What follows belongs to an exercise in optimizing a design on an open flow for small area; a production flow would make more cautious choices. The RTL was checked by simulation tests, not by an equivalence proof against the original design. The series may have gaps, and a smaller design here may also do less where the tests do not look. Power figures rest on the tool's default switching activity, not on a simulated workload.

## flow/design.v in outline (module list and top-level ports)
// module msb32: 25 lines
// module cfneg: 5 lines
// module fneg: 9 lines
// module fadd: 188 lines
// module fsub: 17 lines
// module fmul: 59 lines
// module fabs: 6 lines
// module fclt: 14 lines
// module fcz: 7 lines
// module finv_init_m: 2060 lines
// module sqrt_init_m: 2060 lines
// module finv_init: 14 lines
// module sqrt_init: 14 lines
// module ftoi: 21 lines
// module itof: 16 lines
// module fpu_exec: 76 lines
module fpu_exec (
    input wire clk,
    input wire [5:0] operation,
    input wire [31:0] x1,
    input wire [31:0] x2,
    input wire [31:0] in_data,
    output wire [31:0] y );
  // ...
==> flow/run.sh <==
#!/bin/bash
# synth_recipe.tcl (not shown) runs the flow's synth.tcl, then flattens the netlist and writes it again
# the make line also repeats each setting of config.mk as NAME=value (left out here)
make -C /OpenROAD-flow-scripts/flow DESIGN_CONFIG=/design/flow/config.mk WORK_HOME=/design/flow/orfs CLKGATE_MAP_FILE= SYNTH_SCRIPT=/design/flow/synth_recipe.tcl finish
==> flow/config.mk <==
export PLATFORM = sky130hd
export DESIGN_NAME = fpu_exec
export DESIGN_NICKNAME = fpu_exec
export VERILOG_FILES = /design/flow/design.v
export SDC_FILE = /design/flow/constraint.sdc
export NUM_CORES = 4
export LEC_CHECK = 0
export CAP_MARGIN = 20
export CORE_MARGIN = 2
export CORE_UTILIZATION = 40
export SLEW_MARGIN = 20
export SYNTH_MEMORY_MAX_BITS = 65536
==> flow/constraint.sdc <==
create_clock -name core_clock -period 13.0 [get_ports {clk}]
set_input_delay 2.6000 -clock core_clock [delete_from_list [all_inputs] [get_ports {clk}]]
set_output_delay 2.6000 -clock core_clock [all_outputs]
set_load 0.01 [all_outputs]
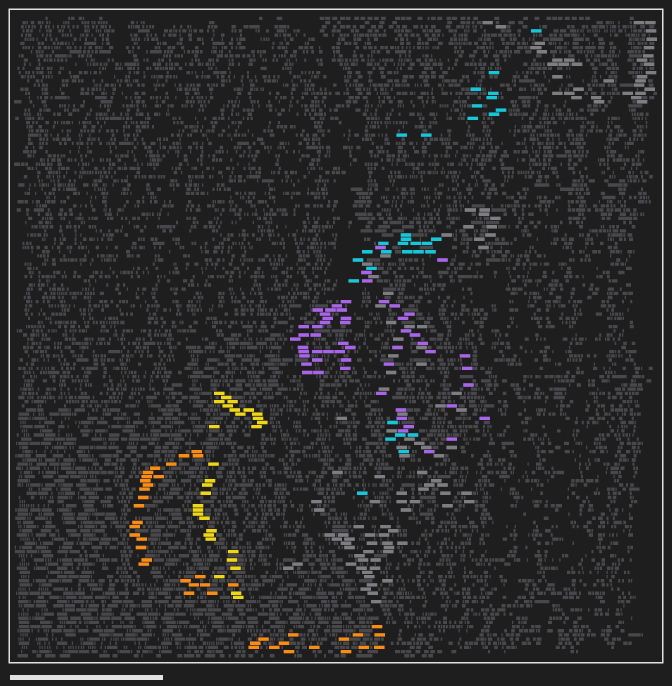
*Sequential cells colored by netlist name, run 1*
Scale bar: 100 microns. Other sequential cells in the stronger gray, the rest of the logic in the fainter gray.
fmul0.mul_l: in orange, placed flops 42. fsub0.fadd0.mia_: in purple, placed flops 55, where center. simple_y_: in cyan, placed flops 32. fmul0.mul_h: in yellow, placed flops 30.
Another 122 sequential cells are not colored.

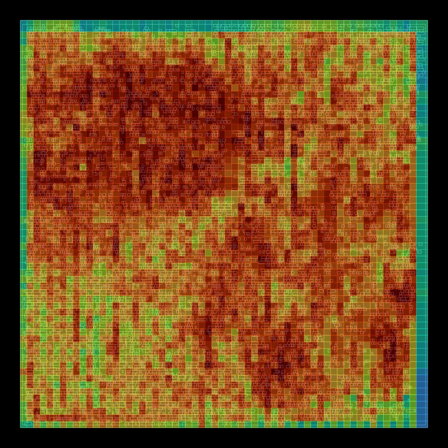
*Routing congestion map, run 1*
DR WL/cell: 33.1 microns
GRT Max-Usage Layer: met2
met3 Use GR: 11.5%
met1 Usage GRT: 54.7%
met2 Track Usage GR: 68.5%

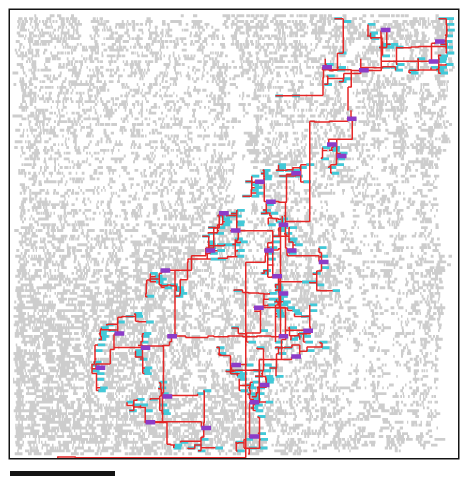
*Routed clock nets over the placement, run 1*
Scale bar: 100 microns.
cells driving clock nets: in purple, count 36. flip-flops: in cyan, count 281. clock wires: in red, length 4810 microns.
There are 37 routed clock nets.

==> summary.txt, run 1 <==
GRT Util Overall -> 45.0%
Synthesized instance count -> 10600
Synth unique cells -> 118
CP arrival -> 10.24 ns
CTS tree -> built
Clock-cell share -> 1.69%
Hold Crit Depth -> 3
Final period demand of the worst path -> 12.84 ns
Clock sink count -> 281
Top cell category -> multi-input gates
Total power draw -> 15.1 mW
Core Region -> 176000 sq um
H-tree levels -> 2
Area of the multi-input gates -> 59900 sq um
Worst hold slack -> 2.52 ns
Delay-heaviest family, CP -> compound AO/OA/AOI/OAI gates
Setup ws final -> 0.164 ns
Leakage -> 32.4 nW
Slew headroom -> 12.5%
Yosys Warn Count -> 6
ANT cells -> 29
Cell count along the critical path -> 37
Layout area overhead -> 9.15%
Outcome -> no timing/DRC/antenna violations
Comb_multi_in -> 8678
Fillers -> 18700
Max stage delay on crit path -> 0.65 ns
CP Data Required Time -> 10.40 ns
Largest net degree at the start of global routing -> 133
Multi-input gate share of the layout cell area -> 77.1%
Comb power frac -> 83.4%
CP Class -> flip-flop to output pin
CP max stage cell -> or4_4
Inverters, non-clock -> 785
Cell Area, Placed -> 75900 sq um
Row count -> 154
Post-DR vias/cell -> 6.84
Pwr/cell area -> 194 nW/um^2
Worst Path Max Fanout -> 7
Tap cells -> 2340
Comb pwr -> 12.6 mW
HPWL after DPL -> 319000 microns
Post-synth EDFFs -> 0
Simple-gate share of the synthesized area -> 23.5%
run 1: synth_stat cells (200+ instances only):
cell,count,area share (%)
nor3_1,264,1.9
nand3_1,282,2.0
nand2_1,1416,7.5
o21ai_0,830,5.8
dfxtp_1,281,7.9
a21oi_1,941,6.6
ha_1,372,6.5
nor2_1,1140,6.0
clkbuf_1,598,3.2
mux2i_1,214,3.0
fa_1,447,13
inv_1,768,4.1
xnor2_1,229,2.8
a211oi_1,200,2.1
run 1: what timing repair did:
action,4_1_cts,5_1_grt
gates cloned,0,1
endpoints found under the hold margin,0,0
buffers inserted,1,6
resized for setup,8,50
setup endpoints to repair,9,31
pin swaps,1,6
run 1: metal layers:
metal / wire length, microns / vias to the layer above / global-route usage, %
met5: 180 / - / 0
met4: 39800 / 24 / 33.7
met3: 44100 / 1831 / 11.5
met2: 181000 / 6108 / 68.5
met1: 157000 / 42100 / 54.7
li1: - / 37300 / -
run 1: metrics by stage:
step | setup TNS, ns | instances
after floorplan | 0 | 10600
after global placement | 0 | 12700
after detailed placement | 0 | 12700
after CTS | 0 | 12700
after global routing | -0.270 | 12700
final | 0 | 12800
### Worst path highlighted, run 1

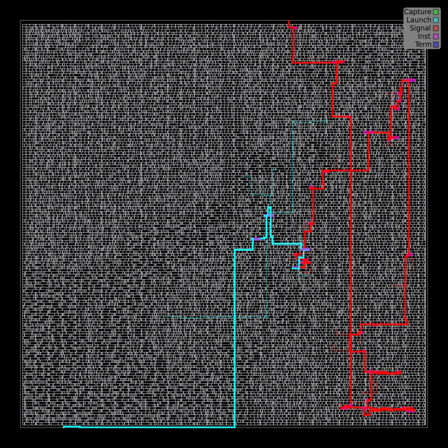

==> inputs of run 2 (changes only) <==
--- a/flow/design.v
+++ b/flow/design.v
@@ -4546,8 +4546,10 @@
     wire [31:0] finv_init_y;
     wire [31:0] ftoi_y;
     wire [31:0] itof_y;
-    fadd fadd0 (.x1(x1), .x2(x2), .y(fadd_y), .clk(clk));
-    fsub fsub0 (.x1(x1), .x2(x2), .y(fsub_y), .clk(clk));
+    wire [31:0] addsub_y;
+    fadd fadd0 (.x1(x1), .x2({x2[31] ^ (operation == OP_FSUB), x2[30:0]}), .y(addsub_y), .clk(clk));
+    assign fadd_y = addsub_y;
+    assign fsub_y = addsub_y;
     fmul fmul0 (.x1(x1), .x2(x2), .y(fmul_y), .clk(clk));
     fneg fneg0 (.x(x1), .y(fneg_y), .clk(clk));
     fabs fabs0 (.x(x1), .y(fabs_y), .clk(clk));
@@ -4580,7 +4582,7 @@
     always @(posedge clk) begin
         simple_y_ <= simple_y;
         sel_ <= operation == OP_FADD ? 2'd1
-              : operation == OP_FSUB ? 2'd2
+              : operation == OP_FSUB ? 2'd1
               : operation == OP_FMUL ? 2'd3
               : 2'd0;
     end
--- a/flow/config.mk
+++ b/flow/config.mk
@@ -5,6 +5,7 @@
 export SDC_FILE = /design/flow/constraint.sdc
 export NUM_CORES = 4
 export LEC_CHECK = 0
+export ABC_AREA = 1
 export CAP_MARGIN = 20
 export CORE_MARGIN = 2
 export CORE_UTILIZATION = 40
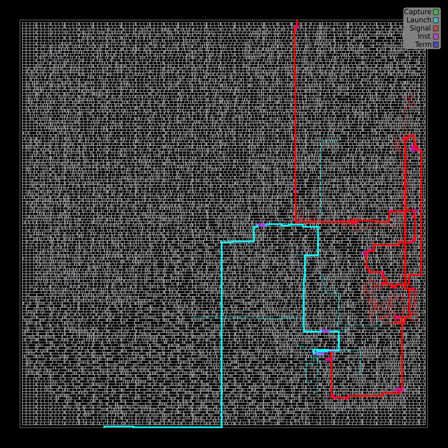
*Worst path highlighted, run 2*
post-layout util: 43.1%
TNS Setup: 0 ns

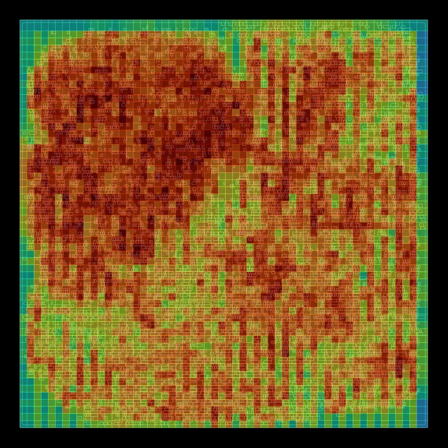
*Routing congestion map, run 2*
DR WL/cell: 27.5 microns
met3 Use GR: 9.94%
GRT Util Overall: 41.2%
met1 Usage GRT: 51.5%
met2 Track Usage GR: 63.4%

==> summary.txt, run 2 <==
Outcome -> no timing/DRC/antenna violations
Vias in the first global route -> 71800
Final hold violation count -> 0
Cell area after layout -> 66200 sq um
Row count -> 144
Core Region -> 154000 sq um
Post-cts sizing count -> 0
Most frequent cells in the layout -> 2606 x nand2_1, 1577 x inv_1, 881 x o21ai_0, 858 x nor2_1, 649 x nand3_1
Post-synth EDFFs -> 0
Share of layout cells above drive strength 1 -> 4.78%
Yosys Warn Count -> 6
Max reg flops -> 55
First-pass GRT wire length -> 485000 microns
Fillers -> 16800
ANT cells -> 11
Grt ovf -> 0
CTS tree -> built
RSZ-0062 raised after global routing -> no
FMAX -> 0.0866 GHz
Asr flop ratio synth -> 0%
Sequential area share after synthesis -> 8.98%
Root Driver -> clkbuf_16
Non-clk buf share -> 4.08%
CP Class -> flip-flop to output pin
Multi-input gate share of the layout cell area -> 72.4%
Placed Instances -> 12100
Total power draw -> 12.5 mW
Cell taking the most area after synthesis -> nand2_1
Worst-Margin Slew -> 1.25 ns
Avg Synthesized Cell Area -> 6.01 sq um
Met3 Wirelength -> 35100 microns
Final period demand of the worst path -> 11.54 ns
Slew headroom -> 16.1%
Most frequent cell after synthesis -> nand2_1
Most frequent CP cell -> nand2_1
Tap cells -> 2044
Hold buffers post-CTS -> 0
Port buffer count -> 134
Routed vias -> 74200
Final wirelength -> 335000 microns
Die Area -> 158000 sq um
Non-clock buffers -> 315
CP Data Required Time -> 10.40 ns
Commonest non-fill, non-tap cell in the layout -> nand2_1
H-tree levels -> 2
Layout clock buffer count -> 45
Deepest clock path buffer count -> 3
Clock sink count -> 277
Final Max Slew Viols -> 0
Critical path launch point type -> flip-flop
DR iter-0 viols -> 9496
Met2 WL -> 143000 microns
DRT antenna net count -> 0
Area of the multi-input gates -> 48000 sq um
Hold Crit Class -> primary input to flip-flop
Final setup fails -> 0
Largest net degree at the start of global routing -> 107
Leakage -> 33.0 nW
Pre-antenna DRT Iters -> 7
Top cell type's share of synthesized area -> 15.9%
Nets -> 11000
HPWL after DPL -> 254000 microns
Crit end category -> output pin
Top cell category -> multi-input gates
Post-DR vias/cell -> 6.09
Clock-cell share -> 1.93%
CP max stage cell -> clkdlybuf4s50_1
Initial antenna violation count -> 25
Met1 WL -> 130000 microns
Worst hold slack -> 2.59 ns
Inverters, non-clock -> 1644
Post-CTS Setup Bufs -> 0
DRC errors left -> 0
Cell Area, Placed -> 64900 sq um
CTS clk-pin slew, worst paths -> 0.06 ns
Hold Crit Depth -> 4
Initial Util -> 40.2%
Layout area overhead -> 7.25%
IO Pins -> 135
Num CTS Buffers -> 36
Routability cong. -> 1.08
CP arrival -> 8.94 ns
Seq cells -> 277
Max stage delay on crit path -> 0.66 ns
Pwr/cell area -> 189 nW/um^2
Worst Path Max Fanout -> 53
Predominant post-synthesis flop cell -> dfxtp_1
Max cap viols -> 0
Synth unique cells -> 80
Commonest cells in the netlist -> 2609 x nand2_1, 1584 x inv_1, 883 x o21ai_0
Highest routed layer -> met5
Die Wd -> 397 microns
Sequential cell area -> 5550 sq um
Final non-filler cell total -> 12200
Worst VDD drop -> 0.000405 V
Synth area leaders -> nand2_1 16%, fa_1 14%, inv_1 9.6%
Comb_multi_in -> 7827
Mapped cell area -> 61800 sq um
Die height -> 397 microns
Flops & latches, synth -> 277
Synthesized instance count -> 10300
Tcrit/Tclk final -> 88.8%
run 2: per-stage QoR:
step | setup WS (ns) | util [%]
after global routing | 1.05 | 43.1
after CTS | 1.70 | 43.1
after global placement | 1.73 | 42.2
after floorplan | 2.90 | -
after detailed placement | 1.77 | 42.3
final | 1.46 | 43.1
run 2: power by group:
group | internal [mW] | total, mW | switching, mW
clock | 0.647 | 1.10 | 0.456
sequential | 1.21 | 1.37 | 0.158
combinational | 3.44 | 10.0 | 6.59
run 2: critical path, delay by kind of cell (launching register included):
kind / cells / cell delay, ns
and+or+nand+nor: 21 / 4.33
AOI/OAI and AO/OA: 5 / 1.38
buffers and inverters: 4 / 1.31
adders and majority gates: 3 / 0.90
DFF: 1 / 0.31
run 2: layer usage:
metal,GRT usage (%),vias up
met5,0,-
li1,-,33000
met4,26.5,20
met3,9.94,1262
met1,51.5,35200
met2,63.4,4666
run 2: kinds of logic (layout without fill, tap and decap cells):
group	Yosys count	after routing	synth area share (%)
adders and majority gates	809	809	21.8
and+or+nand+nor	4560	4560	31.0
AOI/OAI and AO/OA	2198	2198	20.9
other	0	11	0
muxes	40	40	0.648
xor gates and xnor gates	220	220	3.17
buffers and inverters	2181	2022	13.5
DFF	277	277	8.98
### Layout detail, run 2

Window x 178 to 218, y 99 to 139 microns. Cells in gray, sequential cells in the stronger gray; small squares are vias.
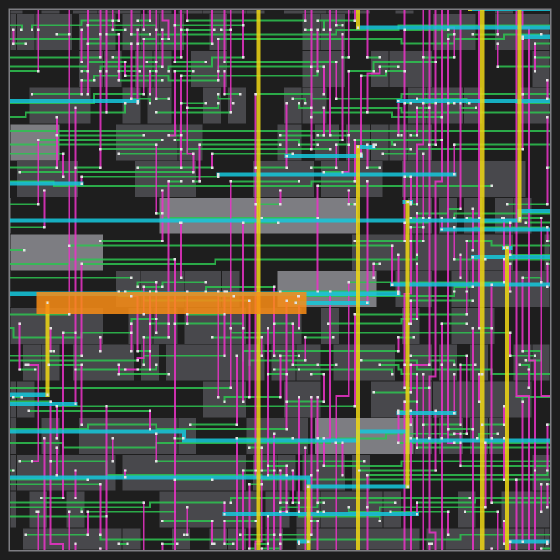

==> run 3: too many edits to list; what changed since run 2 <==
flow/design.v: 4593 -> 3426 lines; modules unchanged: 0
  mul24: new, 2992 lines
  mul_fa: new, 9 lines
  mul_ha: new, 8 lines
  finv_init_m: edited, 2060 -> 138 lines
  sqrt_init_m: edited, 2060 -> 138 lines
  fpu_exec: edited, 78 -> 141 lines
  removed: msb32, cfneg, fneg, fadd, fsub, fmul, fabs, fclt, fcz, finv_init, sqrt_init, ftoi, itof
==> module fpu_exec as of run 3 <==
module fpu_exec (
    input wire clk,
    input wire [5:0] operation,
    input wire [31:0] x1,
    input wire [31:0] x2,
    input wire [31:0] in_data,
    output wire [31:0] y );
    function [4:0] lzc32 (input [31:0] x);
        integer i;
        begin
            lzc32 = 5'd31;
            for (i = 0; i < 32; i = i + 1)
                if (x[i]) lzc32 = 5'd31 - i[4:0];
        end
    endfunction
    wire [5:0] op = operation;
    wire op_fsub   = op == 6'b000001;
    wire op_fmul   = op == 6'b000010;
    wire op_addsub = op[5:1] == 5'b00000;
    wire op_ftoi   = op == 6'b111000;
    wire op_itof   = op == 6'b111001;
    wire s1 = x1[31];
    wire s2 = x2[31] ^ op_fsub;
    wire [7:0] e1 = x1[30:23];
    wire [7:0] e2 = x2[30:23];
    wire [22:0] m1 = x1[22:0];
    wire [22:0] m2 = x2[22:0];
    wire e1_zero = e1 == 8'b0;
    wire e2_zero = e2 == 8'b0;
    wire any_zero = e1_zero | e2_zero;
    wire [7:0] e2x = op_ftoi ? 8'd158 : e2;
    wire [8:0] dexp = {1'b0, e1} - {1'b0, e2x};
    wire e1_lt_e2 = dexp[8];
    wire e_eq = dexp[7:0] == 8'b0;
    wire [7:0] ade = e1_lt_e2 ? (~dexp[7:0] + 8'd1) : dexp[7:0];
    wire [4:0] de = ade[7:5] != 3'b0 ? 5'd31 : ade[4:0];
    wire m1_gt_m2 = m1 > m2;
    wire m_eq = m1 == m2;
    wire sel = e_eq ? ~m1_gt_m2 : e1_lt_e2;
    wire [22:0] mi = sel ? m1 : m2;
    wire [22:0] ms = sel ? m2 : m1;
    wire [7:0] es = sel ? e2 : e1;
    wire ss = sel ? s2 : s1;
    wire same = s1 == s2;
    wire [31:0] al32 = {1'b1, mi, 8'b0} >> de;
    wire [25:0] mi_ext = {1'b1, mi, 2'b0};
    wire [25:0] shmask = ~({26{1'b1}} << de);
    wire stk_add = |(mi_ext & shmask);
    wire [26:0] addend = {1'b0, al32[31:6]} ^ {27{~same}};
    wire [26:0] mye_add = {2'b01, ms, 2'b00} + addend + {26'b0, ~same};
    wire [31:0] add_zero_y = e2_zero ? x1 : {s2, x2[30:0]};
    wire [47:21] prod;
    wire stk_mul;
    mul24 mul24_0 (.a(m1), .b(m2), .p(prod), .sticky(stk_mul));
    wire [8:0] emuled = {1'b0, e1} + {1'b0, e2};
    wire [8:0] emb = emuled - 9'd127;
    wire mul_ge127 = emuled >= 9'd127;
    wire [7:0] mul_eb = emuled <= 9'd127 ? 8'd0 : emb[7:0];
    wire mul_neg = x1[31] ^ x2[31];
    wire em_gt = (~e1_lt_e2 & ~e_eq) | (e_eq & m1_gt_m2);
    wire em_lt = e1_lt_e2 | (e_eq & ~m1_gt_m2 & ~m_eq);
    wire fclt_y = ~(e1_zero & e2_zero)
        & ((x1[31] & ~x2[31]) | (x1[31] & x2[31] & em_gt) | (~x1[31] & ~x2[31] & em_lt));
    wire [31:0] ftoi_abs = {1'b0, al32[30:0]};
    wire [31:0] ftoi_ans = s1 ? (~ftoi_abs + 32'd1) : ftoi_abs;
    wire [31:0] ftoi_y = e1 <= 8'd126 ? 32'b0
                       : e1 >= 8'd158 ? (s1 ? 32'h80000000 : 32'h7fffffff)
                       : ftoi_ans;
    wire [31:0] itof_abs = in_data[31] ? (~in_data + 32'd1) : in_data;
    wire [16:0] fc0, sc0;
    wire [7:0] fc1, sc1;
    finv_init_m finv_tab (.a(m1[22:16]), .c0(fc0), .c1(fc1));
    sqrt_init_m sqrt_tab (.a({e1[0], m1[22:17]}), .c0(sc0), .c1(sc1));
    wire tsel = op[0];
    wire [16:0] tc0 = tsel ? fc0 : sc0;
    wire [7:0] tc1 = tsel ? fc1 : sc1;
    wire [3:0] tb = tsel ? m1[15:12] : m1[16:13];
    wire [16:0] tt = tc0 - tb * tc1;
    wire [7:0] finv_e = 8'd253 - e1 + {7'b0, m1[22:12] == 11'b0};
    wire [7:0] e1m1 = e1 - 8'd1;
    wire [7:0] sqrt_e = 8'd189 - {1'b0, e1m1[7:1]} + {7'b0, m1[22:13] == 10'b0 && e1[0]};
    wire [31:0] tab_y = e1_zero ? 32'b0 : {s1, tsel ? finv_e : sqrt_e, tt[16:6], 12'b0};
    reg [31:0] r;
    always @(*) begin
        casez (op)
            6'b00000?: r = any_zero ? add_zero_y : {5'b0, mye_add};
            6'b000010: r = any_zero ? {mul_neg, 31'b0} : {5'b0, prod};
            6'b000101: r = {1'b0, x1[30:0]};
            6'b010000: r = {~x1[31], x1[30:0]};
            6'b100000: r = {31'b0, fclt_y};
            6'b101000: r = {31'b0, e1_zero};
            6'b11000?: r = tab_y;
            6'b111000: r = ftoi_y;
            6'b111001: r = itof_abs;
            6'b111101: r = x1 | in_data;
            6'b111110: r = in_data;
            default:   r = x1;
        endcase
    end
    wire arith = ((op_addsub | op_fmul) & ~any_zero) | op_itof;
    reg [31:0] r_;
    reg arith_;
    reg mul_;
    reg itof_;
    reg stk_;
    reg [7:0] ex_;
    reg rnd_same_;
    reg ge127_;
    reg sy_;
    always @(posedge clk) begin
        r_ <= r;
        arith_ <= arith;
        mul_ <= op_fmul;
        itof_ <= op_itof;
        stk_ <= op_fmul ? stk_mul : stk_add;
        ex_ <= op_fmul ? mul_eb : op_itof ? 8'd158 : es;
        rnd_same_ <= op_fmul | same;
        ge127_ <= mul_ge127;
        sy_ <= op_fmul ? mul_neg : op_itof ? in_data[31] : ss;
    end
    wire ovf = r_[26] & ~itof_;
    wire [7:0] exi = ex_ + 8'd1;
    wire [7:0] eyd = ovf ? exi : ex_;
    wire [25:0] myd = ovf ? r_[26:1] : r_[25:0];
    wire stck = ovf ? (stk_ | r_[0]) : stk_;
    wire [31:0] nx = itof_ ? r_ : {myd, 6'b0};
    wire [4:0] se = lzc32(nx);
    wire [8:0] eyf = {1'b0, eyd} <= {4'b0, se} ? 9'd0 : {1'b0, eyd} - {4'b0, se};
    wire quirk = (eyf == 9'd0) & ~mul_;
    wire [4:0] sh = quirk ? (eyd[4:0] - 5'd1) : se;
    wire [31:0] ny = nx << sh;
    wire [26:0] myf = {1'b0, ny[31:6]};
    wire up = ~itof_ & myf[1] & (myf[0] | (~stck & myf[2]) | (rnd_same_ & stck));
    wire [24:0] myr = myf[26:2] + {24'b0, up};
    wire [7:0] eyr = eyf[7:0];
    wire [7:0] ey_add = myr[24] ? (eyr + 8'd1) : (myr[23:0] == 24'b0 ? 8'd0 : eyr);
    wire [7:0] ey_mul = (ovf | myr[24]) ? (ge127_ ? exi : 8'd0) : ex_;
    wire [7:0] ey = mul_ ? ey_mul : ey_add;
    wire [22:0] my = myr[24] ? 23'b0 : myr[22:0];
    assign y = arith_ ? {sy_, ey, my} : r_;
endmodule
==> module mul_fa as of run 3 <==
module mul_fa (
    input wire a,
    input wire b,
    input wire c,
    output wire s,
    output wire co );
    assign s = a ^ b ^ c;
    assign co = (a & b) | (a & c) | (b & c);
endmodule
==> module mul_ha as of run 3 <==
module mul_ha (
    input wire a,
    input wire b,
    output wire s,
    output wire co );
    assign s = a ^ b;
    assign co = a & b;
endmodule
==> module sqrt_init_m as of run 3 <==
module sqrt_init_m (
    input wire [6:0] a,
    output reg [16:0] c0,
    output reg [7:0] c1 );
    always @(*) begin
        case (a)
            7'd0: begin c0 = 17'd54288; c1 = 8'd89; end
            7'd1: begin c0 = 17'd52846; c1 = 8'd86; end
            7'd2: begin c0 = 17'd51456; c1 = 8'd85; end
            7'd3: begin c0 = 17'd50088; c1 = 8'd83; end
            7'd4: begin c0 = 17'd48748; c1 = 8'd81; end
            7'd5: begin c0 = 17'd47456; c1 = 8'd81; end
            7'd6: begin c0 = 17'd46158; c1 = 8'd77; end
            7'd7: begin c0 = 17'd44912; c1 = 8'd76; end
            7'd8: begin c0 = 17'd43680; c1 = 8'd74; end
            7'd9: begin c0 = 17'd42480; c1 = 8'd73; end
            7'd10: begin c0 = 17'd41304; c1 = 8'd72; end
            7'd11: begin c0 = 17'd40162; c1 = 8'd71; end
            7'd12: begin c0 = 17'd39012; c1 = 8'd68; end
            7'd13: begin c0 = 17'd37916; c1 = 8'd68; end
            7'd14: begin c0 = 17'd36848; c1 = 8'd68; end
            7'd15: begin c0 = 17'd35712; c1 = 8'd64; end
            7'd16: begin c0 = 17'd34688; c1 = 8'd64; end
            7'd17: begin c0 = 17'd33664; c1 = 8'd64; end
            7'd18: begin c0 = 17'd32660; c1 = 8'd59; end
            7'd19: begin c0 = 17'd31684; c1 = 8'd60; end
            7'd20: begin c0 = 17'd30728; c1 = 8'd60; end
            7'd21: begin c0 = 17'd29776; c1 = 8'd59; end
            7'd22: begin c0 = 17'd28829; c1 = 8'd57; end
            7'd23: begin c0 = 17'd27928; c1 = 8'd59; end
            7'd24: begin c0 = 17'd26999; c1 = 8'd55; end
            7'd25: begin c0 = 17'd26120; c1 = 8'd55; end
            7'd26: begin c0 = 17'd25236; c1 = 8'd54; end
            7'd27: begin c0 = 17'd24376; c1 = 8'd53; end
            7'd28: begin c0 = 17'd23528; c1 = 8'd52; end
            7'd29: begin c0 = 17'd22704; c1 = 8'd51; end
            7'd30: begin c0 = 17'd21874; c1 = 8'd50; end
            7'd31: begin c0 = 17'd21080; c1 = 8'd51; end
            7'd32: begin c0 = 17'd20276; c1 = 8'd49; end
            7'd33: begin c0 = 17'd19488; c1 = 8'd47; end
            7'd34: begin c0 = 17'd18720; c1 = 8'd47; end
            7'd35: begin c0 = 17'd17958; c1 = 8'd46; end
            7'd36: begin c0 = 17'd17216; c1 = 8'd46; end
            7'd37: begin c0 = 17'd16480; c1 = 8'd45; end
            7'd38: begin c0 = 17'd15768; c1 = 8'd46; end
            7'd39: begin c0 = 17'd15040; c1 = 8'd44; end
            7'd40: begin c0 = 17'd14348; c1 = 8'd45; end
            7'd41: begin c0 = 17'd13632; c1 = 8'd42; end
            7'd42: begin c0 = 17'd12960; c1 = 8'd42; end
            7'd43: begin c0 = 17'd12284; c1 = 8'd41; end
            7'd44: begin c0 = 17'd11624; c1 = 8'd42; end
            7'd45: begin c0 = 17'd10978; c1 = 8'd42; end
            7'd46: begin c0 = 17'd10312; c1 = 8'd40; end
            7'd47: begin c0 = 17'd9680; c1 = 8'd39; end
            7'd48: begin c0 = 17'd9040; c1 = 8'd38; end
            7'd49: begin c0 = 17'd8424; c1 = 8'd38; end
            7'd50: begin c0 = 17'd7816; c1 = 8'd38; end
            7'd51: begin c0 = 17'd7214; c1 = 8'd38; end
            7'd52: begin c0 = 17'd6624; c1 = 8'd38; end
            7'd53: begin c0 = 17'd6024; c1 = 8'd37; end
            7'd54: begin c0 = 17'd5448; c1 = 8'd37; end
            7'd55: begin c0 = 17'd4868; c1 = 8'd36; end
            7'd56: begin c0 = 17'd4296; c1 = 8'd35; end
            7'd57: begin c0 = 17'd3728; c1 = 8'd34; end
            7'd58: begin c0 = 17'd3184; c1 = 8'd34; end
            7'd59: begin c0 = 17'd2636; c1 = 8'd34; end
            7'd60: begin c0 = 17'd2104; c1 = 8'd34; end
            7'd61: begin c0 = 17'd1568; c1 = 8'd34; end
            7'd62: begin c0 = 17'd1056; c1 = 8'd34; end
            7'd63: begin c0 = 17'd544; c1 = 8'd34; end
            7'd64: begin c0 = 17'd0; c1 = 8'd128; end
            7'd65: begin c0 = 17'd129036; c1 = 8'd123; end
            7'd66: begin c0 = 17'd127064; c1 = 8'd121; end
            7'd67: begin c0 = 17'd125128; c1 = 8'd118; end
            7'd68: begin c0 = 17'd123240; c1 = 8'd116; end
            7'd69: begin c0 = 17'd121396; c1 = 8'd113; end
            7'd70: begin c0 = 17'd119584; c1 = 8'd111; end
            7'd71: begin c0 = 17'd117804; c1 = 8'd107; end
            7'd72: begin c0 = 17'd116080; c1 = 8'd106; end
            7'd73: begin c0 = 17'd114376; c1 = 8'd104; end
            7'd74: begin c0 = 17'd112712; c1 = 8'd102; end
            7'd75: begin c0 = 17'd111084; c1 = 8'd100; end
            7'd76: begin c0 = 17'd109484; c1 = 8'd98; end
            7'd77: begin c0 = 17'd107936; c1 = 8'd98; end
            7'd78: begin c0 = 17'd106368; c1 = 8'd93; end
            7'd79: begin c0 = 17'd104860; c1 = 8'd91; end
            7'd80: begin c0 = 17'd103388; c1 = 8'd90; end
            7'd81: begin c0 = 17'd101944; c1 = 8'd89; end
            7'd82: begin c0 = 17'd100506; c1 = 8'd86; end
            7'd83: begin c0 = 17'd99118; c1 = 8'd86; end
            7'd84: begin c0 = 17'd97747; c1 = 8'd85; end
            7'd85: begin c0 = 17'd96394; c1 = 8'd83; end
            7'd86: begin c0 = 17'd95064; c1 = 8'd81; end
            7'd87: begin c0 = 17'd93776; c1 = 8'd81; end
            7'd88: begin c0 = 17'd92484; c1 = 8'd79; end
            7'd89: begin c0 = 17'd91212; c1 = 8'd76; end
            7'd90: begin c0 = 17'd89984; c1 = 8'd76; end
            7'd91: begin c0 = 17'd88772; c1 = 8'd76; end
            7'd92: begin c0 = 17'd87568; c1 = 8'd73; end
            7'd93: begin c0 = 17'd86384; c1 = 8'd72; end
            7'd94: begin c0 = 17'd85208; c1 = 8'd68; end
            7'd95: begin c0 = 17'd84068; c1 = 8'd68; end
            7'd96: begin c0 = 17'd82960; c1 = 8'd68; end
            7'd97: begin c0 = 17'd81860; c1 = 8'd68; end
            7'd98: begin c0 = 17'd80772; c1 = 8'd68; end
            7'd99: begin c0 = 17'd79712; c1 = 8'd68; end
            7'd100: begin c0 = 17'd78592; c1 = 8'd64; end
            7'd101: begin c0 = 17'd77568; c1 = 8'd64; end
            7'd102: begin c0 = 17'd76544; c1 = 8'd64; end
            7'd103: begin c0 = 17'd75532; c1 = 8'd59; end
            7'd104: begin c0 = 17'd74560; c1 = 8'd64; end
            7'd105: begin c0 = 17'd73584; c1 = 8'd59; end
            7'd106: begin c0 = 17'd72616; c1 = 8'd59; end
            7'd107: begin c0 = 17'd71669; c1 = 8'd59; end
            7'd108: begin c0 = 17'd70736; c1 = 8'd59; end
            7'd109: begin c0 = 17'd69796; c1 = 8'd57; end
            7'd110: begin c0 = 17'd68865; c1 = 8'd55; end
            7'd111: begin c0 = 17'd67976; c1 = 8'd55; end
            7'd112: begin c0 = 17'd67088; c1 = 8'd55; end
            7'd113: begin c0 = 17'd66208; c1 = 8'd54; end
            7'd114: begin c0 = 17'd65344; c1 = 8'd54; end
            7'd115: begin c0 = 17'd64480; c1 = 8'd52; end
            7'd116: begin c0 = 17'd63632; c1 = 8'd51; end
            7'd117: begin c0 = 17'd62800; c1 = 8'd51; end
            7'd118: begin c0 = 17'd61984; c1 = 8'd51; end
            7'd119: begin c0 = 17'd61170; c1 = 8'd50; end
            7'd120: begin c0 = 17'd60376; c1 = 8'd51; end
            7'd121: begin c0 = 17'd59580; c1 = 8'd49; end
            7'd122: begin c0 = 17'd58784; c1 = 8'd47; end
            7'd123: begin c0 = 17'd58016; c1 = 8'd47; end
            7'd124: begin c0 = 17'd57248; c1 = 8'd46; end
            7'd125: begin c0 = 17'd56496; c1 = 8'd46; end
            7'd126: begin c0 = 17'd55754; c1 = 8'd46; end
            7'd127: begin c0 = 17'd54999; c1 = 8'd43; end
            default: begin c0 = 17'd0; c1 = 8'd0; end
        endcase
    end
endmodule
--- a/flow/config.mk
+++ b/flow/config.mk
@@ -9,5 +9,5 @@
 export CAP_MARGIN = 20
 export CORE_MARGIN = 2
-export CORE_UTILIZATION = 40
+export CORE_UTILIZATION = 60
 export SLEW_MARGIN = 20
-export SYNTH_MEMORY_MAX_BITS = 65536
+export SYNTH_HIERARCHICAL = 1
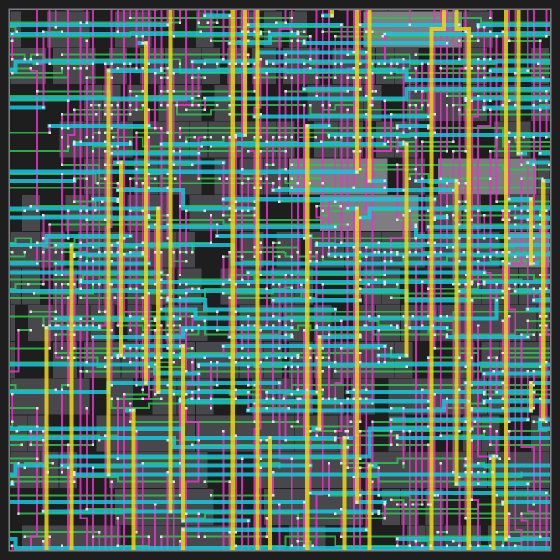
*Layout detail, run 3*
Window x 110 to 150, y 58 to 98 microns. Cells in gray, sequential cells in the stronger gray; small squares are vias.
met2: in magenta. met4: in yellow. met3: in cyan. met1: in green.
171 logic cells have their middle in the window. Sequential cells in the window: 4. Most frequent: nand2_1 (36), inv_1 (31), a21oi_1 (15).

==> summary.txt, run 3 <==
Root Driver -> clkbuf_16
Cell count along the critical path -> 33
Hold Crit Depth -> 3
Commonest cells in the netlist -> 1985 x nand2_1, 1029 x inv_1, 526 x fa_1, 526 x nand3_1, 398 x nor2_1
IO Pins -> 135
Share of layout cells above drive strength 1 -> 5.88%
Synth unique cells -> 78
Die Wd -> 260 microns
Max cap viols -> 0
Hold buffers post-CTS -> 0
Met3 Use GR -> 16.6%
Asr flop ratio synth -> 0%
Max reg flops -> 32
Routed vias -> 45400
Final non-filler cell total -> 7236
Top power group -> combinational cells
Most frequent CP cell -> fa_1
Final wirelength -> 169000 microns
Post-cts sizing count -> 0
Hold Crit Class -> primary input to flip-flop
First-pass GRT wire length -> 256000 microns
Pwr/cell area -> 232 nW/um^2
Predominant post-synthesis flop cell -> dfxtp_1
Die height -> 260 microns
Sequential area share after synthesis -> 2.39%
Outcome -> no timing/DRC/antenna violations
Top cell type's share of synthesized area -> 26.7%
Initial antenna violation count -> 12
CP Class -> primary input to flip-flop
Setup ws final -> 0.327 ns
Comb power frac -> 96.2%
H-tree levels -> 2
Critical path launch point type -> primary input
Slew headroom -> 33.1%
Nets -> 7194
Sw Ratio -> 61.2%
DRT antenna net count -> 0
Post-DR vias/cell -> 6.27
Leakage -> 23.8 nW
Commonest non-fill, non-tap cell in the layout -> nand2_1
Total power draw -> 9.62 mW
DR iter-0 viols -> 7697
Worst-Margin Slew -> 1.00 ns
Comb pwr -> 9.26 mW
CP max stage cell -> clkdlybuf4s50_1
Most frequent cells in the layout -> 1985 x nand2_1, 1029 x inv_1, 526 x nand3_1, 526 x fa_1, 397 x nor2_1
Fillers -> 6256
RSZ-0062 raised after global routing -> no
Post-layout util -> 64.2%
Mapped cell area -> 39400 sq um
Highest routed layer -> met5
Worst Path Max Fanout -> 4
FMAX -> 0.0789 GHz
Clock sink count -> 47
Placed Instances -> 7224
CP arrival -> 12.87 ns
Cell area after layout -> 41500 sq um
Deepest clock path buffer count -> 2
Cell taking the most area after synthesis -> fa_1
Flop pwr share -> 2.3%
CTS clk-pin slew, worst paths -> 0.09 ns
Worst VDD drop -> 0.000548 V
Grt ovf -> 0
Post-synth EDFFs -> 0
Synthesized instance count -> 6413
Core Region -> 64700 sq um
Max stage delay on crit path -> 0.61 ns
Die Area -> 67700 sq um
Port buffer count -> 134
Initial Util -> 60.9%
Vias in the first global route -> 43300
Pint -> 3.73 mW
Met1 WL -> 62000 microns
Pre-antenna DRT Iters -> 12
Most frequent cell after synthesis -> nand2_1
Met1 Usage GRT -> 65.8%
Seq. pwr -> 220 uW
Area of the multi-input gates -> 32900 sq um
CP Data Required Time -> 13.19 ns
Final hold violation count -> 0
Yosys Warn Count -> 9
Final period demand of the worst path -> 12.67 ns
Final Max Slew Viols -> 0
Met2 WL -> 67800 microns
Layout area overhead -> 5.44%
Row count -> 93
Sequential cell area -> 946 sq um
Num CTS Buffers -> 5
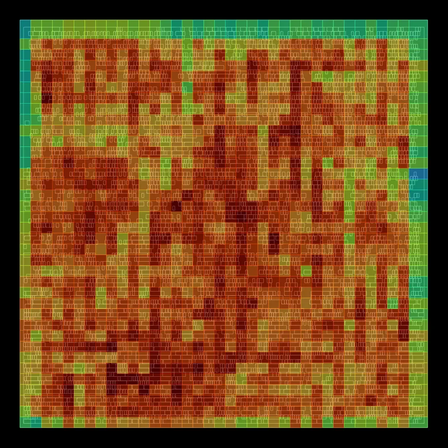
*Routing congestion map, run 3*
GRT Util Overall: 49.5%
DR WL/cell: 23.3 microns
met2 Track Usage GR: 71.7%

## run 3: cell count changes in the layout (fill, tap and decap cells not counted), moves of 57 or more
| cell | change |
|---|---|
| dfxtp_1 | -232 |
| inv_1 | -548 |
| fa_1 | +79 |
| a21oi_1 | -349 |
| nand3_1 | -123 |
| nor3_1 | -63 |
| o21ai_1 | +65 |
| nor2_1 | -461 |
| nand2_1 | -621 |
| ha_1 | -173 |
| o21ai_0 | -579 |
| o22ai_1 | -57 |
| xor2_1 | -88 |
## run 3: cells by family (layout without fill, tap and decap cells)
kind of cell    count (synthesis)  count (layout)  share of synthesized area (%)
simple gates                 3172            3172                           33.8
buf+inv                      1407            1371                           14.1
compound gates                950             950                           14.1
fa+ha+maj                     715             715                           32.7
xor+xnor                      113             113                           2.55
flops                          47              47                           2.39
mux                             9               9                          0.229
other cells                     0               4                              0
## run 3: cell type report
class | instances | share of cell area (%)
Clock buffer | 5 | 0.301
Sequential cell | 47 | 2.28
Inverter | 1095 | 9.92
Tap cell | 855 | 2.57
Multi-Input combinational cell | 4959 | 79.3
Timing Repair Buffer | 268 | 5.57
Clock inverter | 3 | 0.0542
Antenna cell | 4 | 0.0241
### Routed clock nets over the placement, run 3

Scale bar: 100 microns.
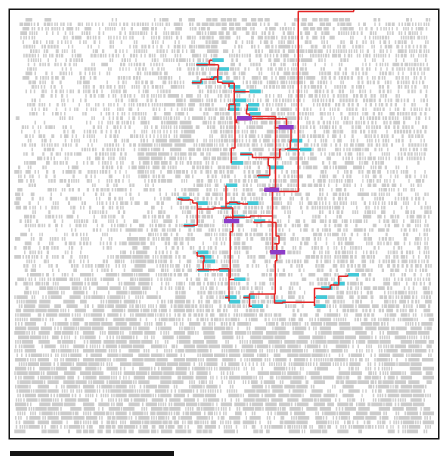

## Run 4: large edit since run 3, in outline
flow/design.v: 3426 -> 2337 lines; modules unchanged: 5
  mul24: edited, 2992 -> 1903 lines
--- a/flow/config.mk
+++ b/flow/config.mk
@@ -7,7 +7,7 @@
 export LEC_CHECK = 0
 export ABC_AREA = 1
-export CAP_MARGIN = 20
+export CAP_MARGIN = 40
 export CORE_MARGIN = 2
 export CORE_UTILIZATION = 60
-export SLEW_MARGIN = 20
+export SLEW_MARGIN = 40
 export SYNTH_HIERARCHICAL = 1
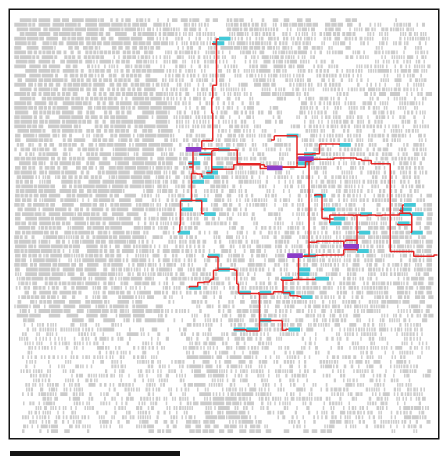
*Routed clock nets over the placement, run 4*
Scale bar: 100 microns.
flip-flops: in cyan, count 47. cells driving clock nets: in purple, count 5. clock wires: in red, length 1040 microns.
There are 6 routed clock nets.
clock share of power: 1.4%
Power Clock: 149 uW

==> summary.txt, run 4 <==
Outcome -> no timing/DRC/antenna violations
Port buffer count -> 134
Tap cells -> 782
Top power group -> combinational cells
Predominant post-synthesis flop cell -> dfxtp_1
Root Driver -> clkbuf_16
Vias in the first global route -> 42800
Most frequent cells in the layout -> 1646 x nand2_1, 617 x inv_1, 590 x nand3_1, 462 x nor2_1, 367 x o21ai_0
First-pass GRT wire length -> 253000 microns
Post-DR vias/cell -> 6.72
Cell Area, Placed -> 38600 sq um
Synth unique cells -> 82
Comb power frac -> 96.5%
Largest net degree at the start of global routing -> 50
IO Pins -> 135
Final setup fails -> 0
Cell count along the critical path -> 38
Yosys Warn Count -> 9
Synthesized instance count -> 6128
Sequential area share after synthesis -> 2.55%
Final hold violation count -> 0
Flop pwr share -> 2.1%
Commonest non-fill, non-tap cell in the layout -> nand2_1
Met1 WL -> 58400 microns
Delay-heaviest family, CP -> adder cells
Core Region -> 60600 sq um
Final Max Slew Viols -> 0
Highest routed layer -> met5
Non-clk buf share -> 6.44%
Max stage delay on crit path -> 0.49 ns
Worst Path Max Fanout -> 5
Hold Crit Depth -> 6
Most frequent CP cell -> fa_1
Seq. pwr -> 229 uW
CTS clk-pin slew, worst paths -> 0.09 ns
Met3 Use GR -> 18.9%
Worst VDD drop -> 0.000715 V
Die height -> 252 microns
Met2 WL -> 66800 microns
HPWL after DPL -> 129000 microns
Mapped cell area -> 36900 sq um
CTS tree -> built
DR iter-0 viols -> 7335
Top cell category -> multi-input gates
Met3 Wirelength -> 27300 microns
Tcrit/Tclk final -> 97.6%
Pwr/cell area -> 278 nW/um^2
Pint -> 4.29 mW
ANT cells -> 11
Seq/total area -> 2.43%
CP max stage cell -> clkdlybuf4s50_1
CP Class -> primary input to flip-flop
Total power draw -> 10.8 mW
DR WL/cell -> 24.6 microns
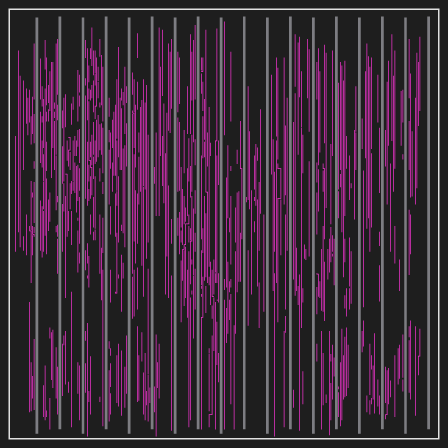
*Signal wires on met4, run 4*
Supply wires on this layer in gray.
The wires run mostly vertical. 395 nets have wire on it. The longest straight run is 119 microns. The layer holds 9.8% of the routed length. The layer carries 16500 microns of wire.
final wirelength: 169000 microns
routed vias: 46100

==> run 4: changes by cell type in the layout (fill, tap and decap cells not counted), sizes merged, moves of 13 or more <==
cell   before   now
a21oi     280   248
a22oi      34    21
buf       147   180
fa        526   296
ha        189   209
inv      1093   669
nand2    2025  1678
nand3     533   609
nand4      46    60
nor2      431   501
o22ai      13   276
xor2       93   356
==> run 4: through the flow <==
stage | setup slack (ns) | utilization, %
2_1_floorplan | 0.561 | -
5_1_grt | 0.00387 | 64.2
3_3_place_gp | -0.00445 | 63.7
6_report | 0.309 | 64.2
4_1_cts | 0.153 | 64.0
3_5_place_dp | -0.194 | 63.8
==> run 4: cells by family (layout without fill, tap and decap cells) <==
logic type,after synthesis,in the layout,share of synthesized area [%]
flip-flops,47,47,2.55
AO/OA/AOI/OAI,1170,1170,18.6
buffers and inverters,1038,983,11.7
AND/OR/NAND/NOR,2973,2973,34.5
adder cells (fa/ha/maj),505,505,23.1
multiplexers,12,12,0.325
other,1,12,0.0102
XOR/XNOR,382,382,9.08
==> run 4: timing repair <==
action	4_1_cts	5_1_grt
resized for setup	0	19
endpoints found under the setup margin	0	34
hold buffers	0	0
buffers inserted	0	1
### Layout detail, run 4

Window x 106 to 146, y 56 to 96 microns. Cells in gray, sequential cells in the stronger gray; small squares are vias.
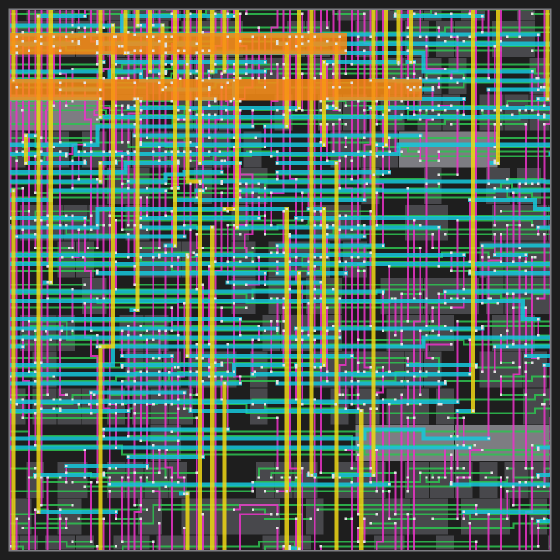

==> inputs of run 5 (changes only) <==
--- a/flow/design.v
+++ b/flow/design.v
@@ -1774,8 +1774,7 @@
     assign lc[0] = 1'b0;
     genvar gi;
     generate for (gi = 0; gi < 21; gi = gi + 1) begin : lo
-        assign ls[gi] = ra[gi] ^ rb[gi] ^ lc[gi];
-        assign lc[gi+1] = (ra[gi] & rb[gi]) | (ra[gi] & lc[gi]) | (rb[gi] & lc[gi]);
+        mul_fa u (.a(ra[gi]), .b(rb[gi]), .c(lc[gi]), .s(ls[gi]), .co(lc[gi+1]));
     end endgenerate
     assign sticky = |ls;
     wire [26:0] hg = ra[47:21] & rb[47:21];
@@ -2201,13 +2200,17 @@
     input wire [31:0] x2,
     input wire [31:0] in_data,
     output wire [31:0] y );
+    function [1:0] lzc4 (input [3:0] x);
+        lzc4 = x[3] ? 2'd0 : x[2] ? 2'd1 : x[1] ? 2'd2 : 2'd3;
+    endfunction
+    function [2:0] lzc8 (input [7:0] x);
+        lzc8 = |x[7:4] ? {1'b0, lzc4(x[7:4])} : {1'b1, lzc4(x[3:0])};
+    endfunction
+    function [3:0] lzc16 (input [15:0] x);
+        lzc16 = |x[15:8] ? {1'b0, lzc8(x[15:8])} : {1'b1, lzc8(x[7:0])};
+    endfunction
     function [4:0] lzc32 (input [31:0] x);
-        integer i;
-        begin
-            lzc32 = 5'd31;
-            for (i = 0; i < 32; i = i + 1)
-                if (x[i]) lzc32 = 5'd31 - i[4:0];
-        end
+        lzc32 = |x[31:16] ? {1'b0, lzc16(x[31:16])} : {1'b1, lzc16(x[15:0])};
     endfunction
     wire [5:0] op = operation;
     wire op_fsub   = op == 6'b000001;
@@ -2243,26 +2246,29 @@
     wire [25:0] shmask = ~({26{1'b1}} << de);
     wire stk_add = |(mi_ext & shmask);
     wire [26:0] addend = {1'b0, al32[31:6]} ^ {27{~same}};
-    wire [26:0] mye_add = {2'b01, ms, 2'b00} + addend + {26'b0, ~same};
+    wire [27:0] mye_add_c = {2'b01, ms, 2'b00, 1'b1} + {addend, ~same};
+    wire [26:0] mye_add = mye_add_c[27:1];
     wire [31:0] add_zero_y = e2_zero ? x1 : {s2, x2[30:0]};
     wire [47:21] prod;
     wire stk_mul;
     mul24 mul24_0 (.a(m1), .b(m2), .p(prod), .sticky(stk_mul));
     wire [8:0] emuled = {1'b0, e1} + {1'b0, e2};
-    wire [8:0] emb = emuled - 9'd127;
-    wire mul_ge127 = emuled >= 9'd127;
-    wire [7:0] mul_eb = emuled <= 9'd127 ? 8'd0 : emb[7:0];
+    wire [9:0] emb = {1'b0, emuled} - 10'd127;
+    wire mul_ge127 = ~emb[9];
+    wire [7:0] mul_eb = (emb[9] | emb == 10'd0) ? 8'd0 : emb[7:0];
     wire mul_neg = x1[31] ^ x2[31];
     wire em_gt = (~e1_lt_e2 & ~e_eq) | (e_eq & m1_gt_m2);
     wire em_lt = e1_lt_e2 | (e_eq & ~m1_gt_m2 & ~m_eq);
     wire fclt_y = ~(e1_zero & e2_zero)
         & ((x1[31] & ~x2[31]) | (x1[31] & x2[31] & em_gt) | (~x1[31] & ~x2[31] & em_lt));
-    wire [31:0] ftoi_abs = {1'b0, al32[30:0]};
-    wire [31:0] ftoi_ans = s1 ? (~ftoi_abs + 32'd1) : ftoi_abs;
+    wire [31:0] neg_in = op_itof ? in_data : {1'b0, al32[30:0]};
+    wire neg_do = op_itof ? in_data[31] : s1;
+    wire [31:0] neg_out = neg_do ? (~neg_in + 32'd1) : neg_in;
+    wire [31:0] ftoi_ans = neg_out;
     wire [31:0] ftoi_y = e1 <= 8'd126 ? 32'b0
                        : e1 >= 8'd158 ? (s1 ? 32'h80000000 : 32'h7fffffff)
                        : ftoi_ans;
-    wire [31:0] itof_abs = in_data[31] ? (~in_data + 32'd1) : in_data;
+    wire [31:0] itof_abs = neg_out;
     wire [16:0] fc0, sc0;
     wire [7:0] fc1, sc1;
     finv_init_m finv_tab (.a(m1[22:16]), .c0(fc0), .c1(fc1));
@@ -2321,14 +2327,15 @@
     wire stck = ovf ? (stk_ | r_[0]) : stk_;
     wire [31:0] nx = itof_ ? r_ : {myd, 6'b0};
     wire [4:0] se = lzc32(nx);
-    wire [8:0] eyf = {1'b0, eyd} <= {4'b0, se} ? 9'd0 : {1'b0, eyd} - {4'b0, se};
-    wire quirk = (eyf == 9'd0) & ~mul_;
+    wire [8:0] eyd_se = {1'b0, eyd} - {4'b0, se};
+    wire eyf_zero = eyd_se[8] | (eyd_se == 9'd0);
+    wire [7:0] eyr = eyf_zero ? 8'd0 : eyd_se[7:0];
+    wire quirk = eyf_zero & ~mul_;
     wire [4:0] sh = quirk ? (eyd[4:0] - 5'd1) : se;
     wire [31:0] ny = nx << sh;
     wire [26:0] myf = {1'b0, ny[31:6]};
     wire up = ~itof_ & myf[1] & (myf[0] | (~stck & myf[2]) | (rnd_same_ & stck));
     wire [24:0] myr = myf[26:2] + {24'b0, up};
-    wire [7:0] eyr = eyf[7:0];
     wire [7:0] ey_add = myr[24] ? (eyr + 8'd1) : (myr[23:0] == 24'b0 ? 8'd0 : eyr);
     wire [7:0] ey_mul = (ovf | myr[24]) ? (ge127_ ? exi : 8'd0) : ex_;
     wire [7:0] ey = mul_ ? ey_mul : ey_add;
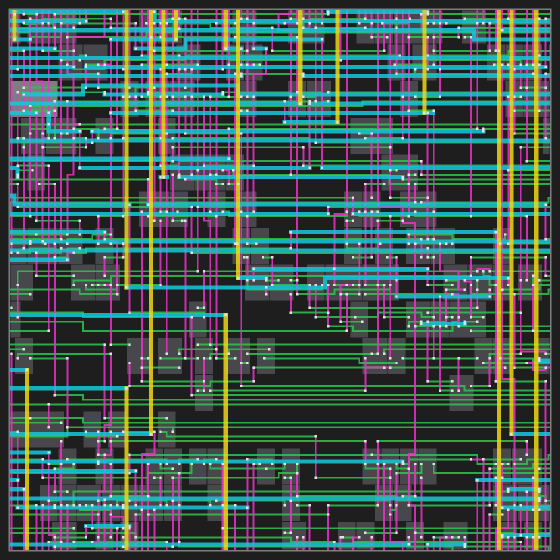
*Layout detail, run 5*
Window x 105 to 145, y 55 to 95 microns. Cells in gray, sequential cells in the stronger gray; small squares are vias.

==> summary.txt, run 5 <==
Outcome -> no timing/DRC/antenna violations
CTS clk-pin slew, worst paths -> 0.08 ns
Worst VDD drop -> 0.000624 V
Sw Ratio -> 58.7%
CTS tree -> built
Post-CTS Setup Bufs -> 0
Sw Pwr -> 6.50 mW
Layout area overhead -> 5.94%
Hold buffers post-CTS -> 0
CP Data Required Time -> 13.19 ns
Top cell type's share of synthesized area -> 18.4%
FMAX -> 0.0784 GHz
Most frequent CP cell -> fa_1
Cell taking the most area after synthesis -> nand2_1
DR iter-0 viols -> 7325
Asr flop ratio synth -> 0%
Placed Instances -> 6792
IO Pins -> 135
Cell area after layout -> 38200 sq um
Initial antenna violation count -> 7
Predominant post-synthesis flop cell -> dfxtp_1
Die Area -> 62100 sq um
CP Class -> primary input to flip-flop
CP arrival -> 12.95 ns
Root Driver -> clkbuf_16
Post-DR vias/cell -> 6.67
Nets -> 6637
DR WL/cell -> 24.5 microns
Commonest cells in the netlist -> 1765 x nand2_1, 625 x nand3_1, 624 x inv_1
Final setup fails -> 0
Delay-heaviest family, CP -> adder cells
Core Region -> 59200 sq um
Pre-antenna DRT Iters -> 10
Max cap viols -> 0
Crit end category -> flip-flop
Final wirelength -> 167000 microns
Commonest non-fill, non-tap cell in the layout -> nand2_1
Yosys Warn Count -> 9
Critical path launch point type -> primary input
Flop pwr share -> 2.0%
Hold Crit Class -> primary input to flip-flop
CP max stage cell -> a2111oi_0
Fillers -> 5670
Final Max Slew Viols -> 0
Mapped cell area -> 36100 sq um
Port buffer count -> 134
Clock sink count -> 47
Final hold violation count -> 0
Top power group -> combinational cells
Max stage delay on crit path -> 0.55 ns
TNS Setup -> 0 ns
Routability cong. -> 1.19
RSZ-0062 raised after global routing -> no
Routed vias -> 45400
Worst Path Max Fanout -> 3
Pint -> 4.57 mW
Vias in the first global route -> 42700
Sequential cell area -> 941 sq um
Post-cts sizing count -> 8
Area of the multi-input gates -> 31200 sq um
Synthesized instance count -> 6057
HPWL after DPL -> 130000 microns
Synth area leaders -> nand2_1 18%, fa_1 16%, nand3_1 8.7%
Clock share of power -> 1.5%
Slew headroom -> 33.4%
Deepest clock path buffer count -> 2
Num CTS Buffers -> 5
Avg Synthesized Cell Area -> 5.96 sq um
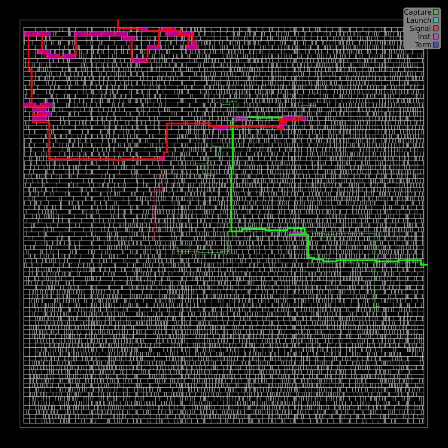
*Worst path highlighted, run 5*
final non-filler cell total: 6803
final period demand of the worst path: 12.76 ns
post-layout util: 64.5%

## run 5: cell count changes after synthesis, moves of 13 or more
cell	delta
a22oi_1	-13
buf_1	-13
buf_2	-22
clkbuf_1	+16
inv_2	-13
nand2_1	+119
nand3_1	+35
nor2_1	-28
o211ai_1	-28
o21ai_0	-35
o21ai_1	-28
xor2_1	-15
## run 5: layout make-up
| class | instances | area share, % |
|---|---|---|
| inverters | 673 | 6.63 |
| diodes | 3 | 0.0196 |
| flip-flops and latches | 47 | 2.46 |
| clock buffers | 6 | 0.337 |
| well taps | 773 | 2.53 |
| clock inverters | 1 | 0.0785 |
| repair buffers | 289 | 6.40 |
| multi-input cells | 5011 | 81.5 |
## run 5: kinds of logic after synthesis
family          synth area share (%)
xor+xnor                        8.98
other cells                   0.0208
mux                            0.250
fa+ha+maj                       23.8
flops                           2.61
buf+inv                         11.3
simple gates                    36.1
compound gates                  17.0
## run 5: routing by layer
metal  global-route usage (%)  vias up  wire, microns
met2                     75.9     4030          67100
met3                     18.9     1070          27400
met4                     36.7       10          15300
met1                     63.0    20500          57100
li1                         -    19800              -
met5                        0        -             67
### Sequential cells colored by netlist name, run 5

Scale bar: 50 microns. Other sequential cells in the stronger gray, the rest of the logic in the fainter gray.
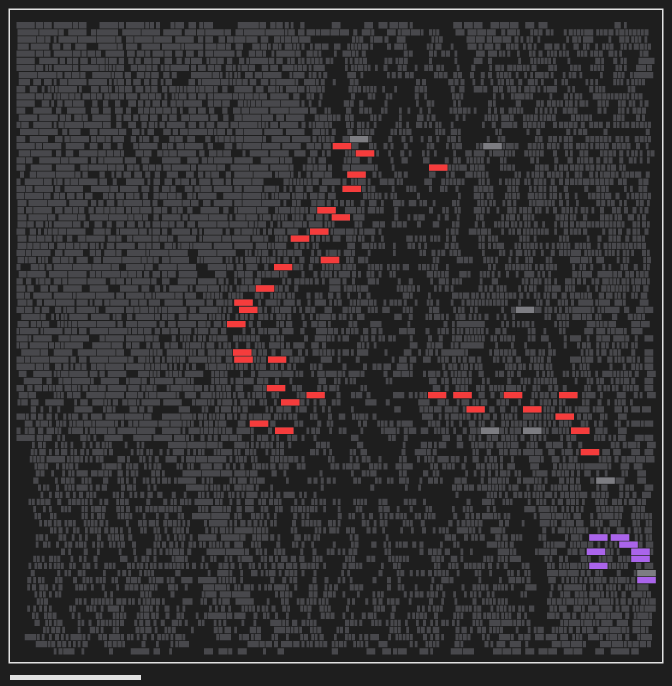

==> inputs of run 6 (changes only) <==
==> flow/flow/run.sh (new file) <==
#!/bin/bash
# The standard layout (standard.sh: ORFS synthesis through finish, unchanged), except
# that each input and output port is buffered with sky130_fd_sc_hd__buf_1 instead of the
# default clkdlybuf4s50_1 delay cell. Every port still gets its own buffer.
set -euo pipefail
bash standard.sh "BUFFER_PORTS_ARGS=-buffer_cell sky130_fd_sc_hd__buf_1" finish > standard_finish.log 2>&1
test -s out/final.def
==> flow/standard.sh (new file) <==
#!/bin/bash
# synth_recipe.tcl (not shown) runs the flow's synth.tcl, then flattens the netlist and writes it again
# the make line also repeats each setting of config.mk as NAME=value (left out here)
make -C /OpenROAD-flow-scripts/flow DESIGN_CONFIG=/design/flow/config.mk WORK_HOME=/design/flow/orfs CLKGATE_MAP_FILE= SYNTH_SCRIPT=/design/flow/synth_recipe.tcl "${@:-finish}"
removed: flow/run.sh
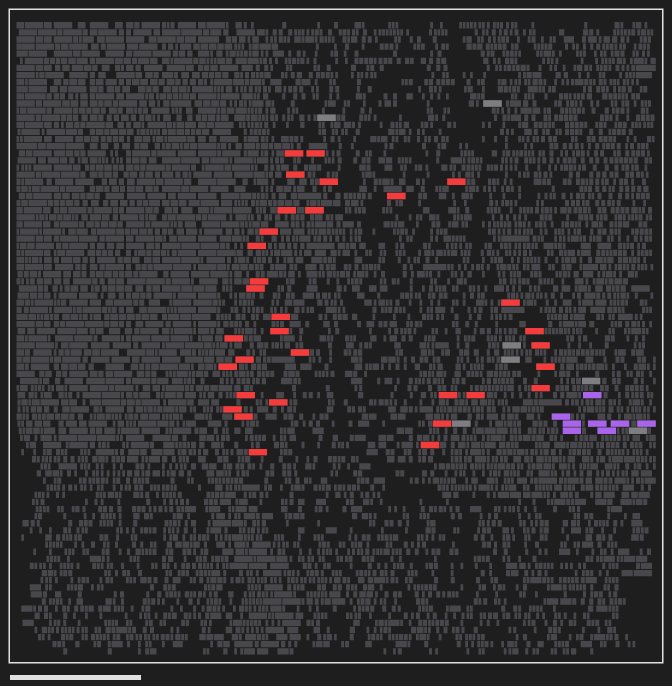
*Sequential cells colored by netlist name, run 6*
Scale bar: 50 microns. Other sequential cells in the stronger gray, the rest of the logic in the fainter gray.
r_: in red, placed flops 32. ex_: in purple, placed flops 8.
Another 7 sequential cells are not colored.

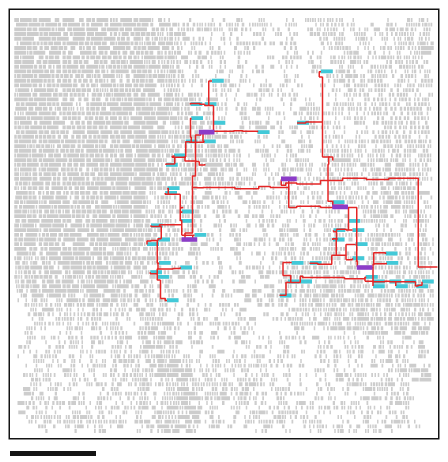
*Routed clock nets over the placement, run 6*
Scale bar: 50 microns.
Power Clock: 186 uW
clock share of power: 1.7%

==> summary.txt, run 6 <==
RSZ-0062 raised after global routing -> no
Max reg flops -> 32
Core Region -> 59200 sq um
Final wirelength -> 171000 microns
Clock-cell share -> 0.502%
Sequential cell area -> 941 sq um
Sequential area share after synthesis -> 2.61%
Critical path buffers and inverters -> 2
Setup ws final -> 0.170 ns
Worst hold slack -> 2.71 ns
Post-layout util -> 63.5%
ANT cells -> 16
Seq cells -> 47
Routability cong. -> 1.15
Avg Synthesized Cell Area -> 5.96 sq um
Hold Crit Class -> primary input to flip-flop
Most frequent CP cell -> fa_1
Pre-antenna DRT Iters -> 17
Delay-heaviest family, CP -> adder cells
H-tree levels -> 2
Clock sink count -> 47
Share of layout cells above drive strength 1 -> 5.62%
Top cell category -> multi-input gates
CTS tree -> built
Dpl ws -> -0.419 ns
Num CTS Buffers -> 5
Flops & latches, synth -> 47
Commonest non-fill, non-tap cell in the layout -> nand2_1
Post-synth EDFFs -> 0
Outcome -> no timing/DRC/antenna violations
Grt ovf -> 0
Tcrit/Tclk final -> 98.7%
IO Pins -> 135
Most frequent cell after synthesis -> nand2_1
DR iter-0 viols -> 8478
Root Driver -> clkbuf_16
Yosys Warn Count -> 9
Final setup fails -> 0
Die Area -> 62100 sq um
Synth unique cells -> 66
Initial Util -> 60.9%
Critical path launch point type -> primary input
Top cell type's share of synthesized area -> 18.4%
Synthesized instance count -> 6057
Commonest cells in the netlist -> 1765 x nand2_1, 625 x nand3_1, 624 x inv_1
Seq/total area -> 2.50%
DR WL/cell -> 25.1 microns
Cell count along the critical path -> 37
Hold buffers post-CTS -> 0
Placed Instances -> 6793
Worst-Margin Slew -> 1.03 ns
CTS clk-pin slew, worst paths -> 0.08 ns
Total power draw -> 11.0 mW
CP Class -> primary input to flip-flop
Asr flop ratio synth -> 0%
Deepest clock path buffer count -> 2
Inverters, non-clock -> 673
Cell taking the most area after synthesis -> nand2_1
Non-clock buffers -> 292
Cell area after layout -> 37600 sq um
Max cap viols -> 0
GRT Util Overall -> 53.0%
Multi-input gate share of the layout cell area -> 82.9%
Fillers -> 5625
Layout area overhead -> 4.18%
Die height -> 249 microns
Worst VDD drop -> 0.000642 V
Synth area leaders -> nand2_1 18%, fa_1 16%, nand3_1 8.7%
Slew headroom -> 31.1%
Final period demand of the worst path -> 12.83 ns
Final hold violation count -> 0
Most frequent cells in the layout -> 1762 x nand2_1, 624 x nand3_1, 621 x inv_1, 436 x nor2_1, 340 x xor2_1
DRT antenna net count -> 0
Initial antenna violation count -> 12
Post-DR vias/cell -> 6.74
Die Wd -> 249 microns
Leakage -> 18.7 nW
DRC errors left -> 0
Non-clk buf share -> 4.67%
CP Data Required Time -> 13.23 ns
Comb_multi_in -> 5011
Worst Path Max Fanout -> 5
Cell Area, Placed -> 37300 sq um
First-pass GRT wire length -> 256000 microns
Tap cells -> 773
Row count -> 89
Routed vias -> 46000
run 6: kinds of logic (layout without fill, tap and decap cells):
group / Yosys count / in the layout / synth area share [%]
adders and majority gates: 507 / 507 / 23.8
buffers and inverters: 1000 / 973 / 11.3
AOI/OAI and AO/OA: 1051 / 1051 / 17.0
xor gates and xnor gates: 370 / 370 / 8.98
and+or+nand+nor: 3071 / 3071 / 36.1
DFF: 47 / 47 / 2.61
muxes: 9 / 9 / 0.250
other: 2 / 19 / 0.0208
run 6: power breakdown:
part / internal [mW] / leakage (nW) / switching (mW)
registers: 0.170 / 0.395 / 0.0562
clock network: 0.111 / 0.0912 / 0.0747
logic: 4.14 / 18.2 / 6.41
run 6: routing by layer:
layer  track usage (%)  wire (microns)  vias up
met5             0.309              54        -
met4              37.9           16200        2
met3              21.6           28800     1309
met2              75.5           67400     4340
met1              64.5           58600    20500
li1                  -               -    19900
run 6: what timing repair did:
item,4_1_cts,5_1_grt
resized for setup,1,19
setup endpoints to repair,4,14
buffers inserted,0,0
pin swaps,0,2
### Routing congestion map, run 6

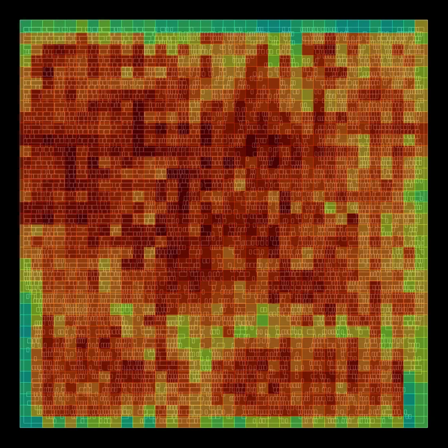

==> run 7: too many edits to list; what changed since run 6 <==
flow/design.v: 2344 -> 3603 lines; modules unchanged: 3
  finv_init_m: edited, 138 -> 1538 lines
  fpu_exec: edited, 149 -> 146 lines
  removed: sqrt_init_m
==> module fpu_exec as of run 7 <==
module fpu_exec (
    input wire clk,
    input wire [5:0] operation,
    input wire [31:0] x1,
    input wire [31:0] x2,
    input wire [31:0] in_data,
    output wire [31:0] y );
    function [1:0] lzc4 (input [3:0] x);
        lzc4 = x[3] ? 2'd0 : x[2] ? 2'd1 : x[1] ? 2'd2 : 2'd3;
    endfunction
    function [2:0] lzc8 (input [7:0] x);
        lzc8 = |x[7:4] ? {1'b0, lzc4(x[7:4])} : {1'b1, lzc4(x[3:0])};
    endfunction
    function [3:0] lzc16 (input [15:0] x);
        lzc16 = |x[15:8] ? {1'b0, lzc8(x[15:8])} : {1'b1, lzc8(x[7:0])};
    endfunction
    function [4:0] lzc32 (input [31:0] x);
        lzc32 = |x[31:16] ? {1'b0, lzc16(x[31:16])} : {1'b1, lzc16(x[15:0])};
    endfunction
    wire [5:0] op = operation;
    wire op_fsub   = op == 6'b000001;
    wire op_fmul   = op == 6'b000010;
    wire op_addsub = op[5:1] == 5'b00000;
    wire op_ftoi   = op == 6'b111000;
    wire op_itof   = op == 6'b111001;
    wire s1 = x1[31];
    wire s2 = x2[31] ^ op_fsub;
    wire [7:0] e1 = x1[30:23];
    wire [7:0] e2 = x2[30:23];
    wire [22:0] m1 = x1[22:0];
    wire [22:0] m2 = x2[22:0];
    wire e1_zero = e1 == 8'b0;
    wire e2_zero = e2 == 8'b0;
    wire any_zero = e1_zero | e2_zero;
    wire [7:0] e2x = op_ftoi ? 8'd158 : e2;
    wire [8:0] dexp = {1'b0, e1} - {1'b0, e2x};
    wire e1_lt_e2 = dexp[8];
    wire e_eq = dexp[7:0] == 8'b0;
    wire [7:0] ade = e1_lt_e2 ? (~dexp[7:0] + 8'd1) : dexp[7:0];
    wire [4:0] de = ade[7:5] != 3'b0 ? 5'd31 : ade[4:0];
    wire m1_gt_m2 = m1 > m2;
    wire m_eq = m1 == m2;
    wire sel = e_eq ? ~m1_gt_m2 : e1_lt_e2;
    wire [22:0] mi = sel ? m1 : m2;
    wire [22:0] ms = sel ? m2 : m1;
    wire [7:0] es = sel ? e2 : e1;
    wire ss = sel ? s2 : s1;
    wire same = s1 == s2;
    wire [31:0] al32 = {1'b1, mi, 8'b0} >> de;
    wire [25:0] mi_ext = {1'b1, mi, 2'b0};
    wire [25:0] shmask = ~({26{1'b1}} << de);
    wire stk_add = |(mi_ext & shmask);
    wire [26:0] addend = {1'b0, al32[31:6]} ^ {27{~same}};
    wire [27:0] mye_add_c = {2'b01, ms, 2'b00, 1'b1} + {addend, ~same};
    wire [26:0] mye_add = mye_add_c[27:1];
    wire [31:0] add_zero_y = e2_zero ? x1 : {s2, x2[30:0]};
    wire [47:21] prod;
    wire stk_mul;
    mul24 mul24_0 (.a(m1), .b(m2), .p(prod), .sticky(stk_mul));
    wire [8:0] emuled = {1'b0, e1} + {1'b0, e2};
    wire [9:0] emb = {1'b0, emuled} - 10'd127;
    wire mul_ge127 = ~emb[9];
    wire [7:0] mul_eb = (emb[9] | emb == 10'd0) ? 8'd0 : emb[7:0];
    wire mul_neg = x1[31] ^ x2[31];
    wire em_gt = (~e1_lt_e2 & ~e_eq) | (e_eq & m1_gt_m2);
    wire em_lt = e1_lt_e2 | (e_eq & ~m1_gt_m2 & ~m_eq);
    wire fclt_y = ~(e1_zero & e2_zero)
        & ((x1[31] & ~x2[31]) | (x1[31] & x2[31] & em_gt) | (~x1[31] & ~x2[31] & em_lt));
    wire [31:0] neg_in = op_itof ? in_data : {1'b0, al32[30:0]};
    wire neg_do = op_itof ? in_data[31] : s1;
    wire [31:0] neg_out = neg_do ? (~neg_in + 32'd1) : neg_in;
    wire [31:0] ftoi_ans = neg_out;
    wire [31:0] ftoi_y = e1 <= 8'd126 ? 32'b0
                       : e1 >= 8'd158 ? (s1 ? 32'h80000000 : 32'h7fffffff)
                       : ftoi_ans;
    wire [31:0] itof_abs = neg_out;
    wire tsel = op[0];
    wire [16:0] tc0;
    wire [7:0] tc1;
    finv_init_m seed_tab (.sel(tsel), .a(tsel ? m1[22:16] : {e1[0], m1[22:17]}), .c0(tc0), .c1(tc1));
    wire [3:0] tb = tsel ? m1[15:12] : m1[16:13];
    wire [16:0] tt = tc0 - tb * tc1;
    wire [7:0] finv_e = 8'd253 - e1 + {7'b0, m1[22:12] == 11'b0};
    wire [7:0] e1m1 = e1 - 8'd1;
    wire [7:0] sqrt_e = 8'd189 - {1'b0, e1m1[7:1]} + {7'b0, m1[22:13] == 10'b0 && e1[0]};
    wire [31:0] tab_y = e1_zero ? 32'b0 : {s1, tsel ? finv_e : sqrt_e, tt[16:6], 12'b0};
    reg [31:0] r;
    always @(*) begin
        casez (op)
            6'b00000?: r = any_zero ? add_zero_y : {5'b0, mye_add};
            6'b000010: r = any_zero ? {mul_neg, 31'b0} : {5'b0, prod};
            6'b000101: r = {1'b0, x1[30:0]};
            6'b010000: r = {~x1[31], x1[30:0]};
            6'b100000: r = {31'b0, fclt_y};
            6'b101000: r = {31'b0, e1_zero};
            6'b11000?: r = tab_y;
            6'b111000: r = ftoi_y;
            6'b111001: r = itof_abs;
            6'b111101: r = x1 | in_data;
            6'b111110: r = in_data;
            default:   r = x1;
        endcase
    end
    wire arith = ((op_addsub | op_fmul) & ~any_zero) | op_itof;
    reg [31:0] r_;
    reg arith_;
    reg mul_;
    reg itof_;
    reg stk_;
    reg [7:0] ex_;
    reg rnd_same_;
    reg ge127_;
    reg sy_;
    always @(posedge clk) begin
        r_ <= r;
        arith_ <= arith;
        mul_ <= op_fmul;
        itof_ <= op_itof;
        stk_ <= op_fmul ? stk_mul : stk_add;
        ex_ <= op_fmul ? mul_eb : op_itof ? 8'd158 : es;
        rnd_same_ <= op_fmul | same;
        ge127_ <= mul_ge127;
        sy_ <= op_fmul ? mul_neg : op_itof ? in_data[31] : ss;
    end
    wire ovf = r_[26] & ~itof_;
    wire [7:0] exi = ex_ + 8'd1;
    wire [7:0] eyd = ovf ? exi : ex_;
    wire [25:0] myd = ovf ? r_[26:1] : r_[25:0];
    wire stck = ovf ? (stk_ | r_[0]) : stk_;
    wire [31:0] nx = itof_ ? r_ : {myd, 6'b0};
    wire [4:0] se = lzc32(nx);
    wire [8:0] eyd_se = {1'b0, eyd} - {4'b0, se};
    wire eyf_zero = eyd_se[8] | (eyd_se == 9'd0);
    wire [7:0] eyr = eyf_zero ? 8'd0 : eyd_se[7:0];
    wire quirk = eyf_zero & ~mul_;
    wire [4:0] sh = quirk ? (eyd[4:0] - 5'd1) : se;
    wire [31:0] ny = nx << sh;
    wire [26:0] myf = {1'b0, ny[31:6]};
    wire up = ~itof_ & myf[1] & (myf[0] | (~stck & myf[2]) | (rnd_same_ & stck));
    wire [24:0] myr = myf[26:2] + {24'b0, up};
    wire [7:0] ey_add = myr[24] ? (eyr + 8'd1) : (myr[23:0] == 24'b0 ? 8'd0 : eyr);
    wire [7:0] ey_mul = (ovf | myr[24]) ? (ge127_ ? exi : 8'd0) : ex_;
    wire [7:0] ey = mul_ ? ey_mul : ey_add;
    wire [22:0] my = myr[24] ? 23'b0 : myr[22:0];
    assign y = arith_ ? {sy_, ey, my} : r_;
endmodule
--- a/flow/config.mk
+++ b/flow/config.mk
@@ -9,5 +9,5 @@
 export CAP_MARGIN = 40
 export CORE_MARGIN = 2
-export CORE_UTILIZATION = 60
+export CORE_UTILIZATION = 50
 export SLEW_MARGIN = 40
 export SYNTH_HIERARCHICAL = 1
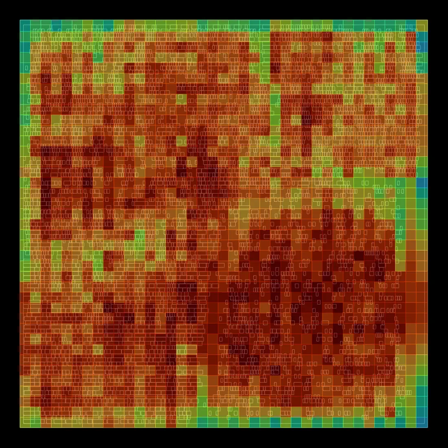
*Routing congestion map, run 7*
met2 Track Usage GR: 75.4%
met1 Usage GRT: 63.1%
post-layout util: 53.4%

==> summary.txt, run 7 <==
Core Region -> 70000 sq um
Routed vias -> 45000
Avg Synthesized Cell Area -> 6.17 sq um
Top cell type's share of synthesized area -> 16.8%
Worst VDD drop -> 0.000695 V
CP arrival -> 12.80 ns
Grt ovf -> 0
Vias in the first global route -> 41900
CTS tree -> built
Sequential area share after synthesis -> 2.66%
Main combinational cell family by area after synthesis -> simple AND/OR/NAND/NOR gates
Final non-filler cell total -> 6703
FMAX -> 0.0794 GHz
Most frequent cell after synthesis -> nand2_1
Synth unique cells -> 71
Final period demand of the worst path -> 12.59 ns
Placed Instances -> 6688
Pre-antenna DRT Iters -> 8
Synthesized instance count -> 5728
Worst-Margin Slew -> 0.923 ns
DRC errors left -> 0
Cell area after layout -> 37400 sq um
Crit end category -> flip-flop
Final Max Slew Viols -> 0
DR WL/cell -> 28.9 microns
HPWL after DPL -> 151000 microns
GRT Util Overall -> 51.4%
CP max stage cell -> fa_1
CTS clk-pin slew, worst paths -> 0.10 ns
Worst hold slack -> 2.72 ns
Final setup fails -> 0
Yosys Warn Count -> 7
Deepest clock path buffer count -> 2
Post-synthesis adder-cell area fraction -> 24.9%
Dpl ws -> -0.204 ns
Mux contribution to synthesized area -> 0.142%
Max reg flops -> 32
Tcrit/Tclk final -> 96.8%
Flops & latches, synth -> 47
CP Data Required Time -> 13.21 ns
Layout area overhead -> 5.80%
Most frequent cells in the layout -> 1331 x nand2_1, 663 x inv_1, 512 x nand3_1, 438 x nor2_1, 387 x o21ai_0
Synth Area in XOR/XNOR -> 9.30%
RSZ-0062 raised after global routing -> no
Setup ws final -> 0.412 ns
Num CTS Buffers -> 5
Hold Crit Class -> primary input to flip-flop
Post-DR vias/cell -> 6.71
Outcome -> no timing/DRC/antenna violations
Clock sink count -> 47
First-pass GRT wire length -> 279000 microns
Share of layout cells above drive strength 1 -> 6.69%
Initial antenna violation count -> 10
TNS Setup -> 0 ns
Cell Area, Placed -> 37100 sq um
Mapped cell area -> 35300 sq um
Port buffer count -> 134
Die Wd -> 270 microns
CP Class -> primary input to flip-flop
Predominant post-synthesis flop cell -> dfxtp_1
Asr flop ratio synth -> 0%
Synth area leaders -> fa_1 17%, nand2_1 14%, xor2_1 8.6%
Root Driver -> clkbuf_16
DR iter-0 viols -> 7907
Largest net degree at the start of global routing -> 48
Hold buffers post-CTS -> 0
Leakage -> 18.1 nW
Total power draw -> 11.7 mW
Nets -> 6386
Commonest cells in the netlist -> 1335 x nand2_1, 664 x inv_1, 512 x nand3_1
Routability cong. -> 1.17
Delay-heaviest family, CP -> adder cells
Row count -> 97
Die Area -> 72800 sq um
Critical path launch point type -> primary input
IO Pins -> 135
Cell taking the most area after synthesis -> fa_1
Commonest non-fill, non-tap cell in the layout -> nand2_1
Pwr/cell area -> 312 nW/um^2
Die height -> 270 microns
Hold Crit Depth -> 4
Max stage delay on crit path -> 0.45 ns
Compound-Gate Fraction of Synth Area -> 20.0%
Final wirelength -> 194000 microns
Slew headroom -> 37.8%
Final hold violation count -> 0
Critical path buffers and inverters -> 2
Max cap viols -> 0
Worst Path Max Fanout -> 5
Cell count along the critical path -> 36
Most frequent CP cell -> fa_1
DRT antenna net count -> 0
Simple-gate share of the synthesized area -> 31.6%
Initial Util -> 50.4%
H-tree levels -> 2
Post-synth EDFFs -> 0
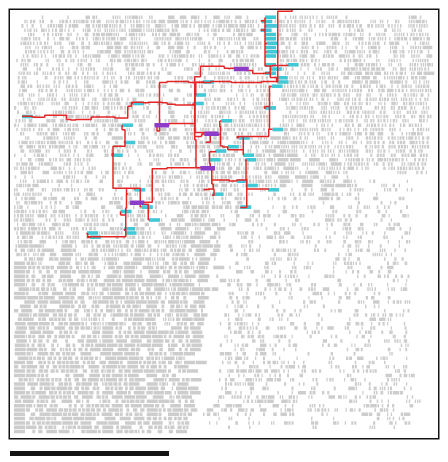
*Routed clock nets over the placement, run 7*
Scale bar: 100 microns.
clock wires: in red, length 1020 microns. flip-flops: in cyan, count 47. cells driving clock nets: in purple, count 5.
There are 6 routed clock nets.
clock share of power: 1.4%
Power Clock: 168 uW

## run 7: cell count changes in the layout (fill, tap and decap cells not counted), moves of 10 or more
cell	previous run	this run
nor3_1	45	71
o2111ai_1	9	19
ha_1	210	228
o211ai_1	28	39
nand3_1	624	512
o22ai_1	277	288
nand2_1	1762	1331
o21ai_0	329	387
diode_2	16	5
buf_4	153	186
inv_1	621	663
a211oi_1	11	23
## run 7: report_power, final
part           internal [mW]  switching [mW]  leakage [nW]
combinational           4.24            7.04          17.7
sequential             0.166          0.0460         0.395
clock                 0.0920          0.0765        0.0805
total                   4.49            7.16          18.1
## run 7: final cells by class
type	instances	area, sq um
fill	7245	32700
multi-input combinational	4677	30500
inverter	704	2650
timing repair buffer	322	1940
tap	940	1180
sequential	47	941
clock buffer	5	125
clock inverter	3	46.3
antenna	5	12.5
## run 7: per-layer routing
layer	part of all wire [%]	vias up	global-route usage, %
li1	-	19100	-
met1	35	20600	63.1
met4	9.3	10	34.3
met2	40	4100	75.4
met3	15	1104	18.4
met5	0.055	-	0
## run 7: what timing repair did
item,4_1_cts,5_1_grt
setup endpoints to repair,0,16
buffers inserted,0,0
gates resized for setup,0,10
### Sequential cells colored by netlist name, run 7

Scale bar: 100 microns. Other sequential cells in the stronger gray, the rest of the logic in the fainter gray.
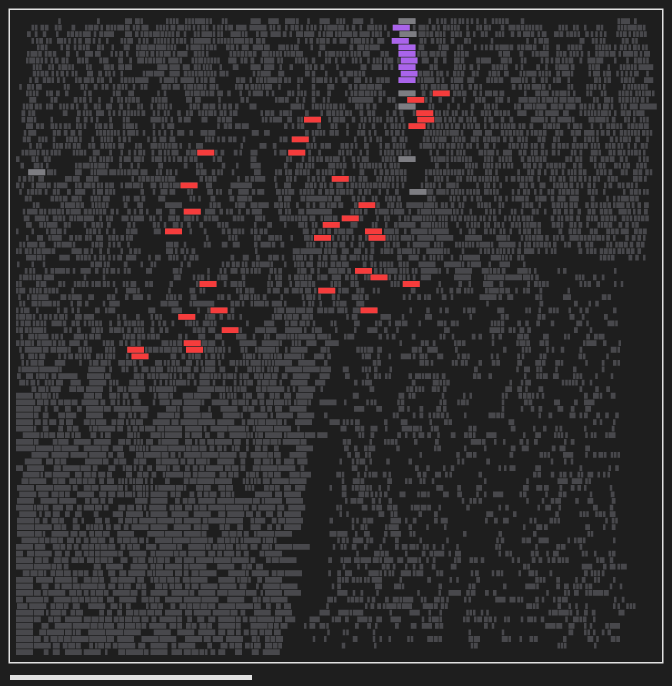

==> inputs of run 8 (changes only) <==
--- a/flow/config.mk
+++ b/flow/config.mk
@@ -6,8 +6,8 @@
 export NUM_CORES = 4
 export LEC_CHECK = 0
 export ABC_AREA = 1
-export CAP_MARGIN = 40
+export CAP_MARGIN = 20
 export CORE_MARGIN = 2
 export CORE_UTILIZATION = 50
-export SLEW_MARGIN = 40
+export SLEW_MARGIN = 20
 export SYNTH_HIERARCHICAL = 1
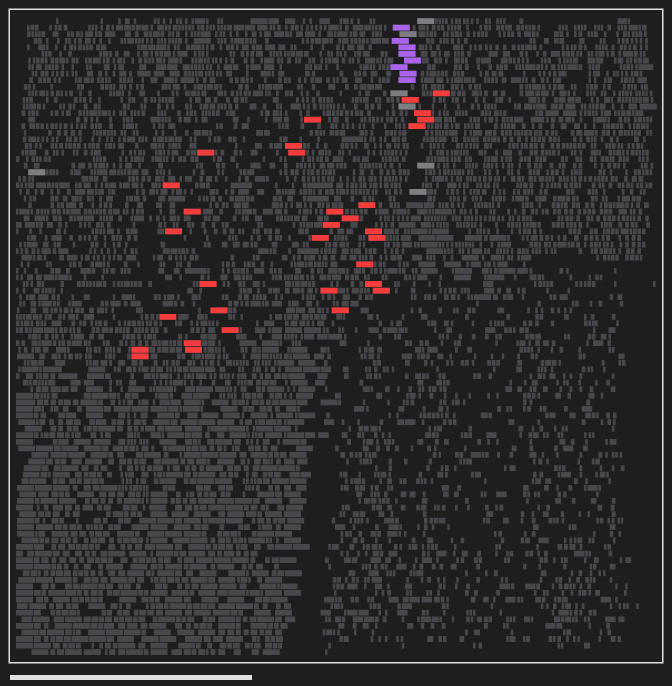
*Sequential cells colored by netlist name, run 8*
Scale bar: 100 microns. Other sequential cells in the stronger gray, the rest of the logic in the fainter gray.
Seq/total area: 2.52%
post-layout util: 53.3%
sequential cell area: 941 sq um
Seq. pwr: 212 uW

==> summary.txt, run 8 <==
Predominant post-synthesis flop cell -> dfxtp_1
CTS clk-pin slew, worst paths -> 0.10 ns
Pint -> 4.55 mW
Setup ws final -> 0.450 ns
Initial antenna violation count -> 11
Commonest non-fill, non-tap cell in the layout -> nand2_1
Flop pwr share -> 1.8%
Layout area overhead -> 5.66%
Synth unique cells -> 71
Commonest cells in the netlist -> 1335 x nand2_1, 664 x inv_1, 512 x nand3_1
Pwr/cell area -> 315 nW/um^2
RSZ-0062 raised after global routing -> no
Final non-filler cell total -> 6702
Sw Ratio -> 61.3%
Slew headroom -> 24.6%
Hold Crit Depth -> 4
CP arrival -> 12.76 ns
ANT cells -> 6
H-tree levels -> 2
Most frequent CP cell -> fa_1
Non-clk buf share -> 5.14%
Clock share of power -> 1.4%
Sw Pwr -> 7.20 mW
Nets -> 6384
Die height -> 270 microns
Critical path launch point type -> primary input
Routed vias -> 44900
Routability cong. -> 1.17
Yosys Warn Count -> 7
Max reg flops -> 32
DR iter-0 viols -> 7916
Top cell type's share of synthesized area -> 16.8%
Leakage -> 18.1 nW
Top cell category -> multi-input gates
Post-synth EDFFs -> 0
Inverters, non-clock -> 704
Synthesized instance count -> 5728
Tap cells -> 940
Die Area -> 72800 sq um
Synth area leaders -> fa_1 17%, nand2_1 14%, xor2_1 8.6%
Worst-Margin Slew -> 1.13 ns
CP Data Required Time -> 13.21 ns
Vias in the first global route -> 42100
Final period demand of the worst path -> 12.55 ns
IO Pins -> 135
Worst VDD drop -> 0.000789 V
Final wirelength -> 194000 microns
Core Region -> 70000 sq um
Largest net degree at the start of global routing -> 48
Port buffer count -> 134
Pre-antenna DRT Iters -> 10
Outcome -> no timing/DRC/antenna violations
Deepest clock path buffer count -> 2
Layout clock buffer count -> 5
CTS tree -> built
Hold Crit Class -> primary input to flip-flop
Fillers -> 7372
Mapped cell area -> 35300 sq um
Comb_multi_in -> 4677
Post-DR vias/cell -> 6.70
Seq cells -> 47
Crit end category -> flip-flop
Row count -> 97
CP max stage cell -> fa_1
Placed Instances -> 6687
Avg Synthesized Cell Area -> 6.17 sq um
DRT antenna net count -> 0
Max cap viols -> 0
Most frequent cell after synthesis -> nand2_1
FMAX -> 0.0797 GHz
Num CTS Buffers -> 5
Worst Path Max Fanout -> 5
Most frequent cells in the layout -> 1335 x nand2_1, 664 x inv_1, 512 x nand3_1, 438 x nor2_1, 389 x o21ai_0
Root Driver -> clkbuf_16
Cell taking the most area after synthesis -> fa_1
Max stage delay on crit path -> 0.44 ns
TNS Setup -> 0 ns
Multi-input gate share of the layout cell area -> 81.6%
Share of layout cells above drive strength 1 -> 6.46%
Final setup fails -> 0
Top power group -> combinational cells
HPWL after DPL -> 151000 microns
Non-clock buffers -> 320
Sequential area share after synthesis -> 2.66%
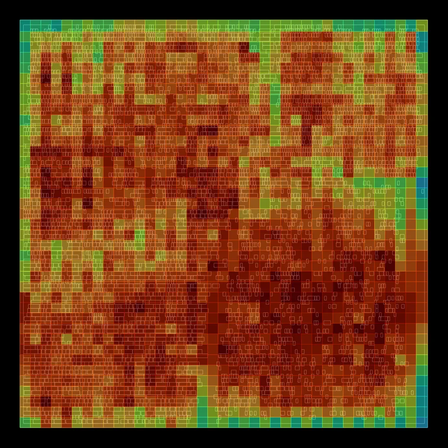
*Routing congestion map, run 8*
GRT Util Overall: 51.7%
DR WL/cell: 29.0 microns
met1 Usage GRT: 63.6%
met2 Track Usage GR: 74.9%

[run 8: cell counts after synthesis]
Identical to the previous run, type by type.
[run 8: worst max-delay path, delay by kind of cell]
family,cells,cell delay (ns)
AO/OA/AOI/OAI,1,0.40
XOR/XNOR,1,0.16
adder cells (fa/ha/maj),21,8.27
buffers and inverters,1,0.16
AND/OR/NAND/NOR,14,1.13
[run 8: what timing repair did]
action,CTS,global route
resized for setup,0,13
buffers inserted,0,1
setup endpoints to repair,0,18
[run 8: kinds of logic after synthesis]
group           after synthesis  share of synthesized area [%]
mux                           5                          0.142
compound gates             1194                           20.0
xor+xnor                    375                           9.30
simple gates               2574                           31.6
flops                        47                           2.66
buf+inv                    1005                           11.4
fa+ha+maj                   526                           24.9
other cells                   2                         0.0213
[run 8: layer usage]
metal	track usage (%)	share of wire, %	vias up	wire length (microns)
met5	1.05	0.086	-	167
met4	36.4	9.2	10	17900
met3	18.4	15	1021	29500
met2	74.9	40	4020	77800
met1	63.6	35	20700	68700
li1	-	-	19100	-
[run 8: per-stage QoR]
stage	hold WS [ns]	power [mW]
final	2.72	11.8
after global routing	2.74	12.5
after CTS	2.72	11.1
after detailed placement	3.04	10.9
after global placement	3.05	10.7
after floorplan	2.72	7.32
### Layout detail, run 8

Window x 115 to 155, y 61 to 101 microns. Cells in gray, sequential cells in the stronger gray; small squares are vias.
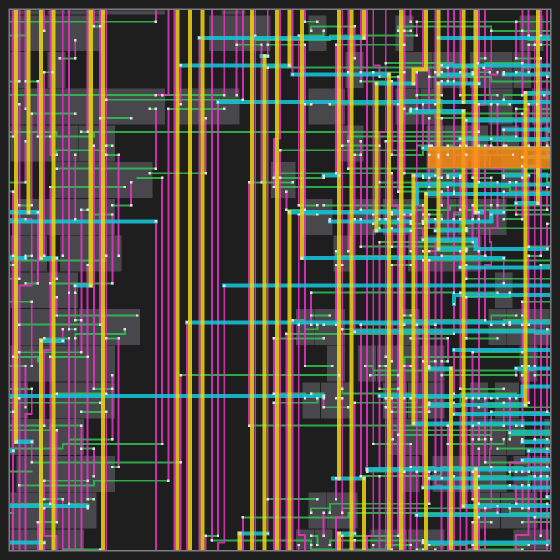

==> inputs of run 9 (changes only) <==
--- a/flow/config.mk
+++ b/flow/config.mk
@@ -6,8 +6,8 @@
 export NUM_CORES = 4
 export LEC_CHECK = 0
 export ABC_AREA = 1
-export CAP_MARGIN = 20
+export CAP_MARGIN = 40
 export CORE_MARGIN = 2
-export CORE_UTILIZATION = 50
-export SLEW_MARGIN = 20
+export CORE_UTILIZATION = 45
+export SLEW_MARGIN = 40
 export SYNTH_HIERARCHICAL = 1
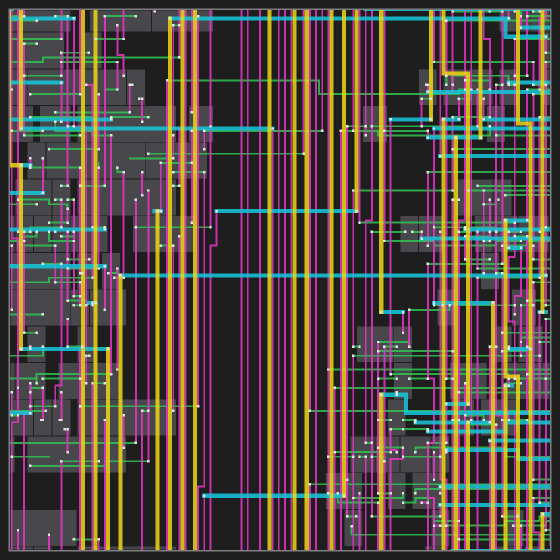
*Layout detail, run 9*
Window x 122 to 162, y 65 to 105 microns. Cells in gray, sequential cells in the stronger gray; small squares are vias.
met2: in magenta. met3: in cyan. met4: in yellow. met1: in green.
Sequential cells in the window: 0. 75 logic cells have their middle in the window. Most frequent: nand2_1 (15), inv_1 (13), fa_1 (10).

==> summary.txt, run 9 <==
Grt ovf -> 0
Die Area -> 80700 sq um
Multi-input gate share of the layout cell area -> 80.7%
Share of layout cells above drive strength 1 -> 7.53%
Met1 WL -> 72900 microns
Pint -> 4.62 mW
Final setup fails -> 0
CTS tree -> built
ANT cells -> 8
Sequential cell area -> 941 sq um
Predominant post-synthesis flop cell -> dfxtp_1
Layout area overhead -> 7.15%
Final period demand of the worst path -> 12.58 ns
Most frequent cell after synthesis -> nand2_1
Area of the multi-input gates -> 30500 sq um
Met1 Usage GRT -> 60.1%
HPWL after DPL -> 157000 microns
Seq/total area -> 2.49%
IO Pins -> 135
CP Data Required Time -> 13.20 ns
Final hold violation count -> 0
Die height -> 284 microns
Post-CTS Setup Bufs -> 0
Cell count along the critical path -> 36
First-pass GRT wire length -> 289000 microns
Layout clock buffer count -> 6
DR iter-0 viols -> 7174
Max cap viols -> 0
Tap cells -> 1040
Met3 Wirelength -> 26700 microns
Mapped cell area -> 35300 sq um
Cell taking the most area after synthesis -> fa_1
DRC errors left -> 0
Fillers -> 8404
Seq cells -> 47
Pre-antenna DRT Iters -> 8
RSZ-0062 raised after global routing -> no
Flop pwr share -> 1.9%
Outcome -> no timing/DRC/antenna violations
Cell area after layout -> 37800 sq um
Slew headroom -> 35.9%
Comb power frac -> 96.7%
Cell Area, Placed -> 37500 sq um
Crit end category -> flip-flop
Post-layout util -> 48.8%
Avg Synthesized Cell Area -> 6.17 sq um
Met2 WL -> 83200 microns
Critical path buffers and inverters -> 4
Yosys Warn Count -> 7
Clock share of power -> 1.5%
Core Region -> 77600 sq um
Row count -> 102
CP arrival -> 12.78 ns
Sequential area share after synthesis -> 2.66%
Die Wd -> 284 microns
Post-DR vias/cell -> 6.53
Hold Crit Depth -> 4
Final Max Slew Viols -> 0
Hold Crit Class -> primary input to flip-flop
Highest routed layer -> met5
Post-synth EDFFs -> 0
Worst VDD drop -> 0.000612 V
Asr flop ratio synth -> 0%
Routability cong. -> 1.14
CP max stage cell -> fa_1
Nets -> 6421
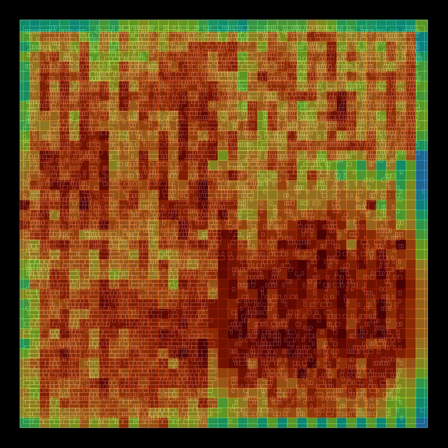
*Routing congestion map, run 9*
met3 Use GR: 14.6%
GRT Util Overall: 48.3%
met2 Track Usage GR: 71.9%
DR WL/cell: 29.3 microns

[run 9: changes by cell type in the layout (fill, tap and decap cells not counted), sizes merged]
cell	delta
buf	+36
clkbuf	+2
diode	+2
clkinvlp	-1
[run 9: what timing repair did]
action	4_1_cts	5_1_grt
resized for setup	1	18
hold buffers	0	0
endpoints found under the setup margin	8	23
pin swaps	0	2
[run 9: stage by stage]
stage | TNS, ns | setup WS, ns | cells | power, mW | hold slack, ns
after floorplan | 0 | 0.445 | 5729 | 7.32 | 2.72
after global placement | -2.14 | -0.239 | 6821 | 10.7 | 3.00
after detailed placement | -5.51 | -0.394 | 6823 | 10.9 | 2.99
after CTS | 0 | 0.00106 | 6831 | 11.2 | 2.67
after global routing | 0 | 0.0496 | 6835 | 12.6 | 2.71
final | 0 | 0.420 | 6841 | 11.6 | 2.68
[run 9: cell families after synthesis]
kind of cell	count (synthesis)	share of synthesized area [%]
AOI/OAI and AO/OA	1194	20.0
xor gates and xnor gates	375	9.30
adders and majority gates	526	24.9
buffers and inverters	1005	11.4
DFF	47	2.66
muxes	5	0.142
other	2	0.0213
and+or+nand+nor	2574	31.6

[re-timing with driven ports]
The flow's constraints put no driver on any port. The routed layouts listed below were extracted and timed again, unchanged, in two steps. Step 1: set_driving_cell puts a clkbuf_16 on clk and a buf_2 on each other input, an assumption about the parent block. Step 2 times the ports against the registers' clock, not the clock port: input delays grow and output delays shrink by t, the midpoint of the rising clock arrivals with the driver on. Slacks: ideal ports / drivers / drivers and shift; pairs: ideal ports / drivers.
run | t (ns) | slack for setup (ns) | cell pins on the clock port's net
run 1 | 0.673 | 0.164 / 0.079 / 0.567 | 1
run 2 | 0.676 | 1.456 / 1.376 / 1.682 | 1
run 3 | 0.362 | 0.327 / 0.340 / -0.022 | 1
run 4 | 0.372 | 0.309 / 0.338 / -0.034 | 1
run 5 | 0.374 | 0.244 / 0.251 / -0.123 | 1
run 6 | 0.377 | 0.170 / 0.200 / -0.176 | 1
run 7 | 0.378 | 0.412 / 0.442 / 0.064 | 1
run 8 | 0.366 | 0.450 / 0.472 / 0.106 | 1
run 9 | 0.357 | 0.420 / 0.446 / 0.089 | 1
With both steps, setup timing fails in run 3, run 4, run 5 and run 6, where it was met with ideal ports. The setup slack of run 5, which loses most, moves by +0.007 ns with the drivers and by -0.367 ns with both steps.
